What follows belongs to an exercise in optimizing a design on an open flow for small area; a production flow would make more cautious choices. At most, simulation tests tie the RTL to the original design; equivalence was not proved. The series may have gaps, and a smaller design here may also do less where the tests do not look. Only the layout flow was run in run 17; the RTL was not checked for function there.

--- flow/design.v: outline only ---
// module alu: 111 lines
// module mul33: 1153 lines
// module bpp: 3 lines
module alu #(
	parameter DATA_WIDTH = 32,
	parameter INST_WIDTH = 4
)(
	input                   i_clk,
	input                   i_rst_n,
	input  [DATA_WIDTH-1:0] i_data_a,
	input  [DATA_WIDTH-1:0] i_data_b,
	input  [INST_WIDTH-1:0] i_inst,
	input                   i_valid,
	output [DATA_WIDTH-1:0] o_data,
	output                  o_overflow,
	output                  o_valid
);
  // ...
==> flow/flow/run.sh <==
#!/bin/bash
# Standard synthesis, then a polarity clean-up of the synthesized netlist
# (flow/fixpol.py: removes the inverters Yosys's full-adder extraction leaves
# between full adders, choosing De Morgan duals of gates where that needs
# fewer inverters), then the standard layout from floorplan on, with the
# port buffers made of the smallest buffer.
set -euo pipefail
R=orfs/results/sky130hd/alu/base
bash standard.sh synth > synth.log 2>&1
cp $R/1_2_yosys.v 1_2_yosys.standard.v
python3 flow/fixpol.py 1_2_yosys.standard.v $R/1_2_yosys.v > fixpol.log 2>&1
rm -f $R/1_synth.odb $R/1_synth.sdc
export BUFFER_PORTS_ARGS="-buffer_cell sky130_fd_sc_hd__buf_1"
bash standard.sh finish > layout.log 2>&1
==> flow/standard.sh <==
#!/bin/bash
# synth_recipe.tcl (not shown) runs the flow's synth.tcl, then flattens the netlist and writes it again
# the make line also repeats each setting of config.mk as NAME=value (left out here)
make -C /OpenROAD-flow-scripts/flow DESIGN_CONFIG=/design/flow/config.mk WORK_HOME=/design/flow/orfs CLKGATE_MAP_FILE= SYNTH_SCRIPT=/design/flow/synth_recipe.tcl "${@:-finish}"
==> flow/config.mk <==
export PLATFORM = sky130hd
export DESIGN_NAME = alu
export DESIGN_NICKNAME = alu
export VERILOG_FILES = /design/flow/design.v
export SDC_FILE = /design/flow/constraint.sdc
export NUM_CORES = 4
export LEC_CHECK = 0
export CAP_MARGIN = 20
export CORE_MARGIN = 2
export CORE_UTILIZATION = 40
export SLEW_MARGIN = 20
export SYNTH_HIERARCHICAL = 1
export SYNTH_MINIMUM_KEEP_SIZE = 0
==> flow/constraint.sdc <==
create_clock -name core_clock -period 12.0 [get_ports {i_clk}]
set_input_delay 2.4000 -clock core_clock [delete_from_list [all_inputs] [get_ports {i_clk}]]
set_output_delay 2.4000 -clock core_clock [all_outputs]
set_load 0.01 [all_outputs]
Not shown: flow/flow/fixpol.py
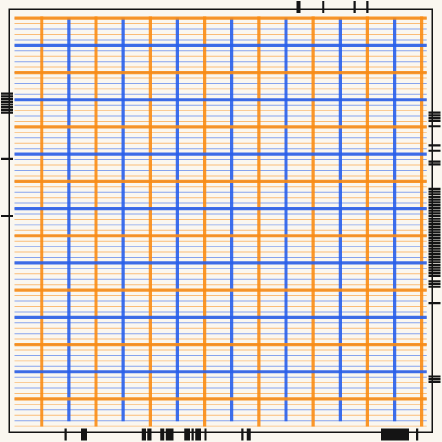
Run 1: supply network
Scale: 2 px per µm. Pins as bars on the die edge.
- orange: VSS
- blue: VDD
- met5 straps: 15
- signal pins: 105
- met1 rails: 76
- rows: 75
- met4 straps: 15

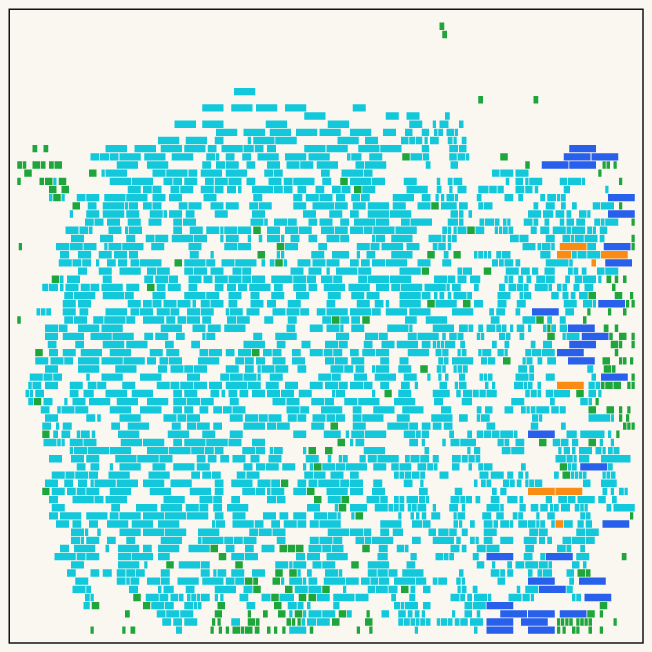
Run 1: placed cells, one color a class
Scale: 3 px per µm.
- blue: registers (cells 34; share of their area 4.6%)
- green: remaining buffers and delay cells (cells 208; share of their area 6.5%)
- cyan: remaining logic cells (cells 1647; share of their area 88%)
- orange: clock drivers and dummy loads (cells 8; share of their area 0.82%)
post-layout util: 0.4571
Seq/total area: 0.04427
Design Area, Final: 0.01922 mm²

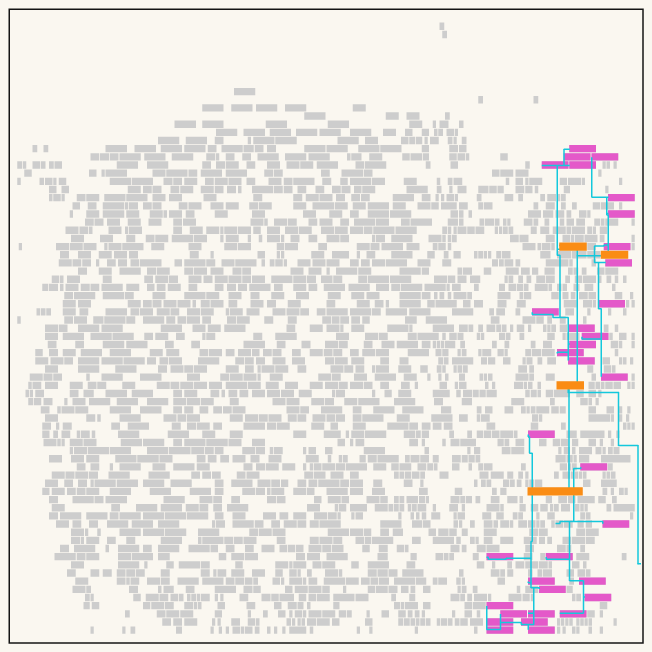
Run 1: routed clock nets over the placement
Scale: 3 px per µm.
- magenta: flip-flops (count 34)
- orange: clock-net drivers (count 5)
- cyan: clock wires (length 623 µm)
- flops lie: a vertical strip on the right
- routed clock nets: 6

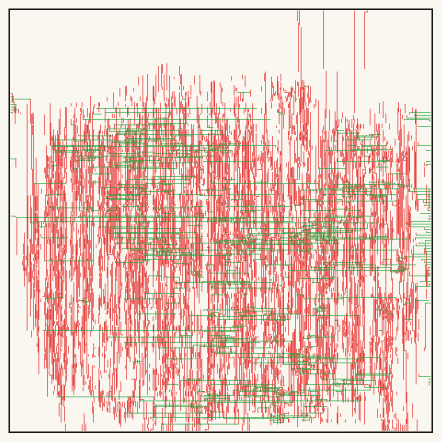
Run 1: signal wires by layer
Scale: 2 px per µm. Two of the layers only.
- green: M3 (wire length 6630 µm)
- red: M2 (wire length 31.8 mm)

==> results.ini, run 1 <==
[run_status]
outcome=finished clean

[cells_and_area]
regArea_um2=850.8
num-nonclk-inverters=96
largest_class=multi-input gates
buffers=208
nMultiInputCombCells=1551
fin_cells=2436
drive_gt1_frac=0.2451
fin_nets=2262
largest_reg_flops=32
multiInputGateArea_mm2=0.01598
multi_input_area_share=0.8317

[sta]
post-route-period-util=0.9548
slew_headroom=0.2374
setup_violations=0
period_minus_slack_ps=11460
hold_slack_ps=2237
tns_ps=0
report.final.slew_viol_count=0
rsz0062_at_grt=false

[setup_path]
cpMostUsedCell=fa_1
cp-start-kind=primary input
worst_ep_arrival_time_ps=11620
crit_family=adder cells
crit_path_max_fanout=5
critical_path_depth=34

[route]
wl_met3_um=6627
wl_met2_um=31780
wl_per_cell_um=28.82
remaining_drc_errors=0
firstDrtPassIters=7
ant_nets=0
wl_met1_um=28690
drt_iter0_markers=1834
wl_um=70210

[placed_design]
portBuffers=104
gp_congestion=0.9700
placed_cell_area_mm2=0.01905
preCtsSetupSlack_ps=88.91

[global_route]
busiest_layer=met2
grt-ovfl-total=0
grt_use_met1=0.4263
grt_pass1_wl_um=104300

[job]
drv_cap=0

[clock_tree]
ctsHoldBuffers=0
cts.sinks=34
cts_buffers=5
cts_setup_buffers=0

[synthesis]
ys_warn_count=7
synth_nets=2047

[floorplanning]
initial_core_util=0.4069
die_y_um=210.8

--- run 2 (diff from run 1) ---
==> flow/flow/run.sh (replaced) <==
#!/bin/bash
# Standard synthesis, then a polarity clean-up of the synthesized netlist
# (flow/fixpol.py: removes the inverters Yosys's full-adder extraction leaves
# between full adders, choosing De Morgan duals of gates where that needs
# fewer inverters, and setting every gate to its smallest drive, which the
# resizer sizes up where timing needs it), then the standard layout from floorplan on, with the
# port buffers made of the smallest buffer.
set -euo pipefail
R=orfs/results/sky130hd/alu/base
bash standard.sh synth > synth.log 2>&1
cp $R/1_2_yosys.v 1_2_yosys.standard.v
python3 flow/fixpol.py 1_2_yosys.standard.v $R/1_2_yosys.v --downsize > fixpol.log 2>&1
rm -f $R/1_synth.odb $R/1_synth.sdc
export BUFFER_PORTS_ARGS="-buffer_cell sky130_fd_sc_hd__buf_1"
bash standard.sh finish > layout.log 2>&1
--- a/flow/config.mk
+++ b/flow/config.mk
@@ -5,9 +5,9 @@
 export SDC_FILE = /design/flow/constraint.sdc
 export NUM_CORES = 4
 export LEC_CHECK = 0
-export CAP_MARGIN = 20
+export CAP_MARGIN = 0
 export CORE_MARGIN = 2
 export CORE_UTILIZATION = 40
-export SLEW_MARGIN = 20
+export SLEW_MARGIN = 0
 export SYNTH_HIERARCHICAL = 1
 export SYNTH_MINIMUM_KEEP_SIZE = 0
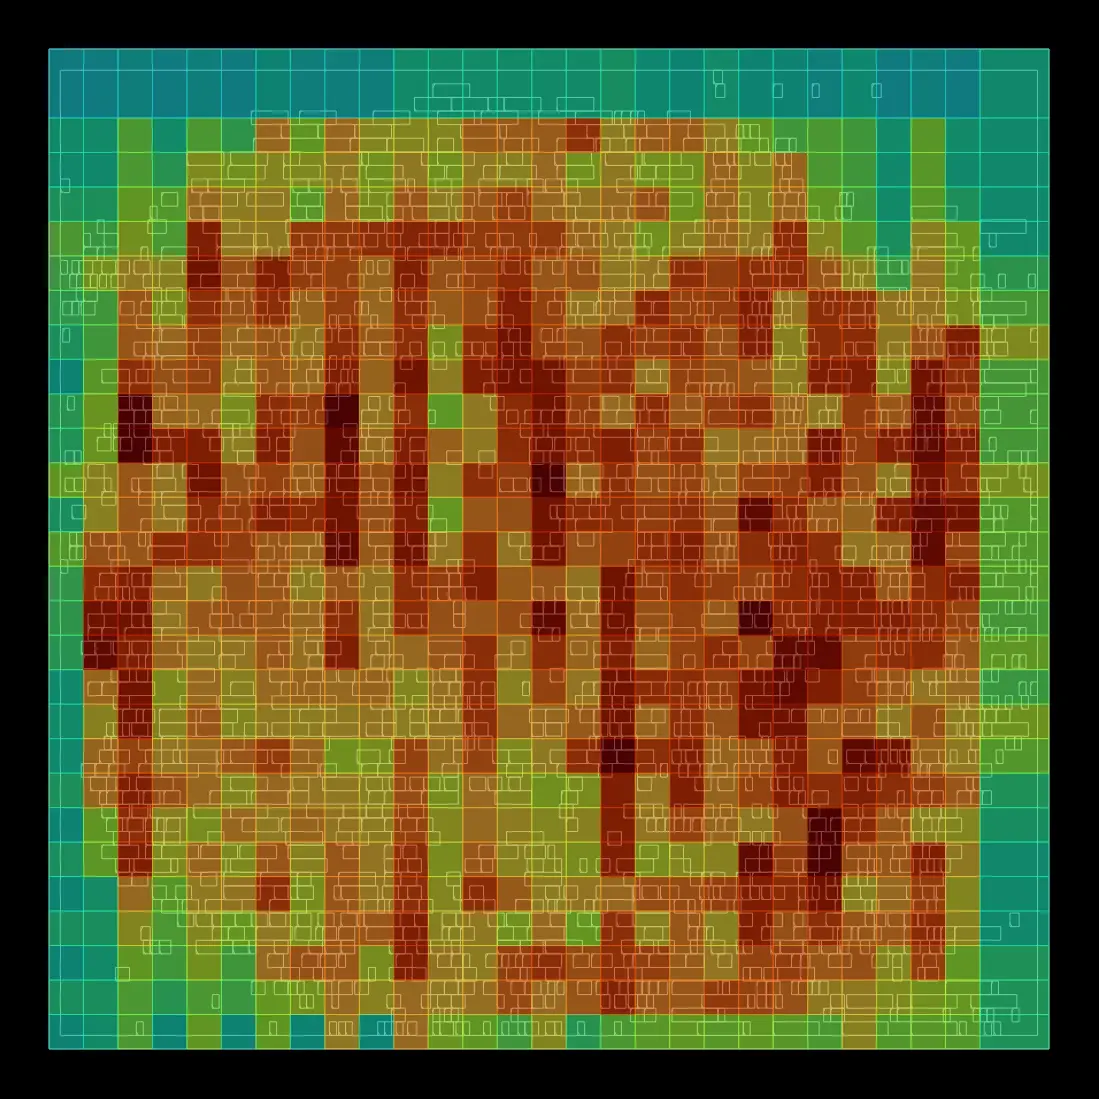
Run 2: congestion heat map
gr usage total: 0.3554
GR Util met3: 0.05578
grt met2 use: 0.5718

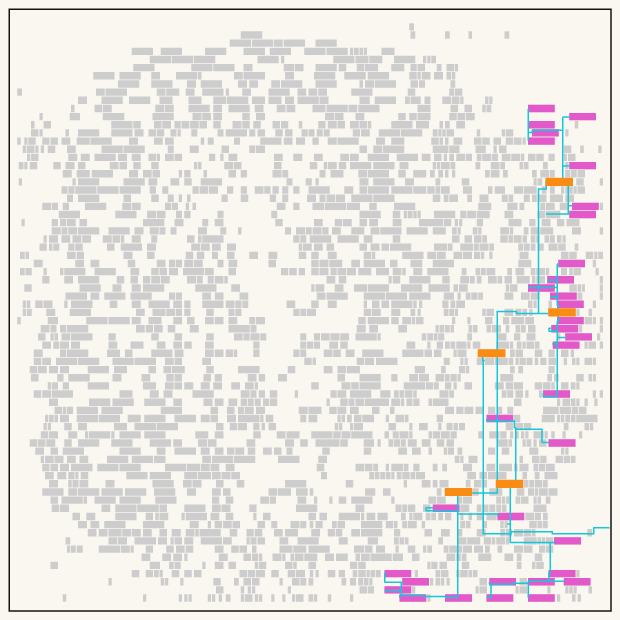
Run 2: routed clock nets over the placement
Scale: 3 px per µm.
- magenta: flip-flops (count 34)
- cyan: clock wires (length 643 µm)
- orange: clock-net drivers (count 5)
- routed clock nets: 6

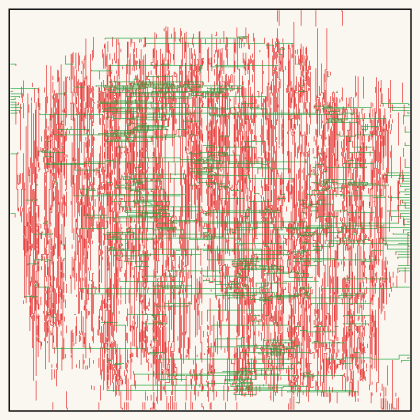
Run 2: signal wires by layer
Scale: 2 px per µm. Two of the layers only.
- green: M3 (wire length 6760 µm)
- red: M2 (wire length 31.8 mm)

==> results.ini, run 2 <==
[route]
wl_met1_um=28180
wl_per_cell_um=29.19
remaining_drc_errors=0
wl_met2_um=31770
drt_iter0_markers=1903
wl_um=70230
firstDrtPassIters=8
ant_nets=0

[setup_path]
cpMostUsedCell=fa_1
cp-start-kind=primary input
crit_family=adder cells
critical_path_depth=34
crit_path_max_fanout=5
worst_ep_arrival_time_ps=11530

[sta]
tns_ps=0
hold_slack_ps=2235
rsz0062_at_grt=false
report.final.slew_viol_count=0
setup_violations=0
post-route-period-util=0.9465

[placed_design]
placed_cell_area_mm2=0.01722
preCtsSetupSlack_ps=40.76

[clock_tree]
cts_buffers=5
cts_setup_buffers=0
cts.sinks=34

[cells_and_area]
multiInputGateArea_mm2=0.01423
buffers=205
fin_nets=2259
final_area_mm2=0.01739
drive_gt1_frac=0.06969
fin_cells=2406
nMultiInputCombCells=1551
regArea_um2=850.8
largest_reg_flops=32
multi_input_area_share=0.8181
final_core_util=0.4607

[floorplanning]
die_y_um=200.1
initial_core_util=0.4074

[global_route]
grt-ovfl-total=0
grt_use_met1=0.4725
grt_pass1_wl_um=103300
busiest_layer=met2

[run_status]
outcome=finished clean

[synthesis]
ys_warn_count=7
synth_nets=2047

[job]
drv_cap=0

--- run 3 (diff from run 2) ---
--- a/flow/config.mk
+++ b/flow/config.mk
@@ -8,6 +8,7 @@
 export CAP_MARGIN = 0
 export CORE_MARGIN = 2
 export CORE_UTILIZATION = 40
+export GPL_TIMING_DRIVEN = 0
 export SLEW_MARGIN = 0
 export SYNTH_HIERARCHICAL = 1
 export SYNTH_MINIMUM_KEEP_SIZE = 0
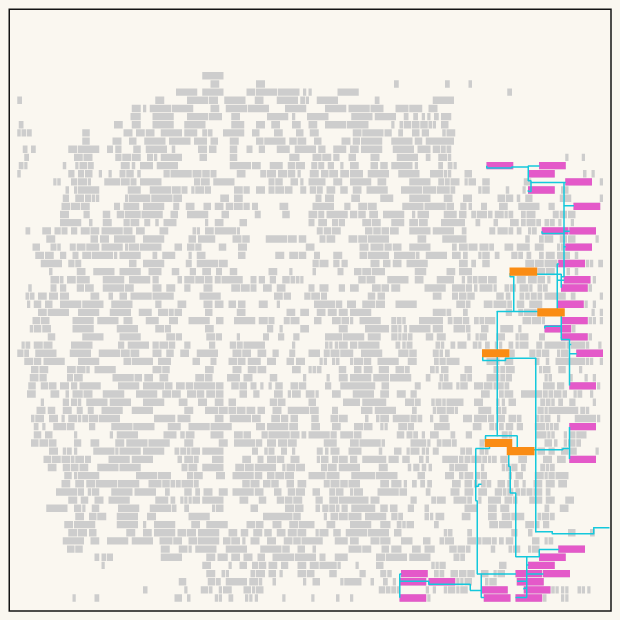
Run 3: routed clock nets over the placement
Scale: 3 px per µm.

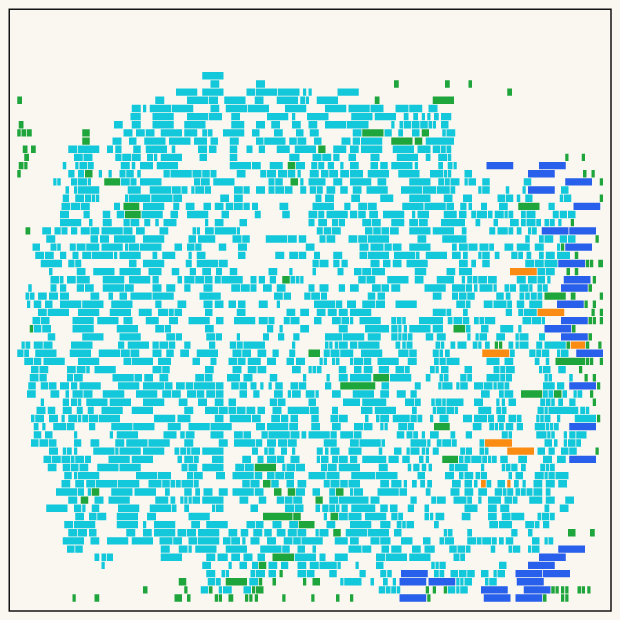
Run 3: placed cells, one color a class
Scale: 3 px per µm.
Design Area, Final: 0.01742 mm²
Seq/total area: 0.04883
cell row count: 71
post-layout util: 0.4615
core area: 0.03776 mm²

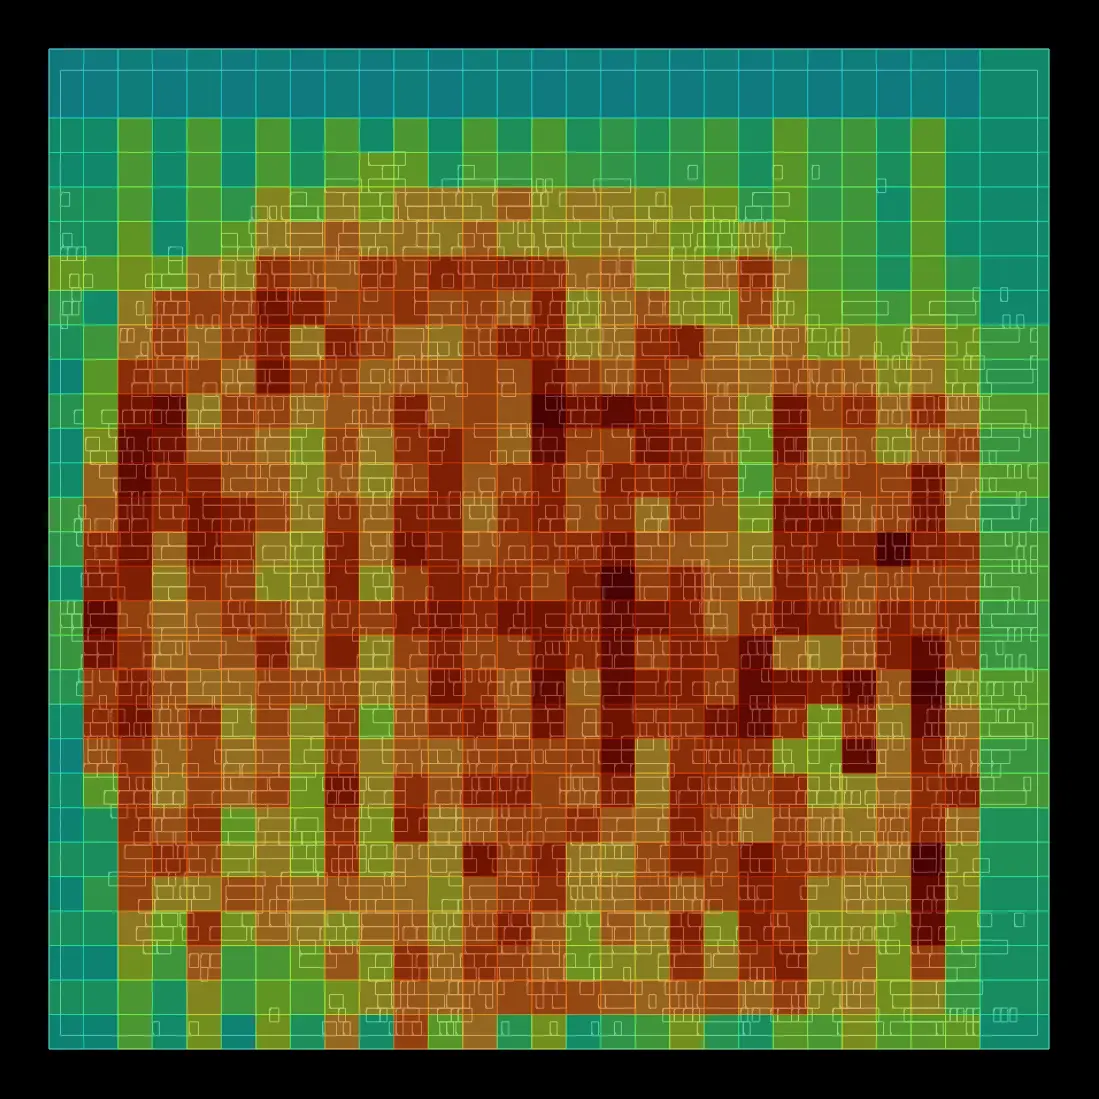
Run 3: congestion heat map
Most Crowded Layer GR: met2
met1 Usage GRT: 0.4390
grt met2 use: 0.5253
WL/cell: 28.38 µm
GR Util met3: 0.07342

==> results.ini, run 3 <==
[route]
wl_um=66640
drt_iter0_markers=1979
ant_nets=0
wl_met1_um=25760
remaining_drc_errors=0
wl_met3_um=7830
firstDrtPassIters=6

[floorplanning]
die_y_um=200.1
initial_core_util=0.4074

[cells_and_area]
largest_class=multi-input gates
nMultiInputCombCells=1551
regArea_um2=850.8
buffers=145
multiInputGateArea_mm2=0.01440
largest_reg_flops=32
fin_cells=2348
drive_gt1_frac=0.06318
num-nonclk-inverters=98
multi_input_area_share=0.8265

[sta]
rsz0062_at_grt=false
hold_slack_ps=2184
tns_ps=0
period_minus_slack_ps=11670
slew_headroom=-0.03504
report.final.slew_viol_count=12
setup_violations=0
post-route-period-util=0.9726

[run_status]
so.violations=max-capacitance violations, max-slew violations
outcome=complete, but fails checks

[placed_design]
gp_congestion=0.9503
preCtsSetupSlack_ps=-2979

[clock_tree]
cts_setup_buffers=18
cts.sinks=34
ctsHoldBuffers=0
cts_buffers=5

[global_route]
grt-ovfl-total=0
grt_pass1_wl_um=99440

[setup_path]
crit_path_max_fanout=31
crit_family=adder cells
cp-start-kind=primary input
worst_ep_arrival_time_ps=11830
cpMostUsedCell=fa_2

[job]
drv_cap=1

--- run 4 (diff from run 3) ---
==> flow/config.mk (replaced) <==
export PLATFORM = sky130hd
export DESIGN_NAME = alu
export DESIGN_NICKNAME = alu
export VERILOG_FILES = /design/flow/design.v
export SDC_FILE = /design/flow/constraint.sdc
export NUM_CORES = 4
export LEC_CHECK = 0
export CAP_MARGIN = 20
export CORE_MARGIN = 2
export CORE_UTILIZATION = 40
export SLEW_MARGIN = 20
export SYNTH_HIERARCHICAL = 1
export SYNTH_MINIMUM_KEEP_SIZE = 0
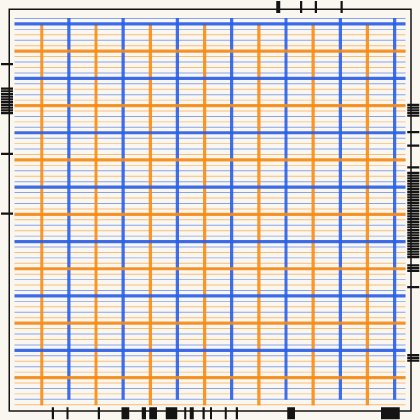
Run 4: supply network
Scale: 2 px per µm. Pins as bars on the die edge.
Die Ht: 200.1 µm
Die X: 200.1 µm

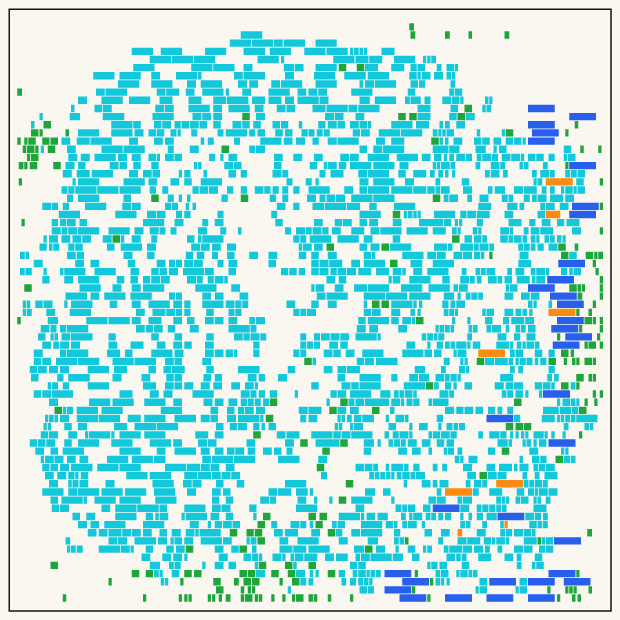
Run 4: placed cells, one color a class
Scale: 3 px per µm.
- orange: clock drivers and dummy loads (cells 8; share of their area 0.88%)
- green: remaining buffers and delay cells (cells 205; share of their area 6.9%)
- blue: registers (cells 34; share of their area 5.1%)
- cyan: remaining logic cells (cells 1647; share of their area 87%)

==> results.ini, run 4 <==
[run_status]
outcome=finished clean

[sta]
rsz0062_at_grt=false
post-route-period-util=0.9465
hold_slack_ps=2235
period_minus_slack_ps=11360
max_freq_mhz=88.05
setup_violations=0
slew_headroom=0.3476
tns_ps=0
report.final.slew_viol_count=0

[placed_design]
placed_cell_area_mm2=0.01722
place_inst=2397
portBuffers=104
preCtsSetupSlack_ps=40.76
gp_congestion=0.9651

[clock_tree]
cts.sinks=34
h-tree-depth=2
cts_setup_buffers=0
cts_buffers=5
ctsHoldBuffers=0
clk_pin_slew_ps=60

[floorplanning]
core_area_mm2=0.03776
initial_core_util=0.4074
rows=71

[route]
wl_um=70230
remaining_drc_errors=0
wl_per_cell_um=29.19
avgViaCountPerCell=6.508
wl_met1_um=28180
wl_met3_um=6762
wl_met2_um=31770
drt_iter0_markers=1903
firstDrtPassIters=8
ant_nets=0

[synthesis]
ys_warn_count=7
syn_inst=1681
synth_nets=2047

[global_route]
use_met2=0.5718
grt_use_met1=0.4725
grtUsageMet3=0.05578
busiest_layer=met2
grt_pass1_wl_um=103300
grt-ovfl-total=0
grt_use_total=0.3554

[setup_path]
crit_path_max_fanout=5
crit_family=adder cells
cpMostUsedCell=fa_1
cp-start-kind=primary input
slowest_stage=fa_1
critical_path_depth=34
worst_ep_arrival_time_ps=11530

[cells_and_area]
seq_share=0.04891
antenna_cells=1
regArea_um2=850.8
final_area_mm2=0.01739
nMultiInputCombCells=1551
clkbuf_count=7
fin_cells=2406
final_core_util=0.4607
fin_nets=2259
buffers=205
num-nonclk-inverters=96
clkCellAreaFrac=0.008488
multiInputGateArea_mm2=0.01423
largest_class=multi-input gates
drive_gt1_frac=0.06969
largest_reg_flops=32
multi_input_area_share=0.8181

[job]
drv_cap=0

--- run 5 (diff from run 4) ---
--- a/flow/flow/run.sh
+++ b/flow/flow/run.sh
@@ -12,4 +12,6 @@
 python3 flow/fixpol.py 1_2_yosys.standard.v $R/1_2_yosys.v --downsize > fixpol.log 2>&1
 rm -f $R/1_synth.odb $R/1_synth.sdc
 export BUFFER_PORTS_ARGS="-buffer_cell sky130_fd_sc_hd__buf_1"
+# the resizer buffers high-fanout nets with the smaller buffers
+export DONT_USE_CELLS="sky130_fd_sc_hd__buf_4 sky130_fd_sc_hd__buf_6 sky130_fd_sc_hd__buf_8 sky130_fd_sc_hd__buf_12 sky130_fd_sc_hd__buf_16"
 bash standard.sh finish > layout.log 2>&1
==> results.ini, run 5 <==
[run_status]
outcome=finished clean

[setup_path]
crit_family=adder cells
slowest_stage=fa_1
worst_ep_arrival_time_ps=11530
cpMostUsedCell=fa_1

[synthesis]
synth_nets=2047
syn_inst=1681

[cells_and_area]
multiInputGateArea_mm2=0.01423
nMultiInputCombCells=1551
final_core_util=0.4607
largest_class=multi-input gates
fin_cells=2406
num-nonclk-inverters=96
multi_input_area_share=0.8181
final_area_mm2=0.01739
clkbuf_count=7
buffers=205
largest_reg_flops=32
antenna_cells=1

[job]
drv_cap=0

[placed_design]
place_inst=2397
portBuffers=104

[route]
remaining_drc_errors=0
drt_iter0_markers=1903
wl_met2_um=31770
wl_per_cell_um=29.19
wl_um=70230

[sta]
hold_slack_ps=2235
slew_headroom=0.3476
rsz0062_at_grt=false
report.final.slew_viol_count=0
setup_violations=0

[global_route]
grt-ovfl-total=0
busiest_layer=met2
grt_pass1_wl_um=103300
grt_use_total=0.3554

[clock_tree]
h-tree-depth=2
cts.sinks=34
cts_setup_buffers=0

[floorplanning]
die_w_um=200.1
rows=71
die_y_um=200.1
core_area_mm2=0.03776

--- run 6 (diff from run 5) ---
--- a/flow/flow/run.sh
+++ b/flow/flow/run.sh
@@ -12,6 +12,4 @@
 python3 flow/fixpol.py 1_2_yosys.standard.v $R/1_2_yosys.v --downsize > fixpol.log 2>&1
 rm -f $R/1_synth.odb $R/1_synth.sdc
 export BUFFER_PORTS_ARGS="-buffer_cell sky130_fd_sc_hd__buf_1"
-# the resizer buffers high-fanout nets with the smaller buffers
-export DONT_USE_CELLS="sky130_fd_sc_hd__buf_4 sky130_fd_sc_hd__buf_6 sky130_fd_sc_hd__buf_8 sky130_fd_sc_hd__buf_12 sky130_fd_sc_hd__buf_16"
 bash standard.sh finish > layout.log 2>&1
--- a/flow/flow/fixpol.py
+++ b/flow/flow/fixpol.py
@@ -247,6 +247,16 @@
             for g in groups:
                 if try_move(g, 0):
                     improved = True
+            # every cell of one kind (as it currently stands) flipped together
+            kinds = collections.defaultdict(list)
+            for i in order:
+                base = split_type(cells[i][0])[0]
+                if flip[i]:
+                    base = DUAL[base][0]
+                kinds[base].append(i)
+            for base in sorted(kinds):
+                if len(kinds[base]) > 1 and try_move(kinds[base], 0):
+                    improved = True
 
     starts = {"none": lambda i: 0, "all": lambda i: 1,
               "fa": lambda i: 1 if split_type(cells[i][0])[0] == "fa" else 0}
@@ -315,10 +325,22 @@
                 b, d = m.group(1), int(m.group(2))
                 if b not in small or d < small[b]:
                     small[b] = d
+        fo_lim = 10 ** 9
+        for a in sys.argv:
+            if a.startswith("--downsize-fo="):
+                fo_lim = int(a.split("=")[1])
+        fanout = collections.Counter()
+        for t, n, pins in newcells:
+            for p, net in pins:
+                if p not in OUT_PINS:
+                    fanout[net] += 1
         out = []
         nd = 0
         for t, n, pins in newcells:
             base, drive = split_type(t)
+            if any(p in OUT_PINS and fanout[net] >= fo_lim for p, net in pins):
+                out.append((t, n, pins))
+                continue
             if base and not base.startswith(("df", "conb", "tap", "fill", "decap", "clk", "dly", "lpflow", "probe")) \
                     and small.get(base, drive) < drive:
                 t = f"{P}{base}_{small[base]}"
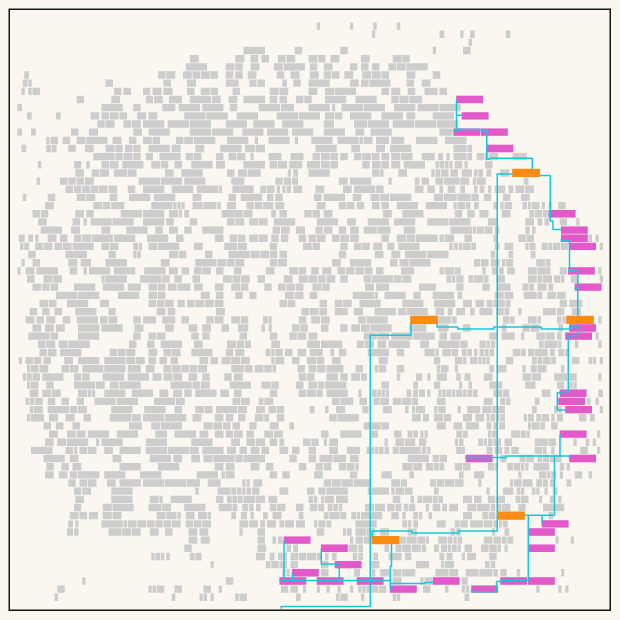
Run 6: routed clock nets over the placement
Scale: 3 px per µm.
- cyan: clock wires (length 756 µm)
- magenta: flip-flops (count 34)
- orange: clock-net drivers (count 5)
- routed clock nets: 6

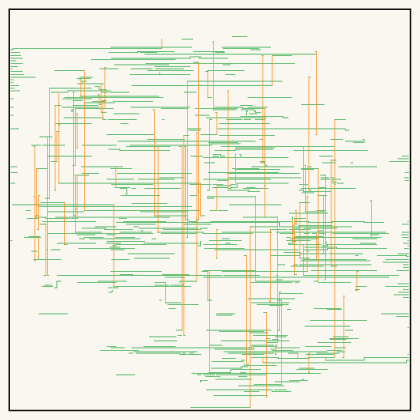
Run 6: signal wires by layer
Scale: 2 px per µm. Two of the layers only.
- orange: M4 (wire length 2730 µm)
- green: M3 (wire length 7120 µm)
gr usage total: 0.3314
Vias: 15320
WL final: 65430 µm
WL/cell: 27.83 µm

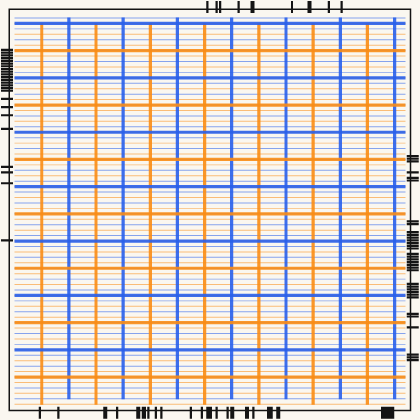
Run 6: supply network
Scale: 2 px per µm. Pins as bars on the die edge.
- orange: VSS
- blue: VDD
- signal pins: 105
- met4 straps: 14
- met5 straps: 14
Die Ht: 199.8 µm
Die X: 199.8 µm

==> results.ini, run 6 <==
[cells_and_area]
regArea_um2=850.8
largest_class=multi-input gates
final_core_util=0.4606
fin_cells=2351
clkbuf_count=6
multi_input_area_share=0.8289
buffers=205
nMultiInputCombCells=1551
antenna_cells=0
drive_gt1_frac=0.07880
fin_nets=2207
final_area_mm2=0.01739

[placed_design]
placed_cell_area_mm2=0.01724
preCtsSetupSlack_ps=9.869
portBuffers=104

[setup_path]
crit_family=adder cells
slowest_stage=fa_1
cpMostUsedCell=fa_1

[clock_tree]
h-tree-depth=2
cts_setup_buffers=0
ctsHoldBuffers=0
cts_buffers=5

[global_route]
use_met2=0.5271
grt-ovfl-total=0
grtUsageMet3=0.06620

[route]
firstDrtPassIters=6
wl_met3_um=7122
drt_iter0_markers=1789
remaining_drc_errors=0
avgViaCountPerCell=6.518
wl_met1_um=25730
wl_met2_um=29810

[sta]
report.final.slew_viol_count=0
period_minus_slack_ps=11430
setup_violations=0
hold_slack_ps=2214
tns_ps=0
rsz0062_at_grt=false

[floorplanning]
core_area_mm2=0.03776
initial_core_util=0.4063
rows=71

[run_status]
outcome=finished clean

--- run 7 (diff from run 6) ---
--- a/flow/config.mk
+++ b/flow/config.mk
@@ -8,6 +8,9 @@
 export CAP_MARGIN = 20
 export CORE_MARGIN = 2
 export CORE_UTILIZATION = 40
+export CTS_BUF_LIST = sky130_fd_sc_hd__clkbuf_8
+export CTS_CLUSTER_DIAMETER = 300
+export CTS_CLUSTER_SIZE = 40
 export SLEW_MARGIN = 20
 export SYNTH_HIERARCHICAL = 1
 export SYNTH_MINIMUM_KEEP_SIZE = 0
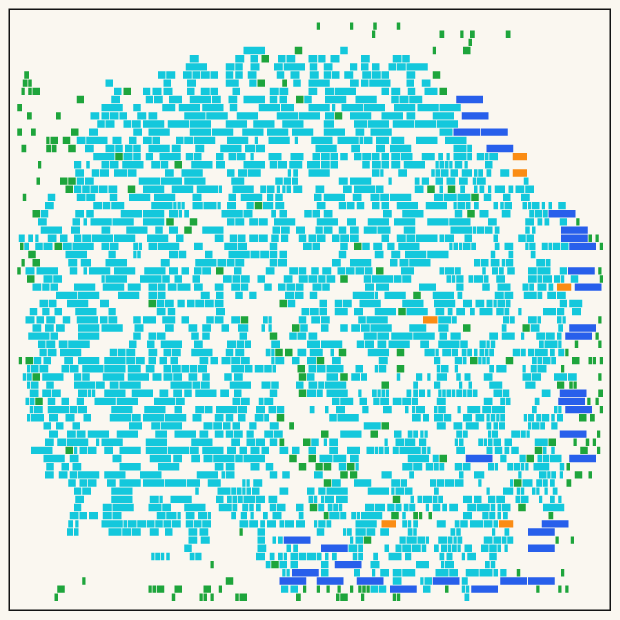
Run 7: placed cells, one color a class
Scale: 3 px per µm.
- blue: registers (cells 34; share of their area 5.1%)
- cyan: remaining logic cells (cells 1595; share of their area 87%)
- green: remaining buffers and delay cells (cells 205; share of their area 7.1%)
- orange: clock drivers and dummy loads (cells 6; share of their area 0.49%)

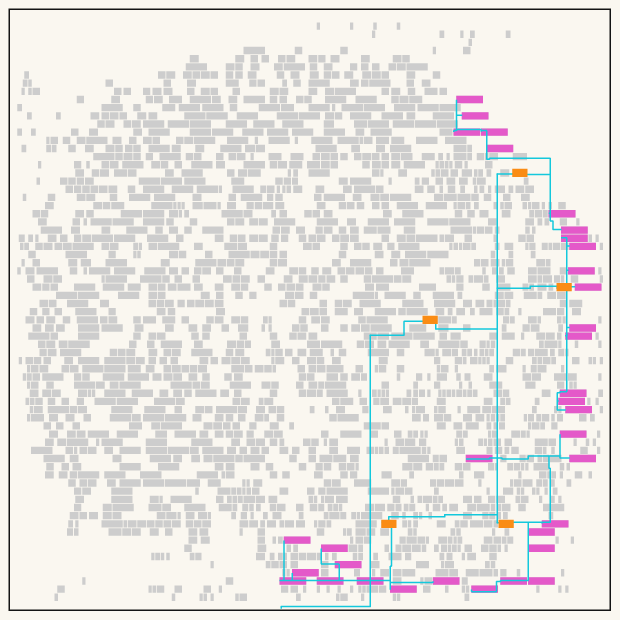
Run 7: routed clock nets over the placement
Scale: 3 px per µm.
- magenta: flip-flops (count 34)
- orange: clock-net drivers (count 5)
- cyan: clock wires (length 747 µm)
- routed clock nets: 6

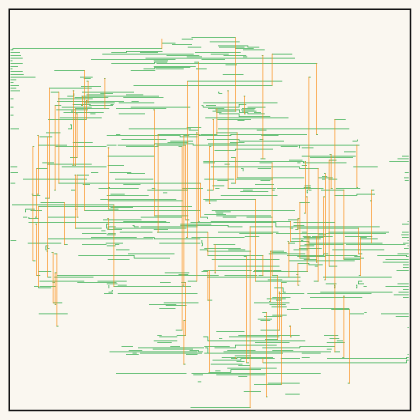
Run 7: signal wires by layer
Scale: 2 px per µm. Two of the layers only.
gr usage total: 0.3315
WL final: 65520 µm

==> results.ini, run 7 <==
[clock_tree]
h-tree-depth=2
cts.sinks=34
clk_pin_slew_ps=70
cts_buffers=5

[cells_and_area]
buffers=205
regArea_um2=850.8
nMultiInputCombCells=1551
drive_gt1_frac=0.07826
clkbuf_count=6
clkCellAreaFrac=0.004766
fin_nets=2207
antenna_cells=0
seq_share=0.04911
largest_reg_flops=32
largest_class=multi-input gates

[sta]
period_minus_slack_ps=11590
slew_headroom=0.2279
rsz0062_at_grt=false
hold_slack_ps=2177
tns_ps=0
report.final.slew_viol_count=0
post-route-period-util=0.9657
setup_violations=0

[route]
vias=15310
avgViaCountPerCell=6.513
wl_met1_um=25700
wl_per_cell_um=27.87
wl_met3_um=7180
ant_nets=0
firstDrtPassIters=8
wl_met2_um=29630
remaining_drc_errors=0
drt_iter0_markers=1813

[placed_design]
portBuffers=104
gp_congestion=0.9284
placed_cell_area_mm2=0.01724
preCtsSetupSlack_ps=9.869

[run_status]
outcome=finished clean

[setup_path]
critical_path_depth=32
worst_ep_arrival_time_ps=11800
crit_path_max_fanout=5
cpMostUsedCell=fa_1
cp-start-kind=primary input
slowest_stage=fa_1

[job]
drv_cap=0

[global_route]
use_met2=0.5267
grt_pass1_wl_um=97500
busiest_layer=met2
grt_use_met1=0.4398
grtUsageMet3=0.06788

[floorplanning]
core_area_mm2=0.03776
die_y_um=199.8
rows=71
die_w_um=199.8

[synthesis]
syn_inst=1629
synth_nets=1995

--- run 8 (diff from run 7) ---
==> flow/flow/run.sh (replaced) <==
#!/bin/bash
# Standard synthesis, then a polarity clean-up of the synthesized netlist
# (flow/fixpol.py: removes the inverters Yosys's full-adder extraction leaves
# between full adders, choosing De Morgan duals of gates where that needs
# fewer inverters, and setting every gate to its smallest drive, which the
# resizer sizes up where timing needs it), then the standard layout from floorplan on, with the
# port buffers made of buf_4.
set -euo pipefail
R=orfs/results/sky130hd/alu/base
bash standard.sh synth > synth.log 2>&1
cp $R/1_2_yosys.v 1_2_yosys.standard.v
python3 flow/fixpol.py 1_2_yosys.standard.v $R/1_2_yosys.v --downsize > fixpol.log 2>&1
rm -f $R/1_synth.odb $R/1_synth.sdc
export BUFFER_PORTS_ARGS="-buffer_cell sky130_fd_sc_hd__buf_4"
bash standard.sh finish > layout.log 2>&1
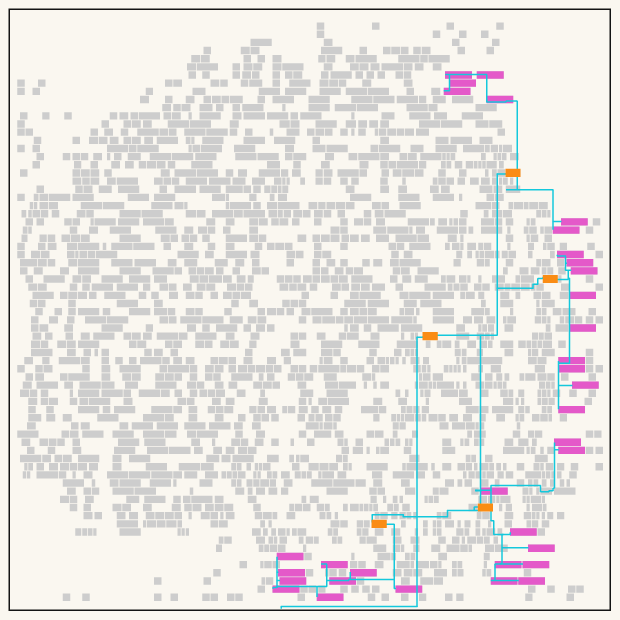
Run 8: routed clock nets over the placement
Scale: 3 px per µm.
- magenta: flip-flops (count 34)
- orange: clock-net drivers (count 5)
- cyan: clock wires (length 717 µm)
- routed clock nets: 6

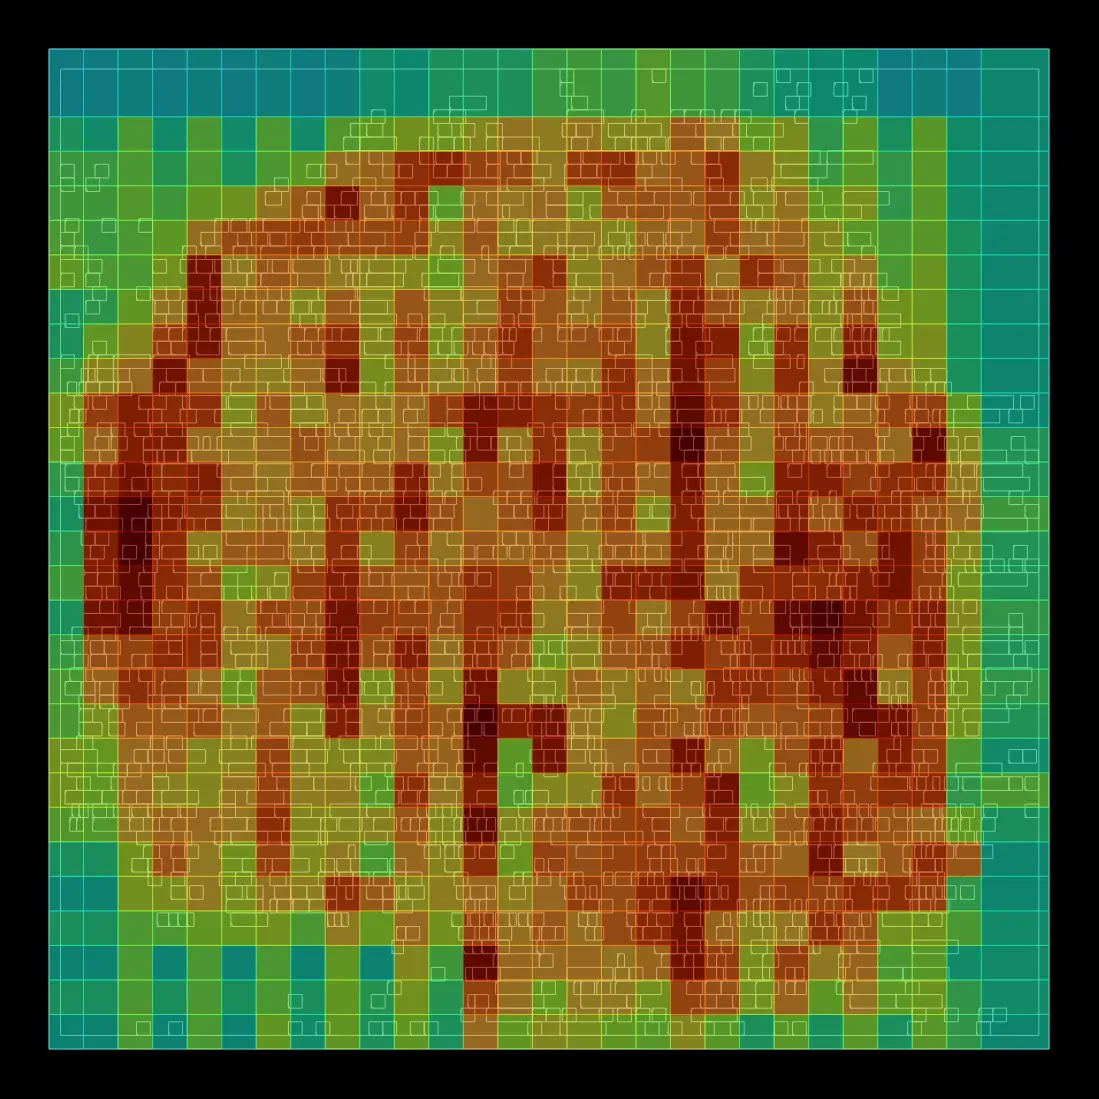
Run 8: congestion heat map
met1 Usage GRT: 0.4342
grt met2 use: 0.5198
WL/cell: 28.00 µm

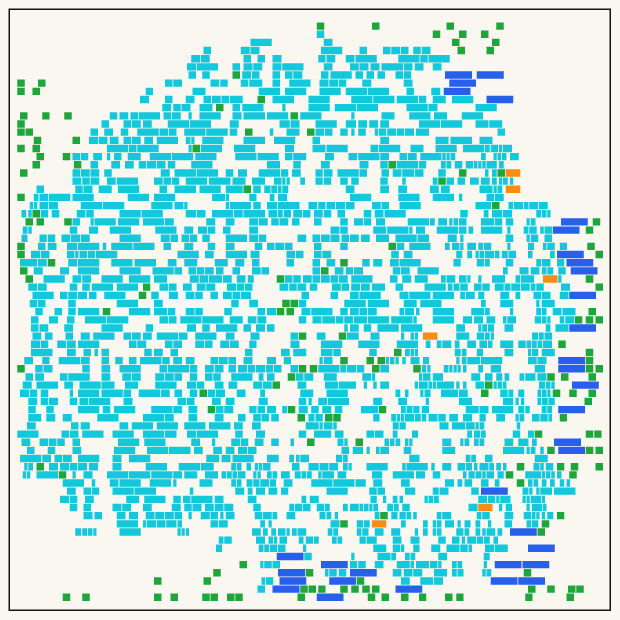
Run 8: placed cells, one color a class
Scale: 3 px per µm.
Seq/total area: 0.04884
Design Area, Final: 0.01742 mm²
post-layout util: 0.4614

==> results.ini, run 8 <==
[sta]
rsz0062_at_grt=false
hold_slack_ps=2015
slew_headroom=0.1684
setup_violations=0
period_minus_slack_ps=11510
max_freq_mhz=86.86
post-route-period-util=0.9594
report.final.slew_viol_count=0
tns_ps=0

[global_route]
grt_pass1_wl_um=97060
grtUsageMet3=0.06536
busiest_layer=met2
grt_use_total=0.3283
grt-ovfl-total=0

[clock_tree]
cts_buffers=5
h-tree-depth=2
ctsHoldBuffers=0
cts.sinks=34
cts_setup_buffers=0
clk_pin_slew_ps=70
cts_root_buf=clkbuf_8

[cells_and_area]
seq_cells=34
antenna_cells=2
fin_cells=2314
clkCellAreaFrac=0.004740
drive_gt1_frac=0.1049
regArea_um2=850.8
multi_input_area_share=0.8284
fin_nets=2168
multiInputGateArea_mm2=0.01443
largest_reg_flops=32
largest_class=multi-input gates
nMultiInputCombCells=1551
num-nonclk-inverters=44
clkbuf_count=6
buffers=166

[setup_path]
critPathBufInv=1
worst_ep_arrival_time_ps=11720
critical-path-max-stage-delay_ps=500
slowest_stage=fa_1
cp-start-kind=primary input
crit_path_max_fanout=5
cpMostUsedCell=fa_1
crit_family=adder cells
critical_path_depth=32

[route]
ant_nets=0
wl_um=64790
drt_iter0_markers=1720
wl_met2_um=29180
firstDrtPassIters=6
wl_met3_um=6621
avgViaCountPerCell=6.551
vias=15160
remaining_drc_errors=0
wl_met1_um=25990

[placed_design]
preCtsSetupSlack_ps=22.02
place_inst=2306
placed_cell_area_mm2=0.01732
dp_hpwl_um=46390
gp_congestion=0.9221
portBuffers=104

[floorplanning]
tap_cells=511
rows=71
core_area_mm2=0.03776
die_w_um=199.8
die_y_um=199.8
initial_core_util=0.4063

[synthesis]
syn_inst=1629
ys_warn_count=7
synth_nets=1995

[job]
drv_cap=0

[hold_path]
hp-class=primary input to asynchronous set/reset pin

[run_status]
outcome=finished clean

--- run 9 (diff from run 8) ---
==> flow/flow/run.sh (replaced) <==
#!/bin/bash
# Standard synthesis, then a polarity clean-up of the synthesized netlist
# (flow/fixpol.py: removes the inverters Yosys's full-adder extraction leaves
# between full adders, choosing De Morgan duals of gates where that needs
# fewer inverters, and setting every gate to its smallest drive, which the
# resizer sizes up where timing needs it), then the standard layout from floorplan on, with the
# port buffers made of buf_2.
set -euo pipefail
R=orfs/results/sky130hd/alu/base
bash standard.sh synth > synth.log 2>&1
cp $R/1_2_yosys.v 1_2_yosys.standard.v
python3 flow/fixpol.py 1_2_yosys.standard.v $R/1_2_yosys.v --downsize > fixpol.log 2>&1
rm -f $R/1_synth.odb $R/1_synth.sdc
export BUFFER_PORTS_ARGS="-buffer_cell sky130_fd_sc_hd__buf_2"
bash standard.sh finish > layout.log 2>&1
--- a/flow/config.mk
+++ b/flow/config.mk
@@ -11,6 +11,7 @@
 export CTS_BUF_LIST = sky130_fd_sc_hd__clkbuf_8
 export CTS_CLUSTER_DIAMETER = 300
 export CTS_CLUSTER_SIZE = 40
+export PLACE_DENSITY = 0.85
 export SLEW_MARGIN = 20
 export SYNTH_HIERARCHICAL = 1
 export SYNTH_MINIMUM_KEEP_SIZE = 0
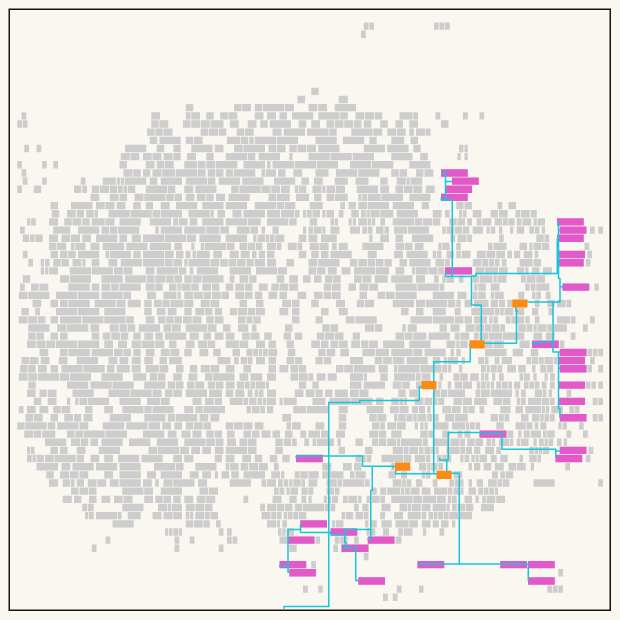
Run 9: routed clock nets over the placement
Scale: 3 px per µm.
- cyan: clock wires (length 713 µm)
- magenta: flip-flops (count 34)
- orange: clock-net drivers (count 5)
- routed clock nets: 6

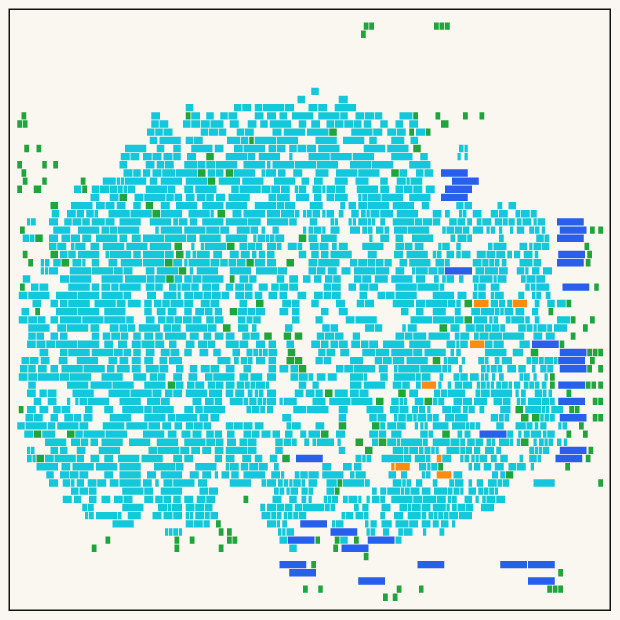
Run 9: placed cells, one color a class
Scale: 3 px per µm.
- green: remaining buffers and delay cells (cells 166; share of their area 6.0%)
- blue: registers (cells 34; share of their area 5.2%)
- orange: clock drivers and dummy loads (cells 8; share of their area 0.55%)
- cyan: remaining logic cells (cells 1595; share of their area 88%)

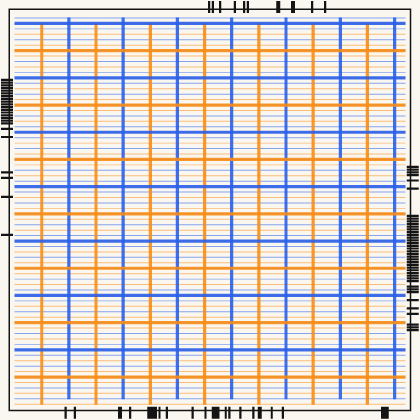
Run 9: supply network
Scale: 2 px per µm. Pins as bars on the die edge.
- orange: VSS
- blue: VDD
- met4 straps: 14
- met1 rails: 72
- rows: 71

==> results.ini, run 9 <==
[placed_design]
dp_hpwl_um=45660
placed_cell_area_mm2=0.01704
portBuffers=104
preCtsSetupSlack_ps=137.1
gp_congestion=1.044
place_inst=2306

[cells_and_area]
buffers=166
final_core_util=0.4545
regArea_um2=850.8
clkCellAreaFrac=0.005323
seq_share=0.04958
nMultiInputCombCells=1551
fin_cells=2316
clkbuf_count=6
antenna_cells=2
areaGrowthSynthToFinish_pct=11.86
multiInputGateArea_mm2=0.01442
layout_common_cells=xnor2_1, a22oi_1, fa_1
fin_nets=2168
largest_class=multi-input gates
multi_input_area_share=0.8405
seq_cells=34
final_area_mm2=0.01716
num-nonclk-inverters=44
largest_reg_flops=32
layout_commonest_cell=xnor2_1
drive_gt1_frac=0.1048

[clock_tree]
cts_tree=yes
cts_root_buf=clkbuf_8
cts_setup_buffers=0
h-tree-depth=2
postCtsResizedCells=0
cts.sinks=34
clk_pin_slew_ps=90
ctsHoldBuffers=0
cts_buffers=5

[job]
drv_cap=0

[route]
wl_um=62660
remaining_drc_errors=0
vias=15810
wl_met2_um=27340
firstDrtPassIters=11
wl_met3_um=9281
ant_nets=0
wl_per_cell_um=27.06
drt_iter0_markers=2295
wl_met1_um=22340
avgViaCountPerCell=6.826

[global_route]
use_met2=0.4815
grt_max_degree=35
grt_pass1_wl_um=94760
antenna_found_initial=5
grt_use_met1=0.4057
grt-ovfl-total=0
grtUsageMet3=0.09123
grt_use_total=0.3147
busiest_layer=met2

[floorplanning]
initial_core_util=0.4063
num_io_pins=105
die_y_um=199.8
core_area_mm2=0.03776
rows=71
tap_cells=511
die_w_um=199.8
dieArea_mm2=0.03993

[setup_path]
critical-path-max-stage-delay_ps=490
slowest_stage=fa_1
crit_family=adder cells
cp-start-kind=primary input
critical_path_depth=32
cpMostUsedCell=fa_1
critPathKind=primary input to flop
worst_ep_arrival_time_ps=11760
crit_path_max_fanout=5
critPathBufInv=1

[sta]
report.final.slew_viol_count=0
tns_ps=0
period_minus_slack_ps=11580
post-route-period-util=0.9649
setup_violations=0
slew_headroom=0.2291
hold_slack_ps=2177
max_freq_mhz=86.36
setup_ws_ps=421.0

[synthesis]
synth_nets=1995
ys_warn_count=7
syn_inst=1629
avgSynthCellArea_um2=9.417

[run_status]
outcome=finished clean

[hold_path]
hp-class=primary input to asynchronous set/reset pin

--- run 10 (diff from run 9) ---
--- a/flow/config.mk
+++ b/flow/config.mk
@@ -11,7 +11,7 @@
 export CTS_BUF_LIST = sky130_fd_sc_hd__clkbuf_8
 export CTS_CLUSTER_DIAMETER = 300
 export CTS_CLUSTER_SIZE = 40
-export PLACE_DENSITY = 0.85
+export PLACE_DENSITY = 0.75
 export SLEW_MARGIN = 20
 export SYNTH_HIERARCHICAL = 1
 export SYNTH_MINIMUM_KEEP_SIZE = 0
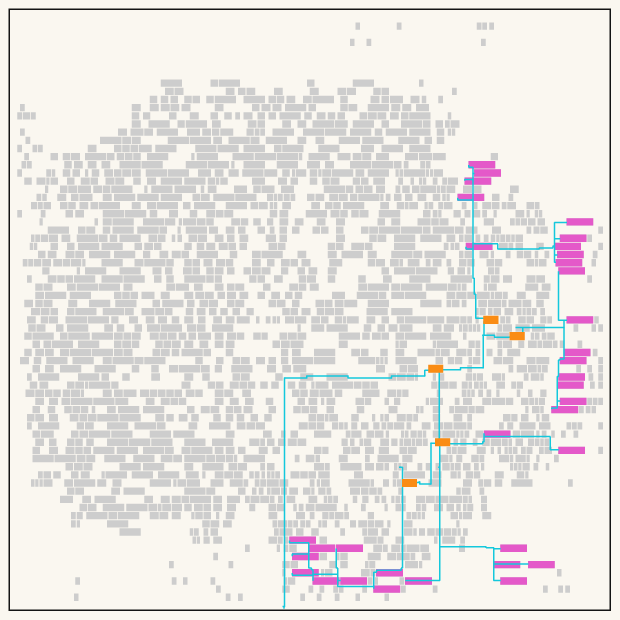
Run 10: routed clock nets over the placement
Scale: 3 px per µm.

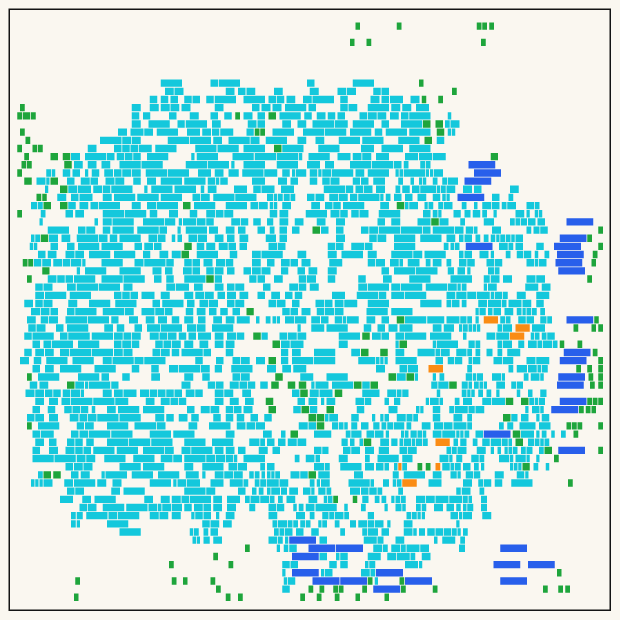
Run 10: placed cells, one color a class
Scale: 3 px per µm.
Design Area, Final: 0.01718 mm²
post-layout util: 0.4551
Seq/total area: 0.04952

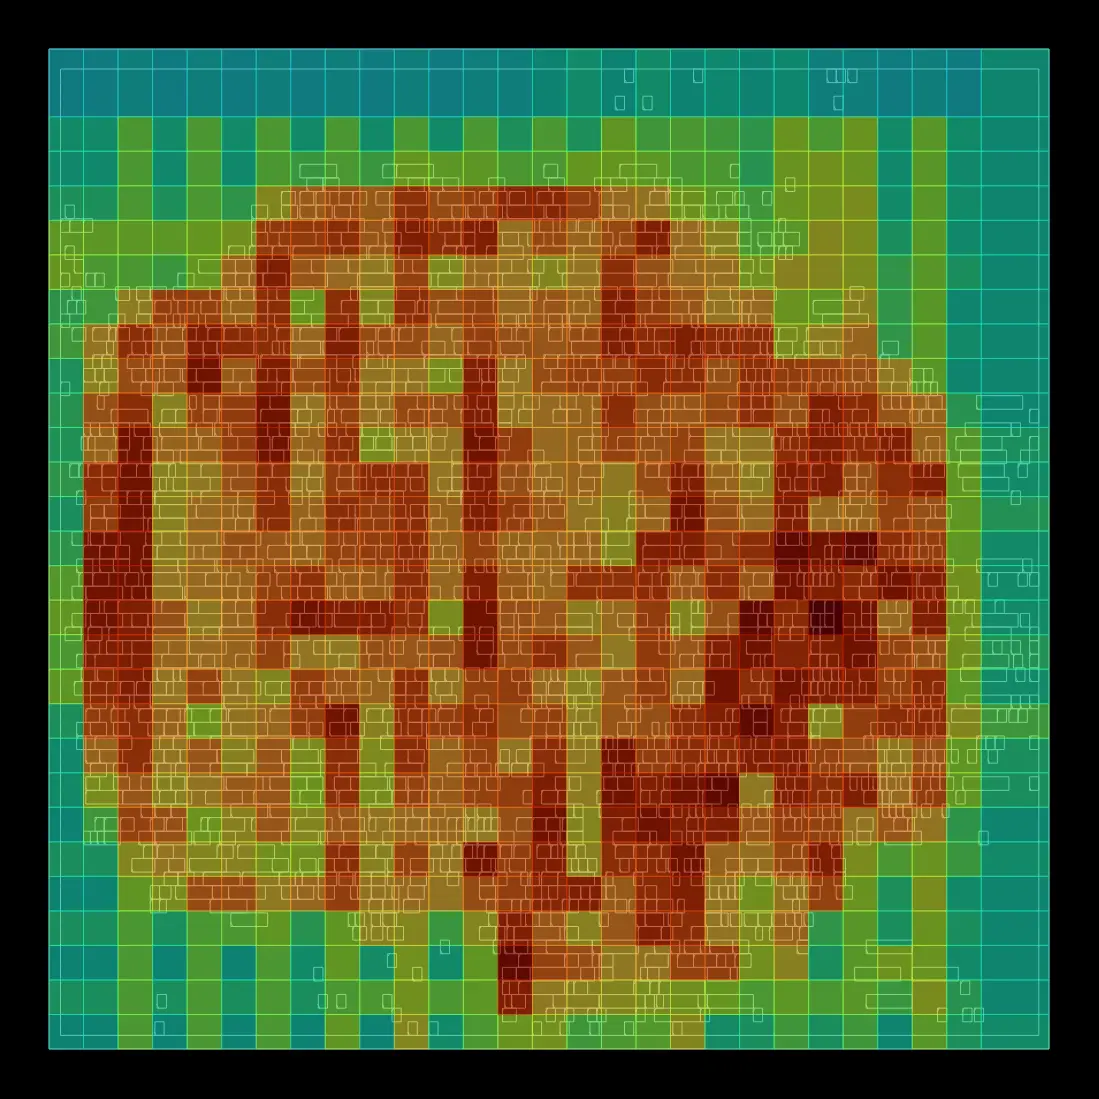
Run 10: congestion heat map
GR Util met3: 0.08266
met1 Usage GRT: 0.4095
WL/cell: 27.11 µm
gr usage total: 0.3158
grt met2 use: 0.4951

==> results.ini, run 10 <==
[run_status]
outcome=finished clean

[setup_path]
worst_ep_arrival_time_ps=11530
critPathBufInv=3
cp-start-kind=primary input
slowest_stage=fa_1
cpMostUsedCell=fa_1
crit_path_max_fanout=29
critical-path-max-stage-delay_ps=480
critPathKind=primary input to flop

[sta]
setup_ws_ps=652.6
period_minus_slack_ps=11350
max_freq_mhz=88.13
hold_slack_ps=2172
report.final.slew_viol_count=0
post-route-period-util=0.9456
rsz0062_at_grt=false
slew_headroom=0.2370
tns_ps=0

[route]
ant_nets=0
wl_met2_um=28110
wl_met1_um=23550
wl_um=62920
vias=15540
remaining_drc_errors=0
drt_iter0_markers=2222
firstDrtPassIters=9
avgViaCountPerCell=6.697

[floorplanning]
tap_cells=511
die_y_um=199.8
rows=71
dieArea_mm2=0.03993
core_area_mm2=0.03776
die_w_um=199.8
initial_core_util=0.4063

[global_route]
grt_max_degree=37
busiest_layer=met2
grt_pass1_wl_um=94990
grt-ovfl-total=0
antenna_found_initial=5

[cells_and_area]
multiInputGateArea_mm2=0.01442
regArea_um2=850.8
clkbuf_count=6
drive_gt1_frac=0.1058
buffers=169
antenna_cells=4
layout_common_cells=xnor2_1, a22oi_1, fa_1
layout_commonest_cell=xnor2_1
fin_cells=2321
nMultiInputCombCells=1551
seq_cells=34
largest_reg_flops=32
largest_class=multi-input gates
multi_input_area_share=0.8391

[synthesis]
synth_area_mm2=0.01534
synth_nets=1995
ys_warn_count=7
syn_inst=1629

[clock_tree]
ctsHoldBuffers=0
clk_pin_slew_ps=80
cts_setup_buffers=0
h-tree-depth=2
cts_root_buf=clkbuf_8
cts.sinks=34
cts_buffers=5
cts_tree=yes
postCtsResizedCells=0

[placed_design]
gp_congestion=0.9755
preCtsSetupSlack_ps=148.1
dp_hpwl_um=45960
place_inst=2309

[hold_path]
hp-class=primary input to asynchronous set/reset pin

[job]
drv_cap=0

--- run 11 (diff from run 10) ---
--- a/flow/config.mk
+++ b/flow/config.mk
@@ -11,7 +11,6 @@
 export CTS_BUF_LIST = sky130_fd_sc_hd__clkbuf_8
 export CTS_CLUSTER_DIAMETER = 300
 export CTS_CLUSTER_SIZE = 40
-export PLACE_DENSITY = 0.75
 export SLEW_MARGIN = 20
 export SYNTH_HIERARCHICAL = 1
 export SYNTH_MINIMUM_KEEP_SIZE = 0
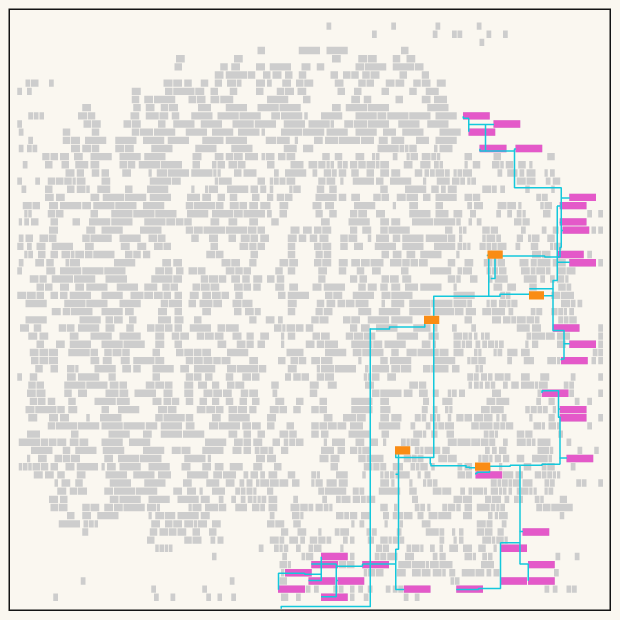
Run 11: routed clock nets over the placement
Scale: 3 px per µm.
- cyan: clock wires (length 760 µm)
- orange: clock-net drivers (count 5)
- magenta: flip-flops (count 34)
- routed clock nets: 6

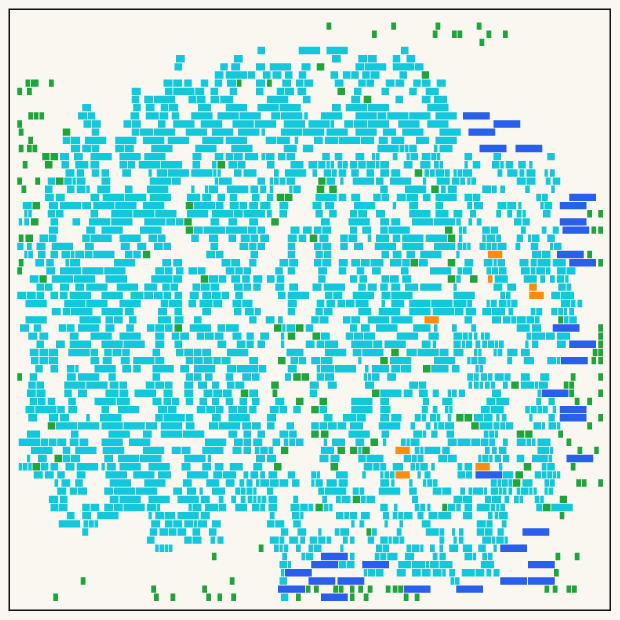
Run 11: placed cells, one color a class
Scale: 3 px per µm.
Design Area, Final: 0.01727 mm²
post-layout util: 0.4575
Seq/total area: 0.04926

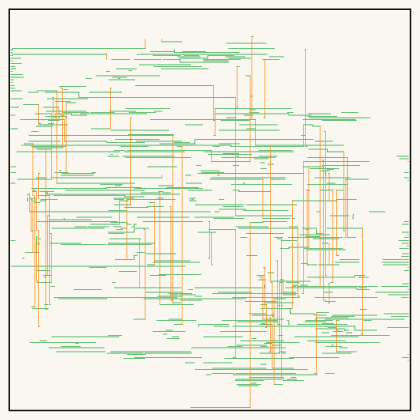
Run 11: signal wires by layer
Scale: 2 px per µm. Two of the layers only.
- green: M3 (wire length 7040 µm)
- orange: M4 (wire length 2750 µm)
WL/cell: 28.02 µm
gr usage total: 0.3289

==> results.ini, run 11 <==
[cells_and_area]
layout_common_cells=xnor2_1, a22oi_1, fa_1
buffers=181
largest_class=multi-input gates
clkCellAreaFrac=0.005505
fin_cells=2332
clkbuf_count=6
fin_nets=2183
num-nonclk-inverters=44
antenna_cells=3
seq_cells=34
multiInputGateArea_mm2=0.01442
areaGrowthSynthToFinish_pct=12.59
multi_input_area_share=0.8346
regArea_um2=850.8
drive_gt1_frac=0.1122
layout_commonest_cell=xnor2_1
nMultiInputCombCells=1551

[route]
vias=15280
wl_met2_um=29160
firstDrtPassIters=8
drt_iter0_markers=1774
ant_nets=0
wl_met3_um=7041
wl_met1_um=26350
avgViaCountPerCell=6.550
remaining_drc_errors=0
wl_um=65340

[sta]
post-route-period-util=0.9628
report.final.slew_viol_count=0
period_minus_slack_ps=11550
max_freq_mhz=86.55
setup_violations=0
setup_ws_ps=446.5
hold_slack_ps=2150
slew_headroom=0.2489
tns_ps=0
rsz0062_at_grt=false

[global_route]
grt_max_degree=36
grt_pass1_wl_um=97130
antenna_found_initial=5
busiest_layer=met2
grtUsageMet3=0.06704
grt-ovfl-total=0
grt_pass1_vias=15170
grt_use_met1=0.4437
use_met2=0.5130

[setup_path]
worst_ep_arrival_time_ps=11740
critical-path-max-stage-delay_ps=480
critPathBufInv=2
slowest_stage=fa_1
crit_family=adder cells
cp-start-kind=primary input
crit_path_max_fanout=5
critPathKind=primary input to flop
critical_path_depth=33

[synthesis]
syn_inst=1629
ys_warn_count=7
avgSynthCellArea_um2=9.417
synth_area_mm2=0.01534
synth_nets=1995

[placed_design]
gp_congestion=0.9393
placed_cell_area_mm2=0.01716
portBuffers=104
dp_hpwl_um=48180
place_inst=2321

[floorplanning]
initial_core_util=0.4063
tap_cells=511
rows=71
die_w_um=199.8
dieArea_mm2=0.03993
num_io_pins=105
die_y_um=199.8

[clock_tree]
cts_root_buf=clkbuf_8
cts_setup_buffers=0
cts_buffers=5
h-tree-depth=2
postCtsResizedCells=0
clk_pin_slew_ps=90
cts.sinks=34

[hold_path]
hp-class=primary input to asynchronous set/reset pin

[job]
drv_cap=0

[run_status]
outcome=finished clean

--- run 12 (diff from run 11) ---
--- a/flow/flow/fixpol.py
+++ b/flow/flow/fixpol.py
@@ -317,13 +317,12 @@
             newpins.append((p, net))
         newcells.append((t, n, newpins))
     if "--downsize" in sys.argv:
-        # smallest drive of each combinational cell; the resizer sizes up where timing needs it
         small = {}
         for name in have:
             m = re.fullmatch(r"(\w+?)_(\d+)", name)
             if m:
                 b, d = m.group(1), int(m.group(2))
-                if b not in small or d < small[b]:
+                if b not in small or (have[name], -d) < (have[f"{b}_{small[b]}"], -small[b]):
                     small[b] = d
         fo_lim = 10 ** 9
         for a in sys.argv:
@@ -342,14 +341,14 @@
                 out.append((t, n, pins))
                 continue
             if base and not base.startswith(("df", "conb", "tap", "fill", "decap", "clk", "dly", "lpflow", "probe")) \
-                    and small.get(base, drive) < drive:
+                    and small.get(base, drive) != drive and have[f"{base}_{small[base]}"] <= have[f"{base}_{drive}"]:
                 t = f"{P}{base}_{small[base]}"
                 nd += 1
             out.append((t, n, pins))
         newcells = out
         print(f"fixpol: {nd} cells set to their smallest drive")
     for r, w in invnet.items():
-        newcells.append((P + "inv_1", f"{w}i", [("A", r), ("Y", w)]))
+        newcells.append((P + ("inv_2" if "--downsize" in sys.argv else "inv_1"), f"{w}i", [("A", r), ("Y", w)]))
     # drop declarations of nets no longer used
     used = set()
     for t, n, pins in newcells:
--- a/flow/config.mk
+++ b/flow/config.mk
@@ -11,6 +11,7 @@
 export CTS_BUF_LIST = sky130_fd_sc_hd__clkbuf_8
 export CTS_CLUSTER_DIAMETER = 300
 export CTS_CLUSTER_SIZE = 40
+export PLACE_DENSITY = 0.85
 export SLEW_MARGIN = 20
 export SYNTH_HIERARCHICAL = 1
 export SYNTH_MINIMUM_KEEP_SIZE = 0
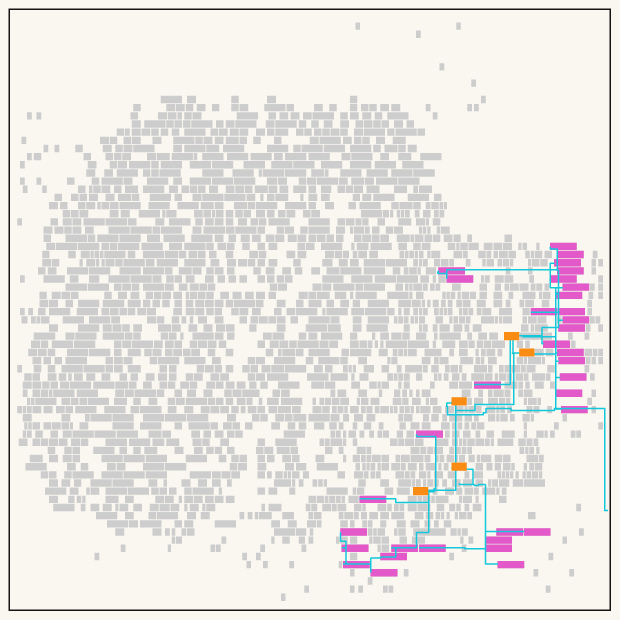
Run 12: routed clock nets over the placement
Scale: 3 px per µm.
- orange: clock-net drivers (count 5)
- cyan: clock wires (length 618 µm)
- magenta: flip-flops (count 34)
- routed clock nets: 6

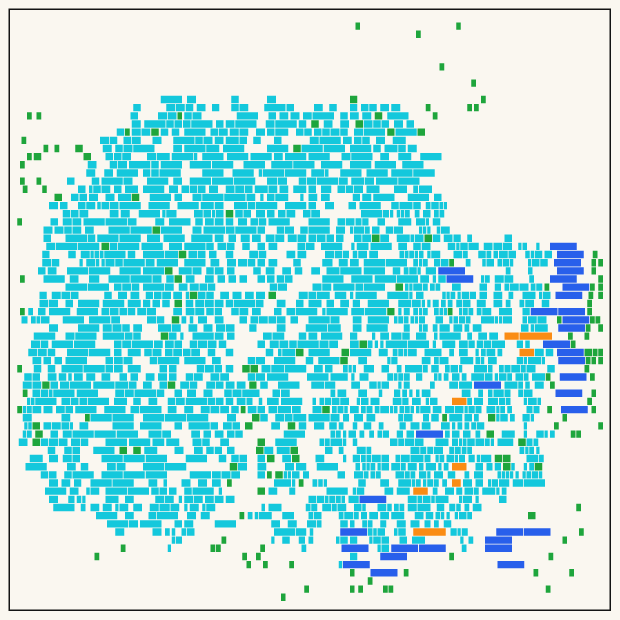
Run 12: placed cells, one color a class
Scale: 3 px per µm.
- green: remaining buffers and delay cells (cells 167; share of their area 6.0%)
- orange: clock drivers and dummy loads (cells 8; share of their area 0.83%)
- blue: registers (cells 34; share of their area 5.1%)
- cyan: remaining logic cells (cells 1595; share of their area 88%)

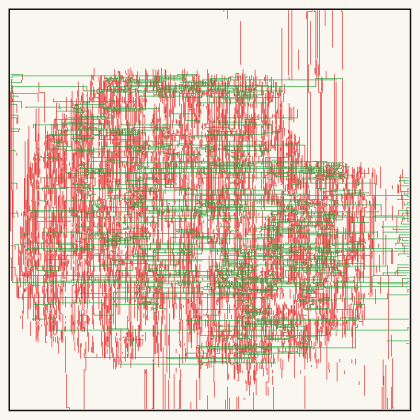
Run 12: signal wires by layer
Scale: 2 px per µm. Two of the layers only.
Vias: 15670
gr usage total: 0.3105

==> results.ini, run 12 <==
[setup_path]
end_kind=flop
slowest_stage=fa_1
crit_path_max_fanout=30
critPathBufInv=2
critical-path-max-stage-delay_ps=490
cp-start-kind=primary input
critPathKind=primary input to flop
crit_family=adder cells
cpMostUsedCell=fa_1
worst_ep_arrival_time_ps=11710
critical_path_depth=32

[hold_path]
hp-class=primary input to asynchronous set/reset pin

[cells_and_area]
num-nonclk-inverters=44
regArea_um2=850.8
areaGrowthSynthToFinish_pct=12.23
clkCellAreaFrac=0.007994
multiInputGateArea_mm2=0.01441
seq_share=0.04941
fin_nets=2169
drive_gt1_frac=0.1375
largest_class=multi-input gates
clkbuf_count=5
buffers=167
seq_cells=34
fill_cells=3591
final_core_util=0.4560
largest_reg_flops=32
antenna_cells=7
fin_cells=2322
nMultiInputCombCells=1551
multi_input_area_share=0.8371
layout_commonest_cell=xnor2_1
final_area_mm2=0.01722
layout_common_cells=xnor2_1, a22oi_1, fa_1

[route]
wl_um=62320
firstDrtPassIters=7
wl_per_cell_um=26.84
drt_iter0_markers=2286
top_layer_used=met4
wl_met1_um=22190
ant_nets=0
wl_met2_um=27070
wl_met3_um=10040
remaining_drc_errors=0
avgViaCountPerCell=6.750

[placed_design]
place_inst=2307
preCtsSetupSlack_ps=230.5
placed_cell_area_mm2=0.01706
portBuffers=104
dp_hpwl_um=45510
gp_congestion=1.005

[clock_tree]
cts_tree=yes
cts_setup_buffers=0
clockBufferDepth=2
cts_root_buf=clkbuf_8
cts.sinks=34
cts_buffers=5
ctsHoldBuffers=0
postCtsResizedCells=0
clk_pin_slew_ps=90
h-tree-depth=2

[sta]
report.final.slew_viol_count=0
hold_slack_ps=2185
slew_headroom=0.2668
setup_ws_ps=469.5
period_minus_slack_ps=11530
post-route-period-util=0.9609
tns_ps=0
setup_violations=0
max_freq_mhz=86.73

[synthesis]
avgSynthCellArea_um2=9.417
synth_nets=1995
syn_inst=1629
synth_area_mm2=0.01534
ys_warn_count=7

[global_route]
busiest_layer=met2
grtUsageMet3=0.1058
grt_pass1_wl_um=93830
grt_pass1_vias=15840
grt_use_met1=0.4003
antenna_found_initial=8
use_met2=0.4716
grt_max_degree=37
grt-ovfl-total=0

[floorplanning]
tap_cells=511
initial_core_util=0.4063
rows=71
num_io_pins=105
dieArea_mm2=0.03993
core_area_mm2=0.03776
die_y_um=199.8
die_w_um=199.8

[job]
drv_cap=0

[run_status]
outcome=finished clean

--- run 13 (diff from run 12) ---
--- a/flow/config.mk
+++ b/flow/config.mk
@@ -11,7 +11,7 @@
 export CTS_BUF_LIST = sky130_fd_sc_hd__clkbuf_8
 export CTS_CLUSTER_DIAMETER = 300
 export CTS_CLUSTER_SIZE = 40
-export PLACE_DENSITY = 0.85
+export PLACE_DENSITY = 0.75
 export SLEW_MARGIN = 20
 export SYNTH_HIERARCHICAL = 1
 export SYNTH_MINIMUM_KEEP_SIZE = 0
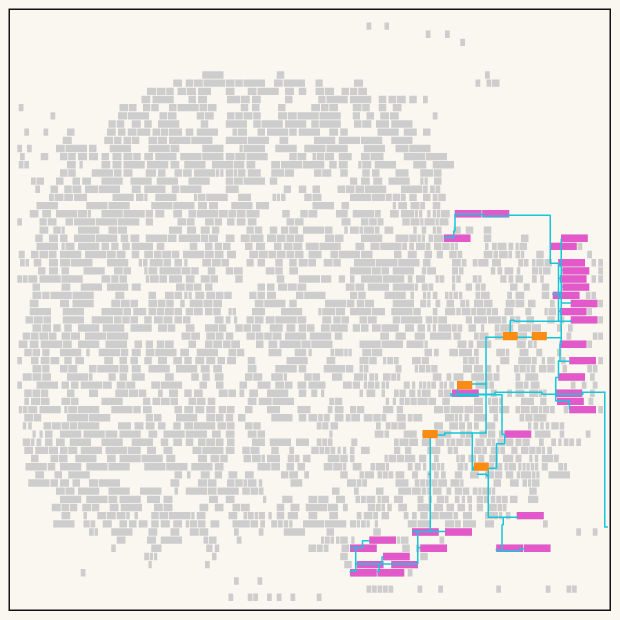
Run 13: routed clock nets over the placement
Scale: 3 px per µm.

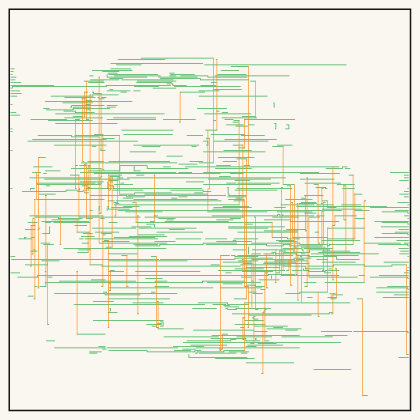
Run 13: signal wires by layer
Scale: 2 px per µm. Two of the layers only.
gr usage total: 0.3132
WL final: 62370 µm
Vias: 15530
WL/cell: 26.91 µm

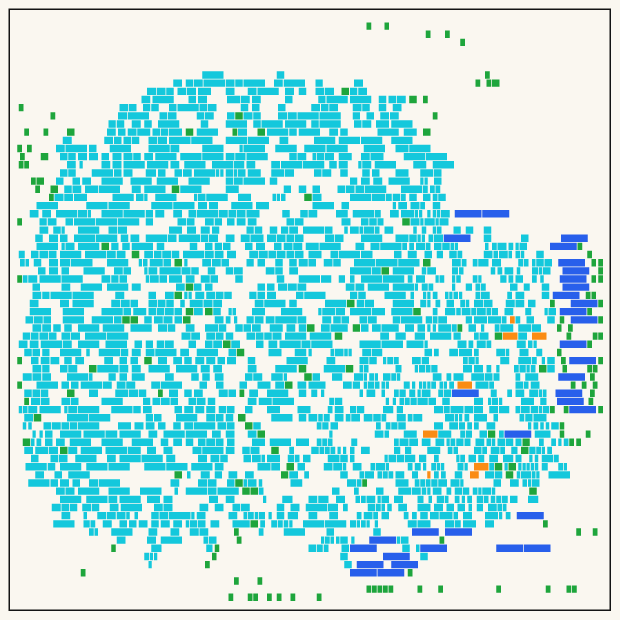
Run 13: placed cells, one color a class
Scale: 3 px per µm.
post-layout util: 0.4544
Design Area, Final: 0.01716 mm²

==> results.ini, run 13 <==
[run_status]
outcome=finished clean

[route]
top_layer_used=met5
avgViaCountPerCell=6.698

[cells_and_area]
buffers=167
fin_cells=2318
multi_input_area_share=0.8402
multiInputGateArea_mm2=0.01442
clkCellAreaFrac=0.005032
num-nonclk-inverters=44
areaGrowthSynthToFinish_pct=11.84
largest_reg_flops=32
seq_cells=34

[sta]
slew_headroom=0.2477
setup_violations=0
post-route-period-util=0.9535
hold_slack_ps=2190
setup_ws_ps=557.5
max_freq_mhz=87.39

[global_route]
grt_use_met1=0.4303
antenna_found_initial=6
busiest_layer=met2

[floorplanning]
dieArea_mm2=0.03993
core_area_mm2=0.03776
num_io_pins=105
die_y_um=199.8
initial_core_util=0.4063

[clock_tree]
postCtsResizedCells=0
cts_setup_buffers=0
h-tree-depth=2
cts_root_buf=clkbuf_8

[hold_path]
hp-class=primary input to asynchronous set/reset pin

[setup_path]
critPathKind=primary input to flop
end_kind=flop
critical-path-max-stage-delay_ps=500
critical_path_depth=32
crit_path_max_fanout=7
cpMostUsedCell=fa_1
slowest_stage=fa_1

[synthesis]
avgSynthCellArea_um2=9.417
ys_warn_count=7
synth_nets=1995

[placed_design]
dp_hpwl_um=46150
gp_congestion=0.9701

--- run 14 (diff from run 13) ---
--- a/flow/config.mk
+++ b/flow/config.mk
@@ -7,7 +7,7 @@
 export LEC_CHECK = 0
 export CAP_MARGIN = 20
 export CORE_MARGIN = 2
-export CORE_UTILIZATION = 40
+export CORE_UTILIZATION = 55
 export CTS_BUF_LIST = sky130_fd_sc_hd__clkbuf_8
 export CTS_CLUSTER_DIAMETER = 300
 export CTS_CLUSTER_SIZE = 40
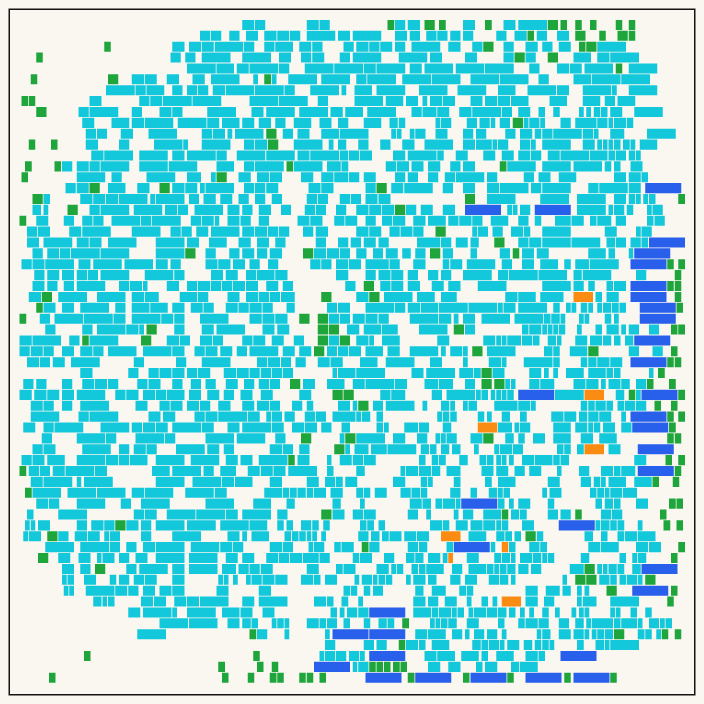
Run 14: placed cells, one color a class
Scale: 4 px per µm.
- cyan: remaining logic cells (cells 1595; share of their area 88%)
- green: remaining buffers and delay cells (cells 169; share of their area 6.1%)
- blue: registers (cells 34; share of their area 5.1%)
- orange: clock drivers and dummy loads (cells 8; share of their area 0.55%)

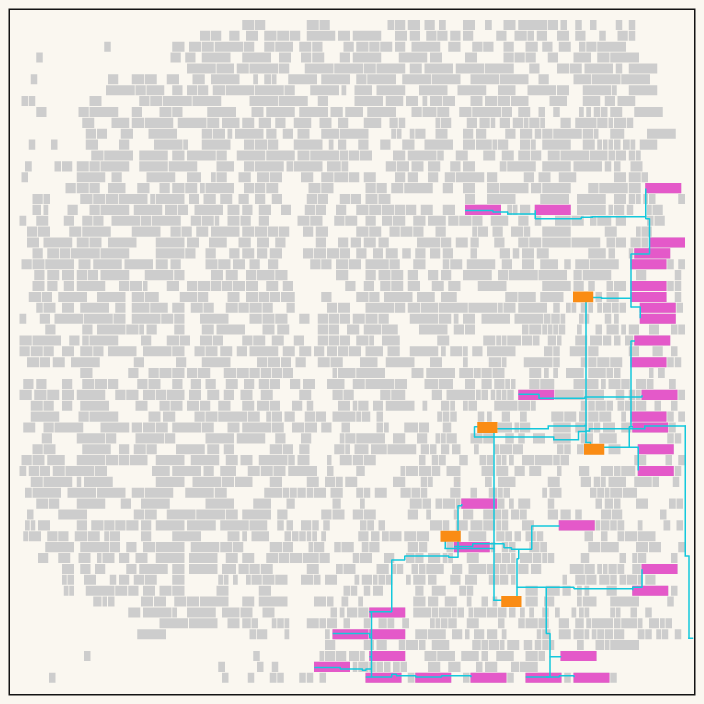
Run 14: routed clock nets over the placement
Scale: 4 px per µm.
- cyan: clock wires (length 664 µm)
- orange: clock-net drivers (count 5)
- magenta: flip-flops (count 34)
- routed clock nets: 6

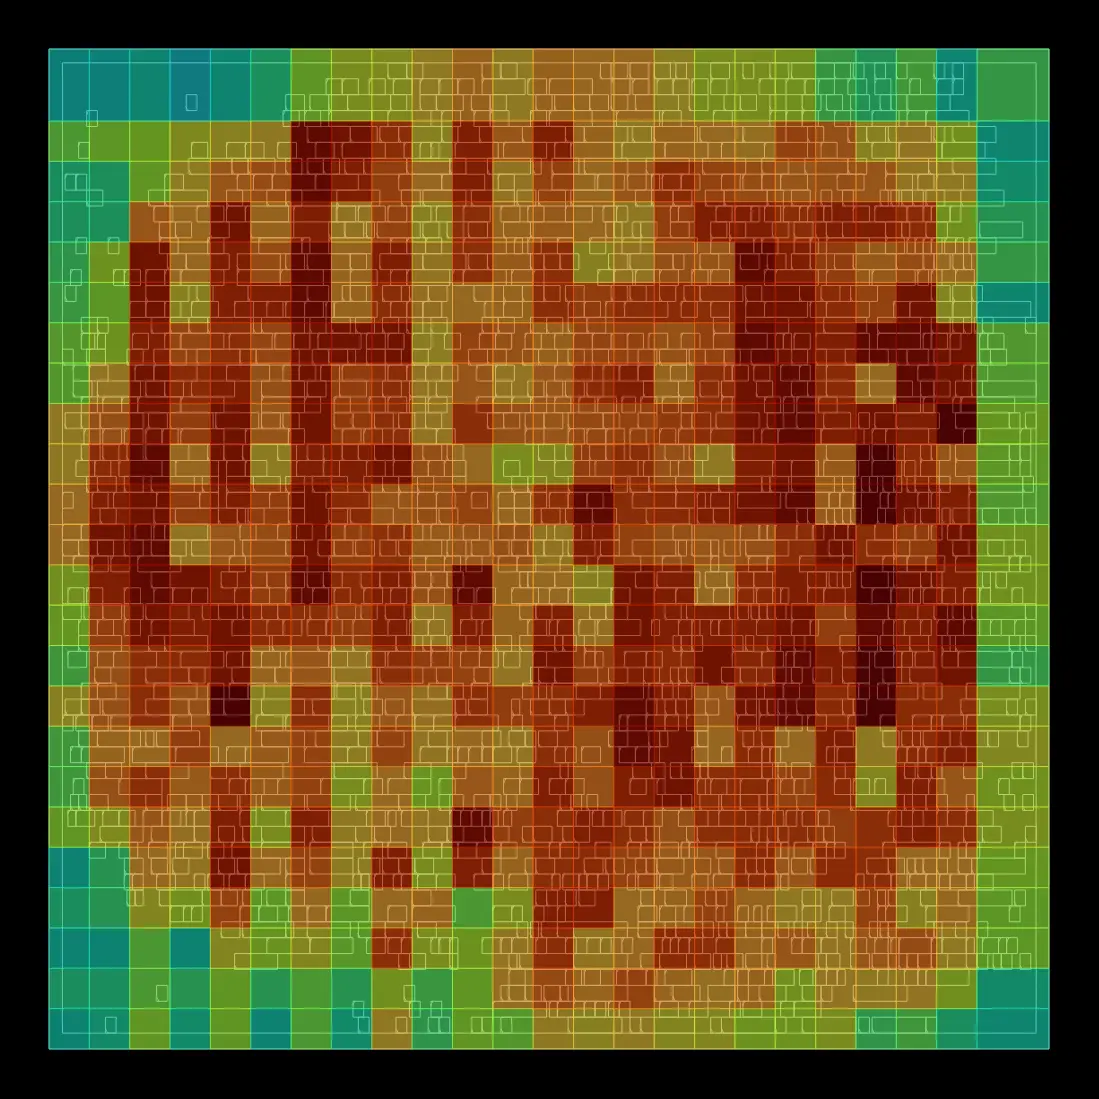
Run 14: congestion heat map
gr usage total: 0.4323
WL/cell: 28.56 µm
grt met2 use: 0.6597

==> results.ini, run 14 <==
[cells_and_area]
seq_share=0.04996
buffers=169
multi_input_area_share=0.8479
num-nonclk-inverters=44
layout_commonest_cell=xnor2_1
antenna_cells=1
layout_common_cells=xnor2_1, a22oi_1, fa_1
seq_cells=34
areaGrowthSynthToFinish_pct=11.02
largest_class=multi-input gates
regArea_um2=850.8
largest_reg_flops=32
fin_nets=2171
fill_cells=2458
multiInputGateArea_mm2=0.01444
final_area_mm2=0.01703
drive_gt1_frac=0.1401
clkbuf_count=6
final_core_util=0.6164
nMultiInputCombCells=1551
clkCellAreaFrac=0.005363

[route]
vias=15620
remaining_drc_errors=0
wl_um=62410
wl_met2_um=27190
firstDrtPassIters=9
drt_iter0_markers=2269
avgViaCountPerCell=7.148
wl_met1_um=22530
top_layer_used=met5
ant_nets=0

[global_route]
grt_pass1_vias=15710
grt_max_degree=37
grt_use_met1=0.5594
antenna_found_initial=3
grtUsageMet3=0.1018
busiest_layer=met2
grt-ovfl-total=0
grt_pass1_wl_um=94340

[floorplanning]
die_w_um=171.0
initial_core_util=0.5552
num_io_pins=105
tap_cells=378
die_y_um=171.0
dieArea_mm2=0.02924
core_area_mm2=0.02763
rows=61

[clock_tree]
cts.sinks=34
postCtsResizedCells=0
cts_buffers=5
cts_root_buf=clkbuf_8
cts_tree=yes
cts_setup_buffers=0
ctsHoldBuffers=0
h-tree-depth=2
clockBufferDepth=2
clk_pin_slew_ps=80

[setup_path]
worst_ep_arrival_time_ps=11710
cpMostUsedCell=fa_1
critPathBufInv=1
critical_path_depth=32
critical-path-max-stage-delay_ps=490
end_kind=flop
cp-start-kind=primary input
crit_family=adder cells

[synthesis]
ys_warn_count=7
syn_inst=1629
avgSynthCellArea_um2=9.417
synth_nets=1995
synth_area_mm2=0.01534

[sta]
period_minus_slack_ps=11510
tightestPinTransition_ps=1130
max_freq_mhz=86.85
setup_ws_ps=486.0
hold_slack_ps=2190
report.final.slew_viol_count=0
post-route-period-util=0.9595
setup_violations=0

[placed_design]
preCtsSetupSlack_ps=17.68
place_inst=2176
gp_congestion=1.012
placed_cell_area_mm2=0.01692
portBuffers=104
dp_hpwl_um=44500

[run_status]
outcome=finished clean

[hold_path]
hp-class=primary input to asynchronous set/reset pin

[job]
drv_cap=0

--- run 15 (diff from run 14) ---
==> flow/flow/run.sh (replaced) <==
#!/bin/bash
# Standard synthesis (adders mapped as Brent-Kung), then a polarity clean-up of the synthesized netlist
# (flow/fixpol.py: removes the inverters Yosys's full-adder extraction leaves
# between full adders, choosing De Morgan duals of gates where that needs
# fewer inverters, and setting every gate to its smallest drive, which the
# resizer sizes up where timing needs it), then the standard layout from floorplan on, with the
# port buffers made of buf_2.
set -euo pipefail
R=orfs/results/sky130hd/alu/base
# SYNTH_OPERATIONS_ARGS set (to a no-op) keeps ORFS from adding its Kogge-Stone
# carry-lookahead map, so Yosys's own Brent-Kung map builds the adders
bash standard.sh 'SYNTH_OPERATIONS_ARGS=-top alu' synth > synth.log 2>&1
cp $R/1_2_yosys.v 1_2_yosys.standard.v
python3 flow/fixpol.py 1_2_yosys.standard.v $R/1_2_yosys.v --downsize > fixpol.log 2>&1
rm -f $R/1_synth.odb $R/1_synth.sdc
export BUFFER_PORTS_ARGS="-buffer_cell sky130_fd_sc_hd__buf_2"
bash standard.sh finish > layout.log 2>&1
--- a/flow/config.mk
+++ b/flow/config.mk
@@ -7,7 +7,7 @@
 export LEC_CHECK = 0
 export CAP_MARGIN = 20
 export CORE_MARGIN = 2
-export CORE_UTILIZATION = 55
+export CORE_UTILIZATION = 40
 export CTS_BUF_LIST = sky130_fd_sc_hd__clkbuf_8
 export CTS_CLUSTER_DIAMETER = 300
 export CTS_CLUSTER_SIZE = 40
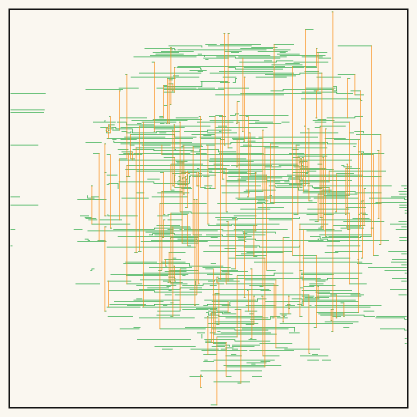
Run 15: signal wires by layer
Scale: 2 px per µm. Two of the layers only.
gr usage total: 0.3186
Vias: 15200

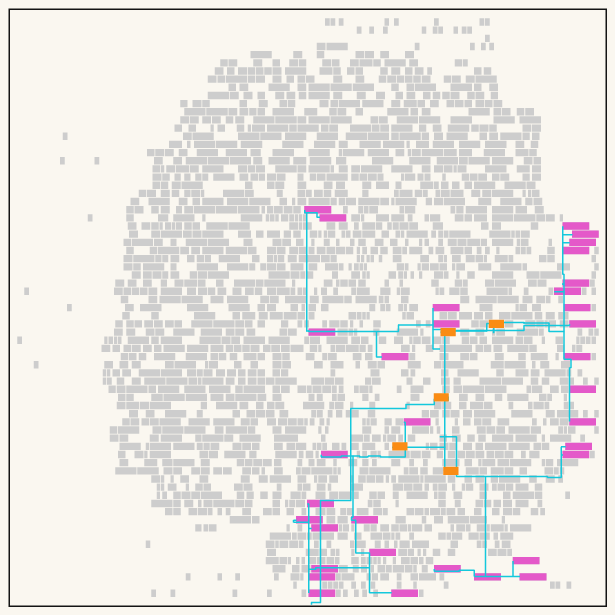
Run 15: routed clock nets over the placement
Scale: 3 px per µm.
- magenta: flip-flops (count 34)
- orange: clock-net drivers (count 5)
- cyan: clock wires (length 768 µm)
- routed clock nets: 6

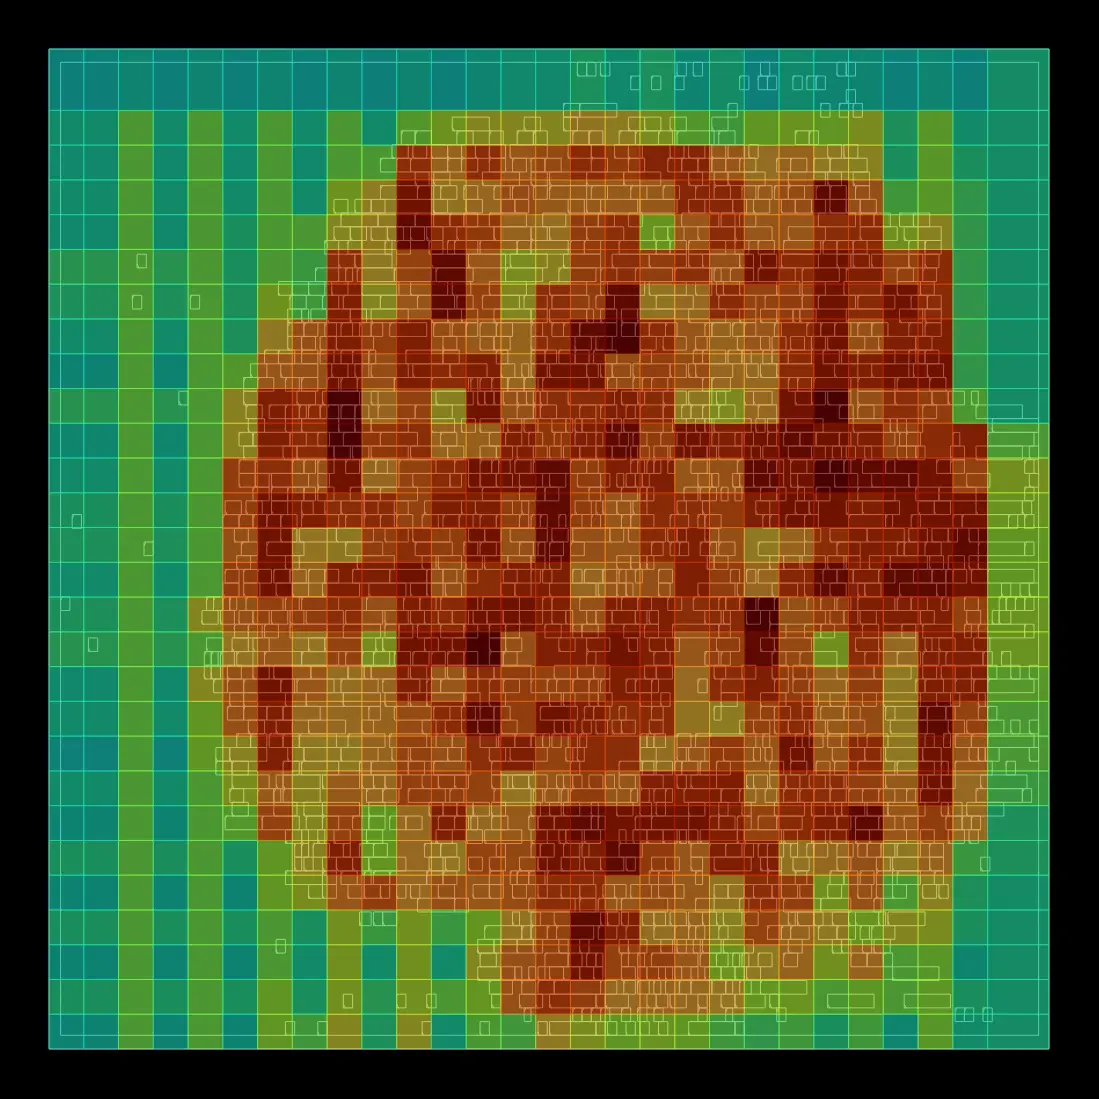
Run 15: congestion heat map
WL/cell: 28.11 µm
met1 Usage GRT: 0.3995

==> results.ini, run 15 <==
[setup_path]
crit_path_max_fanout=6
cpMostUsedCell=fa_1
critPathBufInv=1
critical_path_depth=28
critPathKind=primary input to flop
worst_ep_arrival_time_ps=11890

[job]
drv_cap=0

[cells_and_area]
seq_share=0.05026
fin_nets=2100
clkCellAreaFrac=0.006504
largest_reg_flops=32
multiInputGateArea_mm2=0.01410
final_core_util=0.4516
fill_cells=3608
buffers=163
largest_class=multi-input gates

[clock_tree]
h-tree-depth=2
postCtsResizedCells=0
cts_setup_buffers=0
clk_pin_slew_ps=90

[global_route]
grt-ovfl-total=0
grtUsageMet3=0.08664
grt_pass1_vias=15560

[route]
top_layer_used=met5
firstDrtPassIters=7
drt_iter0_markers=2201
wl_um=62690
wl_met1_um=22030

[floorplanning]
num_io_pins=105
die_w_um=198.5
initial_core_util=0.4036

[sta]
report.final.slew_viol_count=0
setup_ws_ps=370.8
tightestPinTransition_ps=1074
rsz0062_at_grt=false

[synthesis]
ys_warn_count=7
synth_area_mm2=0.01513
synth_nets=1930

[placed_design]
gp_congestion=1.024

[run_status]
outcome=finished clean

--- run 16 (diff from run 15) ---
--- a/flow/design.v
+++ b/flow/design.v
@@ -1217,17 +1217,9 @@
 	wire fc494 = (fc428 & fs429) | (fc428 & fc492) | (fs429 & fc492);
 	wire fs495 = fc430 ^ fs431 ^ fc494;
 	wire fc496 = (fc430 & fs431) | (fc430 & fc494) | (fs431 & fc494);
-	wire fs497 = fc432 ^ fs433 ^ fc496;
-	wire fc498 = (fc432 & fs433) | (fc432 & fc496) | (fs433 & fc496);
-	wire fs499 = fc434 ^ fs435 ^ fc498;
-	wire fc500 = (fc434 & fs435) | (fc434 & fc498) | (fs435 & fc498);
-	wire fs501 = fc436 ^ fs437 ^ fc500;
-	wire fc502 = (fc436 & fs437) | (fc436 & fc500) | (fs437 & fc500);
-	wire fs503 = fc438 ^ fs439 ^ fc502;
-	wire fc504 = (fc438 & fs439) | (fc438 & fc502) | (fs439 & fc502);
-	wire [19:0] fx = {fc478, fc476, fc474, fc472, fc470, fc468, fc466, fc464, fc462, fc460, fc458, fc456, fc454, fc452, fc450, fc448, fc446, fc444, fc442, fc440};
-	wire [19:0] fy = {fs479, fs477, fs475, fs473, fs471, fs469, fs467, fs465, fs463, fs461, fs459, fs457, fs455, fs453, fs451, fs449, fs447, fs445, fs443, fs441};
-	wire [20:0] fsum = fx + fy + fc504;
+	wire [23:0] fx = {fc478, fc476, fc474, fc472, fc470, fc468, fc466, fc464, fc462, fc460, fc458, fc456, fc454, fc452, fc450, fc448, fc446, fc444, fc442, fc440, fc438, fc436, fc434, fc432};
+	wire [23:0] fy = {fs479, fs477, fs475, fs473, fs471, fs469, fs467, fs465, fs463, fs461, fs459, fs457, fs455, fs453, fs451, fs449, fs447, fs445, fs443, fs441, fs439, fs437, fs435, fs433};
+	wire [24:0] fsum = fx + fy + fc496;
 	assign p[0] = hs481;
 	assign p[1] = hs483;
 	assign p[2] = fs485;
@@ -1236,31 +1228,31 @@
 	assign p[5] = fs491;
 	assign p[6] = fs493;
 	assign p[7] = fs495;
-	assign p[8] = fs497;
-	assign p[9] = fs499;
-	assign p[10] = fs501;
-	assign p[11] = fs503;
-	assign p[12] = fsum[0];
-	assign p[13] = fsum[1];
-	assign p[14] = fsum[2];
-	assign p[15] = fsum[3];
-	assign p[16] = fsum[4];
-	assign p[17] = fsum[5];
-	assign p[18] = fsum[6];
-	assign p[19] = fsum[7];
-	assign p[20] = fsum[8];
-	assign p[21] = fsum[9];
-	assign p[22] = fsum[10];
-	assign p[23] = fsum[11];
-	assign p[24] = fsum[12];
-	assign p[25] = fsum[13];
-	assign p[26] = fsum[14];
-	assign p[27] = fsum[15];
-	assign p[28] = fsum[16];
-	assign p[29] = fsum[17];
-	assign p[30] = fsum[18];
-	assign p[31] = fsum[19];
-	assign p[32] = (pp_0_32 ^ pp_1_30 ^ pp_2_28 ^ pp_3_26 ^ pp_4_24 ^ pp_5_22 ^ pp_6_20 ^ pp_7_18 ^ pp_8_16 ^ pp_9_14 ^ pp_10_12 ^ pp_11_10 ^ pp_12_8 ^ pp_13_6 ^ pp_14_4 ^ pp_15_2 ^ pp_16_0 ^ bn16 ^ fc34 ^ fc36 ^ fc38 ^ hc40 ^ fc138 ^ fc140 ^ fc142 ^ fc144 ^ fc260 ^ fc262 ^ fc264 ^ fc362 ^ fc364 ^ fc420 ^ fc480 ^ fsum[20]);
+	assign p[8] = fsum[0];
+	assign p[9] = fsum[1];
+	assign p[10] = fsum[2];
+	assign p[11] = fsum[3];
+	assign p[12] = fsum[4];
+	assign p[13] = fsum[5];
+	assign p[14] = fsum[6];
+	assign p[15] = fsum[7];
+	assign p[16] = fsum[8];
+	assign p[17] = fsum[9];
+	assign p[18] = fsum[10];
+	assign p[19] = fsum[11];
+	assign p[20] = fsum[12];
+	assign p[21] = fsum[13];
+	assign p[22] = fsum[14];
+	assign p[23] = fsum[15];
+	assign p[24] = fsum[16];
+	assign p[25] = fsum[17];
+	assign p[26] = fsum[18];
+	assign p[27] = fsum[19];
+	assign p[28] = fsum[20];
+	assign p[29] = fsum[21];
+	assign p[30] = fsum[22];
+	assign p[31] = fsum[23];
+	assign p[32] = (pp_0_32 ^ pp_1_30 ^ pp_2_28 ^ pp_3_26 ^ pp_4_24 ^ pp_5_22 ^ pp_6_20 ^ pp_7_18 ^ pp_8_16 ^ pp_9_14 ^ pp_10_12 ^ pp_11_10 ^ pp_12_8 ^ pp_13_6 ^ pp_14_4 ^ pp_15_2 ^ pp_16_0 ^ bn16 ^ fc34 ^ fc36 ^ fc38 ^ hc40 ^ fc138 ^ fc140 ^ fc142 ^ fc144 ^ fc260 ^ fc262 ^ fc264 ^ fc362 ^ fc364 ^ fc420 ^ fc480 ^ fsum[24]);
 endmodule
 module bpp (input one, input two, input neg, input aj, input aj1, output y);
 	assign y = ((one & aj) | (two & aj1)) ^ neg;
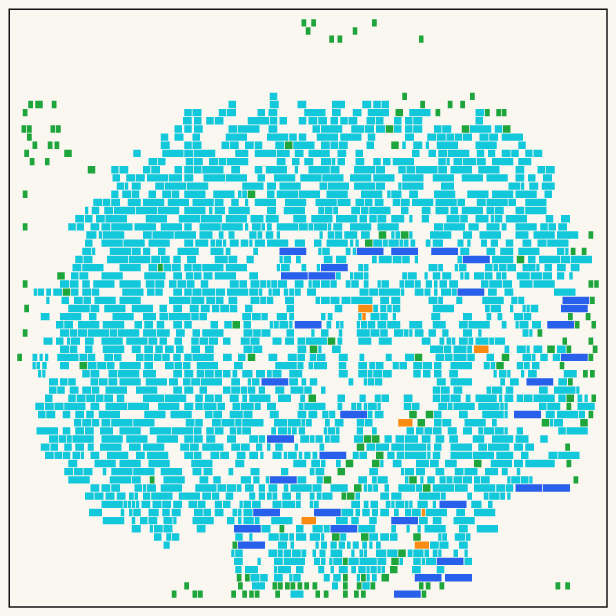
Run 16: placed cells, one color a class
Scale: 3 px per µm.
- green: remaining buffers and delay cells (cells 156; share of their area 5.6%)
- cyan: remaining logic cells (cells 1514; share of their area 89%)
- orange: clock drivers and dummy loads (cells 7; share of their area 0.47%)
- blue: registers (cells 34; share of their area 5.2%)

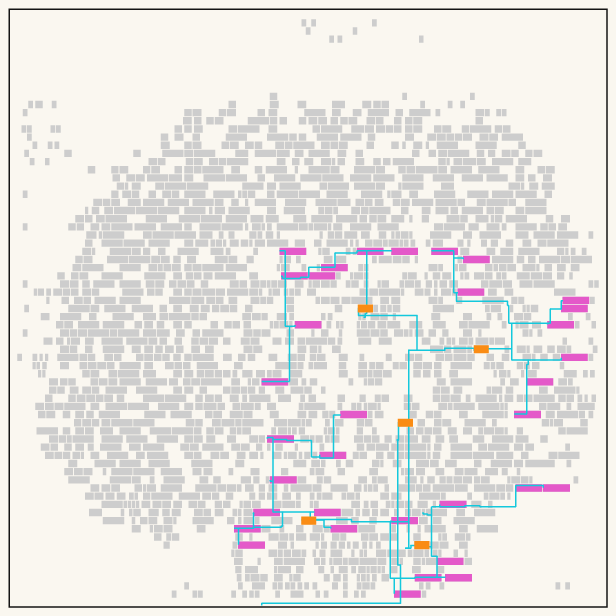
Run 16: routed clock nets over the placement
Scale: 3 px per µm.
- magenta: flip-flops (count 34)
- cyan: clock wires (length 796 µm)
- orange: clock-net drivers (count 5)
- routed clock nets: 6

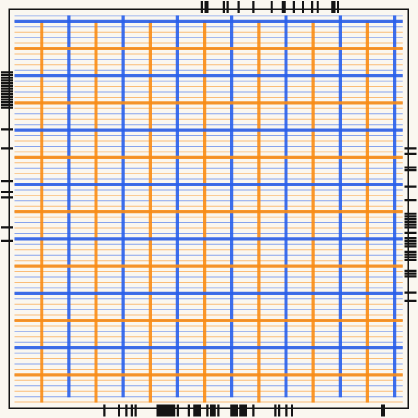
Run 16: supply network
Scale: 2 px per µm. Pins as bars on the die edge.
- blue: VDD
- orange: VSS
- met1 rails: 72
- signal pins: 105
- met5 straps: 14

==> results.ini, run 16 <==
[run_status]
outcome=finished clean

[floorplanning]
core_area_mm2=0.03749
initial_core_util=0.4048
die_w_um=198.8
tap_cells=511
rows=71
num_io_pins=105

[sta]
post-route-period-util=0.9104
slew_headroom=0.3179
hold_slack_ps=2219
report.final.slew_viol_count=0
period_minus_slack_ps=10930
rsz0062_at_grt=false

[cells_and_area]
seq_cells=34
largest_reg_flops=32
seq_share=0.05034
multiInputGateArea_mm2=0.01419
largest_class=multi-input gates
final_core_util=0.4508
multi_input_area_share=0.8395
fin_nets=2097
fill_cells=3637
final_area_mm2=0.01690
drive_gt1_frac=0.1438
fin_cells=2223
clkbuf_count=5
layout_commonest_cell=xnor2_1
areaGrowthSynthToFinish_pct=11.37
clkCellAreaFrac=0.004516

[route]
top_layer_used=met5
wl_per_cell_um=27.36
wl_met2_um=27700
firstDrtPassIters=6
wl_met3_um=7071
remaining_drc_errors=0
wl_um=60810
wl_met1_um=22740

[clock_tree]
clk_pin_slew_ps=80
h-tree-depth=2
clockBufferDepth=2
postCtsResizedCells=0
ctsHoldBuffers=0
cts.sinks=34

[global_route]
use_met2=0.4841
busiest_layer=met2
grt-ovfl-total=0
grt_pass1_wl_um=92450
grt_pass1_vias=15120
grt_use_total=0.3106

[synthesis]
syn_inst=1548
synth_nets=1934

[hold_path]
hp-class=primary input to asynchronous set/reset pin

[setup_path]
slowest_stage=mux2_2
critPathKind=primary input to flop
cpMostUsedCell=fa_1
end_kind=flop
critical_path_depth=29
cp-start-kind=primary input
critPathBufInv=2

[placed_design]
placed_cell_area_mm2=0.01681
gp_congestion=0.9663
preCtsSetupSlack_ps=831.3

--- run 17 (diff from run 16) ---
--- a/flow/design.v
+++ b/flow/design.v
@@ -33,8 +33,16 @@
 	wire rc6 = (a[6] & bxx[6]) | (a[6] & rc5) | (bxx[6] & rc5);
 	wire rs7 = a[7] ^ bxx[7] ^ rc6;
 	wire rc7 = (a[7] & bxx[7]) | (a[7] & rc6) | (bxx[7] & rc6);
-	wire [24:0] rhi = {1'b0, a[31:8]} + {1'b0, bxx[31:8]} + rc7;
-	wire [32:0] s = {rhi, rs7, rs6, rs5, rs4, rs3, rs2, rs1, rs0};
+	wire rs8 = a[8] ^ bxx[8] ^ rc7;
+	wire rc8 = (a[8] & bxx[8]) | (a[8] & rc7) | (bxx[8] & rc7);
+	wire rs9 = a[9] ^ bxx[9] ^ rc8;
+	wire rc9 = (a[9] & bxx[9]) | (a[9] & rc8) | (bxx[9] & rc8);
+	wire rs10 = a[10] ^ bxx[10] ^ rc9;
+	wire rc10 = (a[10] & bxx[10]) | (a[10] & rc9) | (bxx[10] & rc9);
+	wire rs11 = a[11] ^ bxx[11] ^ rc10;
+	wire rc11 = (a[11] & bxx[11]) | (a[11] & rc10) | (bxx[11] & rc10);
+	wire [20:0] rhi = {1'b0, a[31:12]} + {1'b0, bxx[31:12]} + rc11;
+	wire [32:0] s = {rhi, rs11, rs10, rs9, rs8, rs7, rs6, rs5, rs4, rs3, rs2, rs1, rs0};
 	wire [31:0] sum = s[31:0];
 	wire        cout = s[32];
 	wire        bx   = b[31] ^ sub;
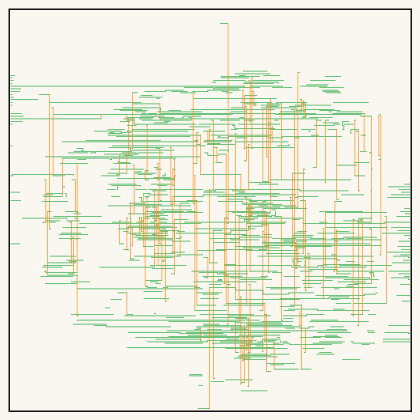
Run 17: signal wires by layer
Scale: 2 px per µm. Two of the layers only.
WL final: 62050 µm
Vias: 15600
gr usage total: 0.3032

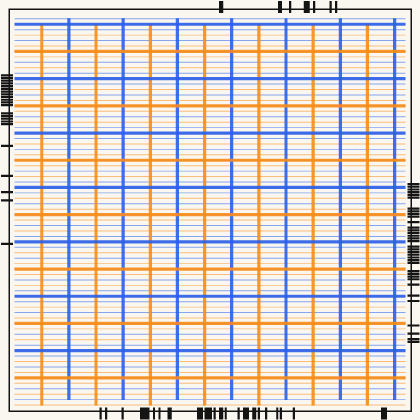
Run 17: supply network
Scale: 2 px per µm. Pins as bars on the die edge.
- blue: VDD
- orange: VSS
- met5 straps: 14
- met1 rails: 72
- rows: 71
Die X: 200.2 µm

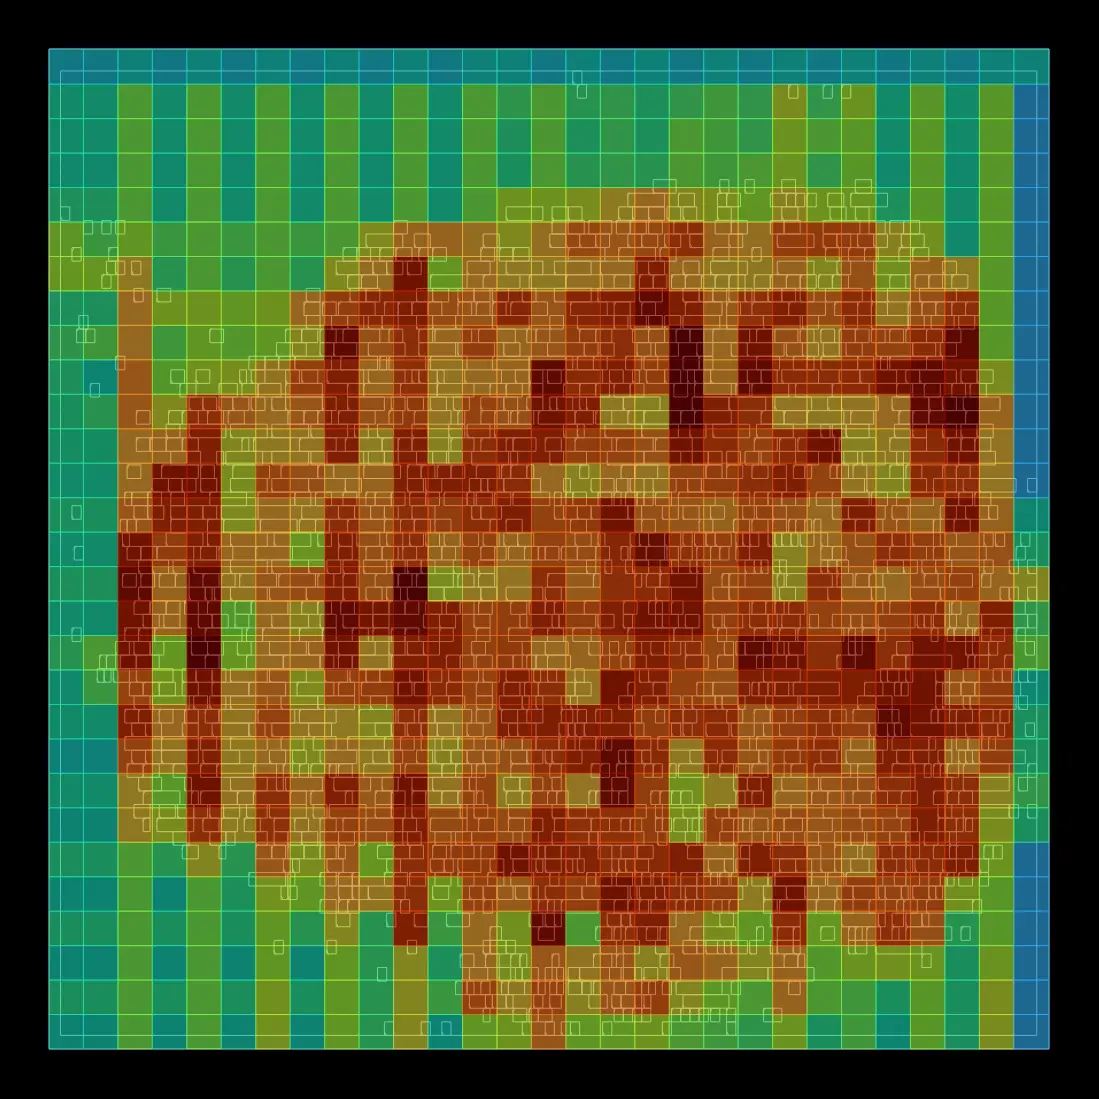
Run 17: congestion heat map
met1 Usage GRT: 0.3961
WL/cell: 27.21 µm
GR Util met3: 0.07436

==> results.ini, run 17 <==
[sta]
period_minus_slack_ps=11680
report.final.slew_viol_count=0
max_freq_mhz=85.62
post-route-period-util=0.9733
rsz0062_at_grt=false
slew_headroom=0.2274
hold_slack_ps=2227
setup_ws_ps=320.3

[global_route]
grt-ovfl-total=0
busiest_layer=met2
use_met2=0.4661
antenna_found_initial=3
grt_pass1_vias=15960

[cells_and_area]
fin_cells=2280
clkCellAreaFrac=0.004637
fill_cells=3589
nMultiInputCombCells=1505
layout_common_cells=xnor2_1, a22oi_1, fa_1
antenna_cells=0
seq_share=0.04927
clkbuf_count=5
fin_nets=2153
num-nonclk-inverters=51
seq_cells=34
drive_gt1_frac=0.1504
multiInputGateArea_mm2=0.01446
multi_input_area_share=0.8376
buffers=172

[clock_tree]
ctsHoldBuffers=0
cts_setup_buffers=0
cts_tree=yes
clk_pin_slew_ps=90
clockBufferDepth=2
postCtsResizedCells=0
cts_buffers=5

[route]
wl_met2_um=27290
firstDrtPassIters=6
drt_iter0_markers=2205
wl_met3_um=8264
wl_met1_um=22770
avgViaCountPerCell=6.841

[run_status]
outcome=finished clean

[floorplanning]
rows=71
tap_cells=511
initial_core_util=0.4080
num_io_pins=105

[setup_path]
slowest_stage=fa_1
critPathKind=primary input to flop
worst_ep_arrival_time_ps=11860
cpMostUsedCell=fa_1
crit_family=adder cells
critical-path-max-stage-delay_ps=420

[synthesis]
synth_area_mm2=0.01540
syn_inst=1590
synth_nets=1974
ys_warn_count=7
avgSynthCellArea_um2=9.689

[placed_design]
dp_hpwl_um=45200
place_inst=2273
placed_cell_area_mm2=0.01718
portBuffers=104

[hold_path]
hp-class=primary input to asynchronous set/reset pin

[job]
drv_cap=0


==> layout pictures side by side <==
Congestion heat map.
picture 1
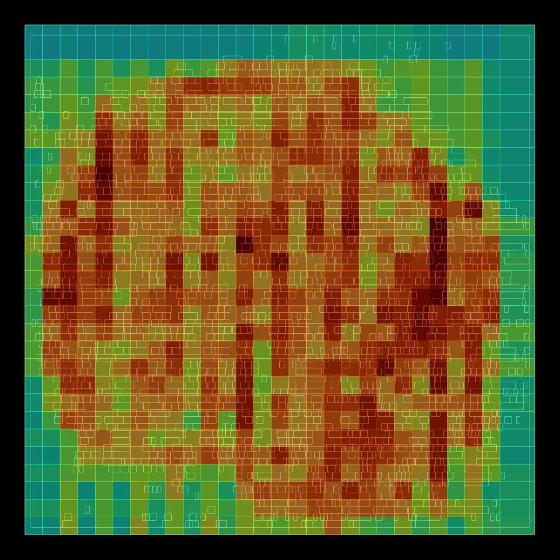
picture 2
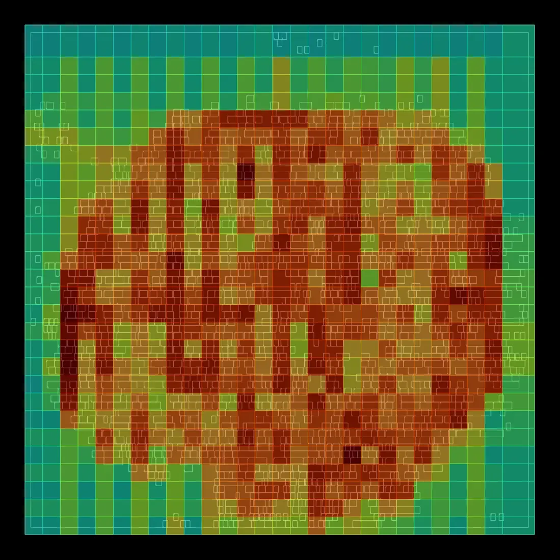
picture 3
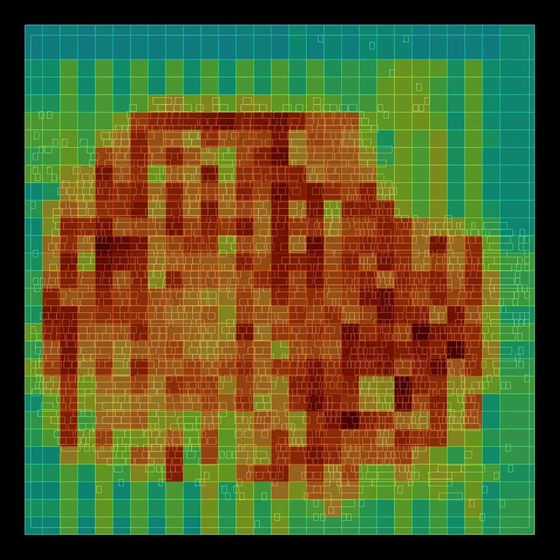
picture 4
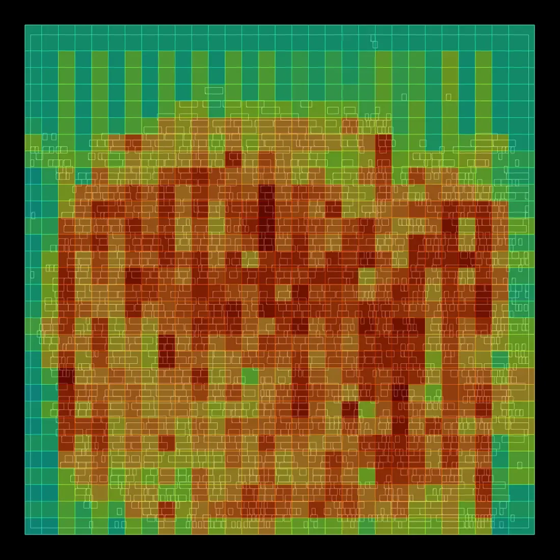
Picture 3 is run 12.
Picture 2 is run 16.
Picture 4 is run 1.
Picture 1 is run 6.


## Gallery

Signal wires by layer.
shot_01.png
Scale: 2 px per µm. Two of the layers only.
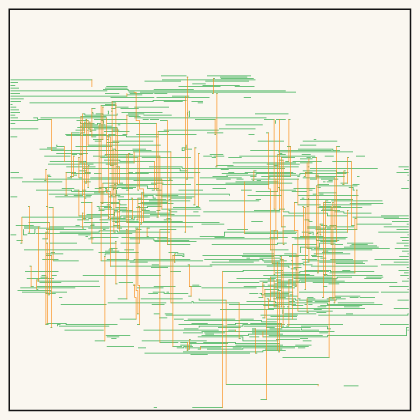
shot_02.png
Scale: 2 px per µm. Two of the layers only.
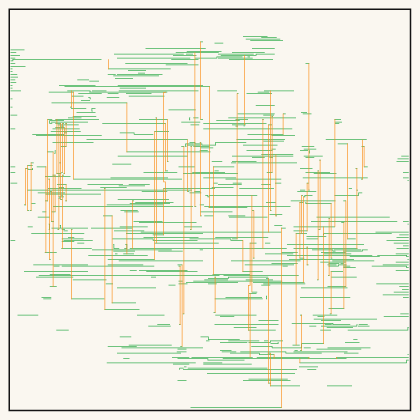
shot_03.png
Scale: 2 px per µm. Two of the layers only.
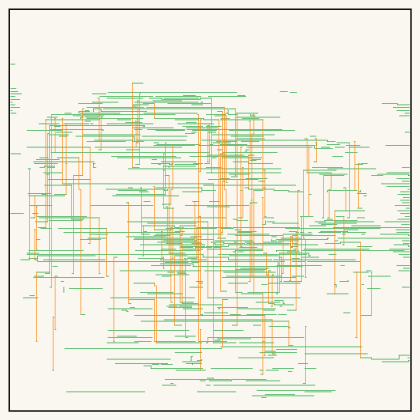
shot_04.png
Scale: 2 px per µm. Two of the layers only.
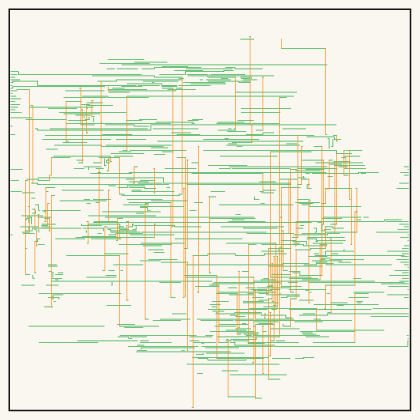
shot_05.png
Scale: 2 px per µm. Two of the layers only.
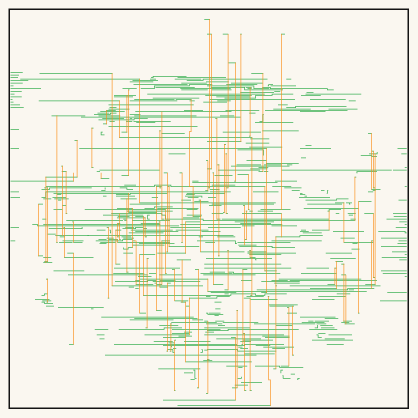
shot_06.png
Scale: 3 px per µm. Two of the layers only.
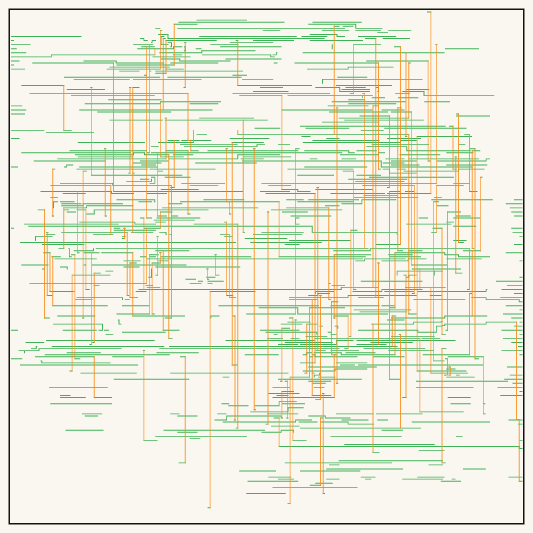
run 9 -> shot_01.png
run 8 -> shot_02.png
run 16 -> shot_05.png
run 10 -> shot_04.png
run 3 -> shot_03.png
run 14 -> shot_06.png
The one with the smallest die is shot_06.png.

Key to shot_05.png:
- orange: M4 (wire length 3300 µm)
- green: M3 (wire length 7070 µm)

-- re-timing with driven ports --
Ports are ideal in the flow. The routed layouts listed here were re-timed in OpenROAD.
Step 1 sets driving cells, clkbuf_16 on the clock port and buf_2 on the other inputs (assumed; they add their load-dependent delay and slew).
Step 2 moves the port delays by t, midway between the first and last clock arrival at a register: inputs arrive t later, outputs are due t later. That takes back most of the time a late clock gives input paths.
Slacks: ideal ports / drivers / drivers and shift; pairs: ideal ports / drivers.
run	t, ns	slack for setup (ns)	worst register clock-pin slew, ns	cell pins on the clock port's net
run 1	0.322	0.542 / 0.546 / 0.225	0.06 / 0.06	1
run 2	0.334	0.642 / 0.655 / 0.321	0.06 / 0.06	1
run 3	0.322	0.329 / 0.346 / 0.024	0.06 / 0.06	1
run 4	0.334	0.642 / 0.655 / 0.321	0.06 / 0.06	1
run 5	0.334	0.642 / 0.655 / 0.321	0.06 / 0.06	1
run 6	0.352	0.571 / 0.546 / 0.194	0.06 / 0.06	1
run 7	0.368	0.412 / 0.390 / 0.021	0.07 / 0.07	1
run 8	0.363	0.487 / 0.433 / 0.070	0.07 / 0.07	1
run 9	0.342	0.421 / 0.439 / 0.097	0.09 / 0.09	1
run 10	0.340	0.653 / 0.619 / 0.279	0.08 / 0.08	1
run 11	0.357	0.446 / 0.460 / 0.103	0.09 / 0.09	1
run 12	0.336	0.470 / 0.451 / 0.115	0.09 / 0.09	1
run 13	0.330	0.558 / 0.557 / 0.227	0.08 / 0.08	1
run 14	0.345	0.486 / 0.466 / 0.121	0.08 / 0.08	1
run 15	0.347	0.371 / 0.307 / -0.039	0.10 / 0.10	1
run 16	0.356	1.075 / 1.089 / 0.733	0.08 / 0.08	1
run 17	0.335	0.320 / 0.343 / 0.008	0.09 / 0.09	1
With both steps, setup timing fails in run 15, where it was met with ideal ports. For run 8, which loses most, drivers alone change the setup slack by -0.054 ns; drivers and shift together by -0.417 ns.
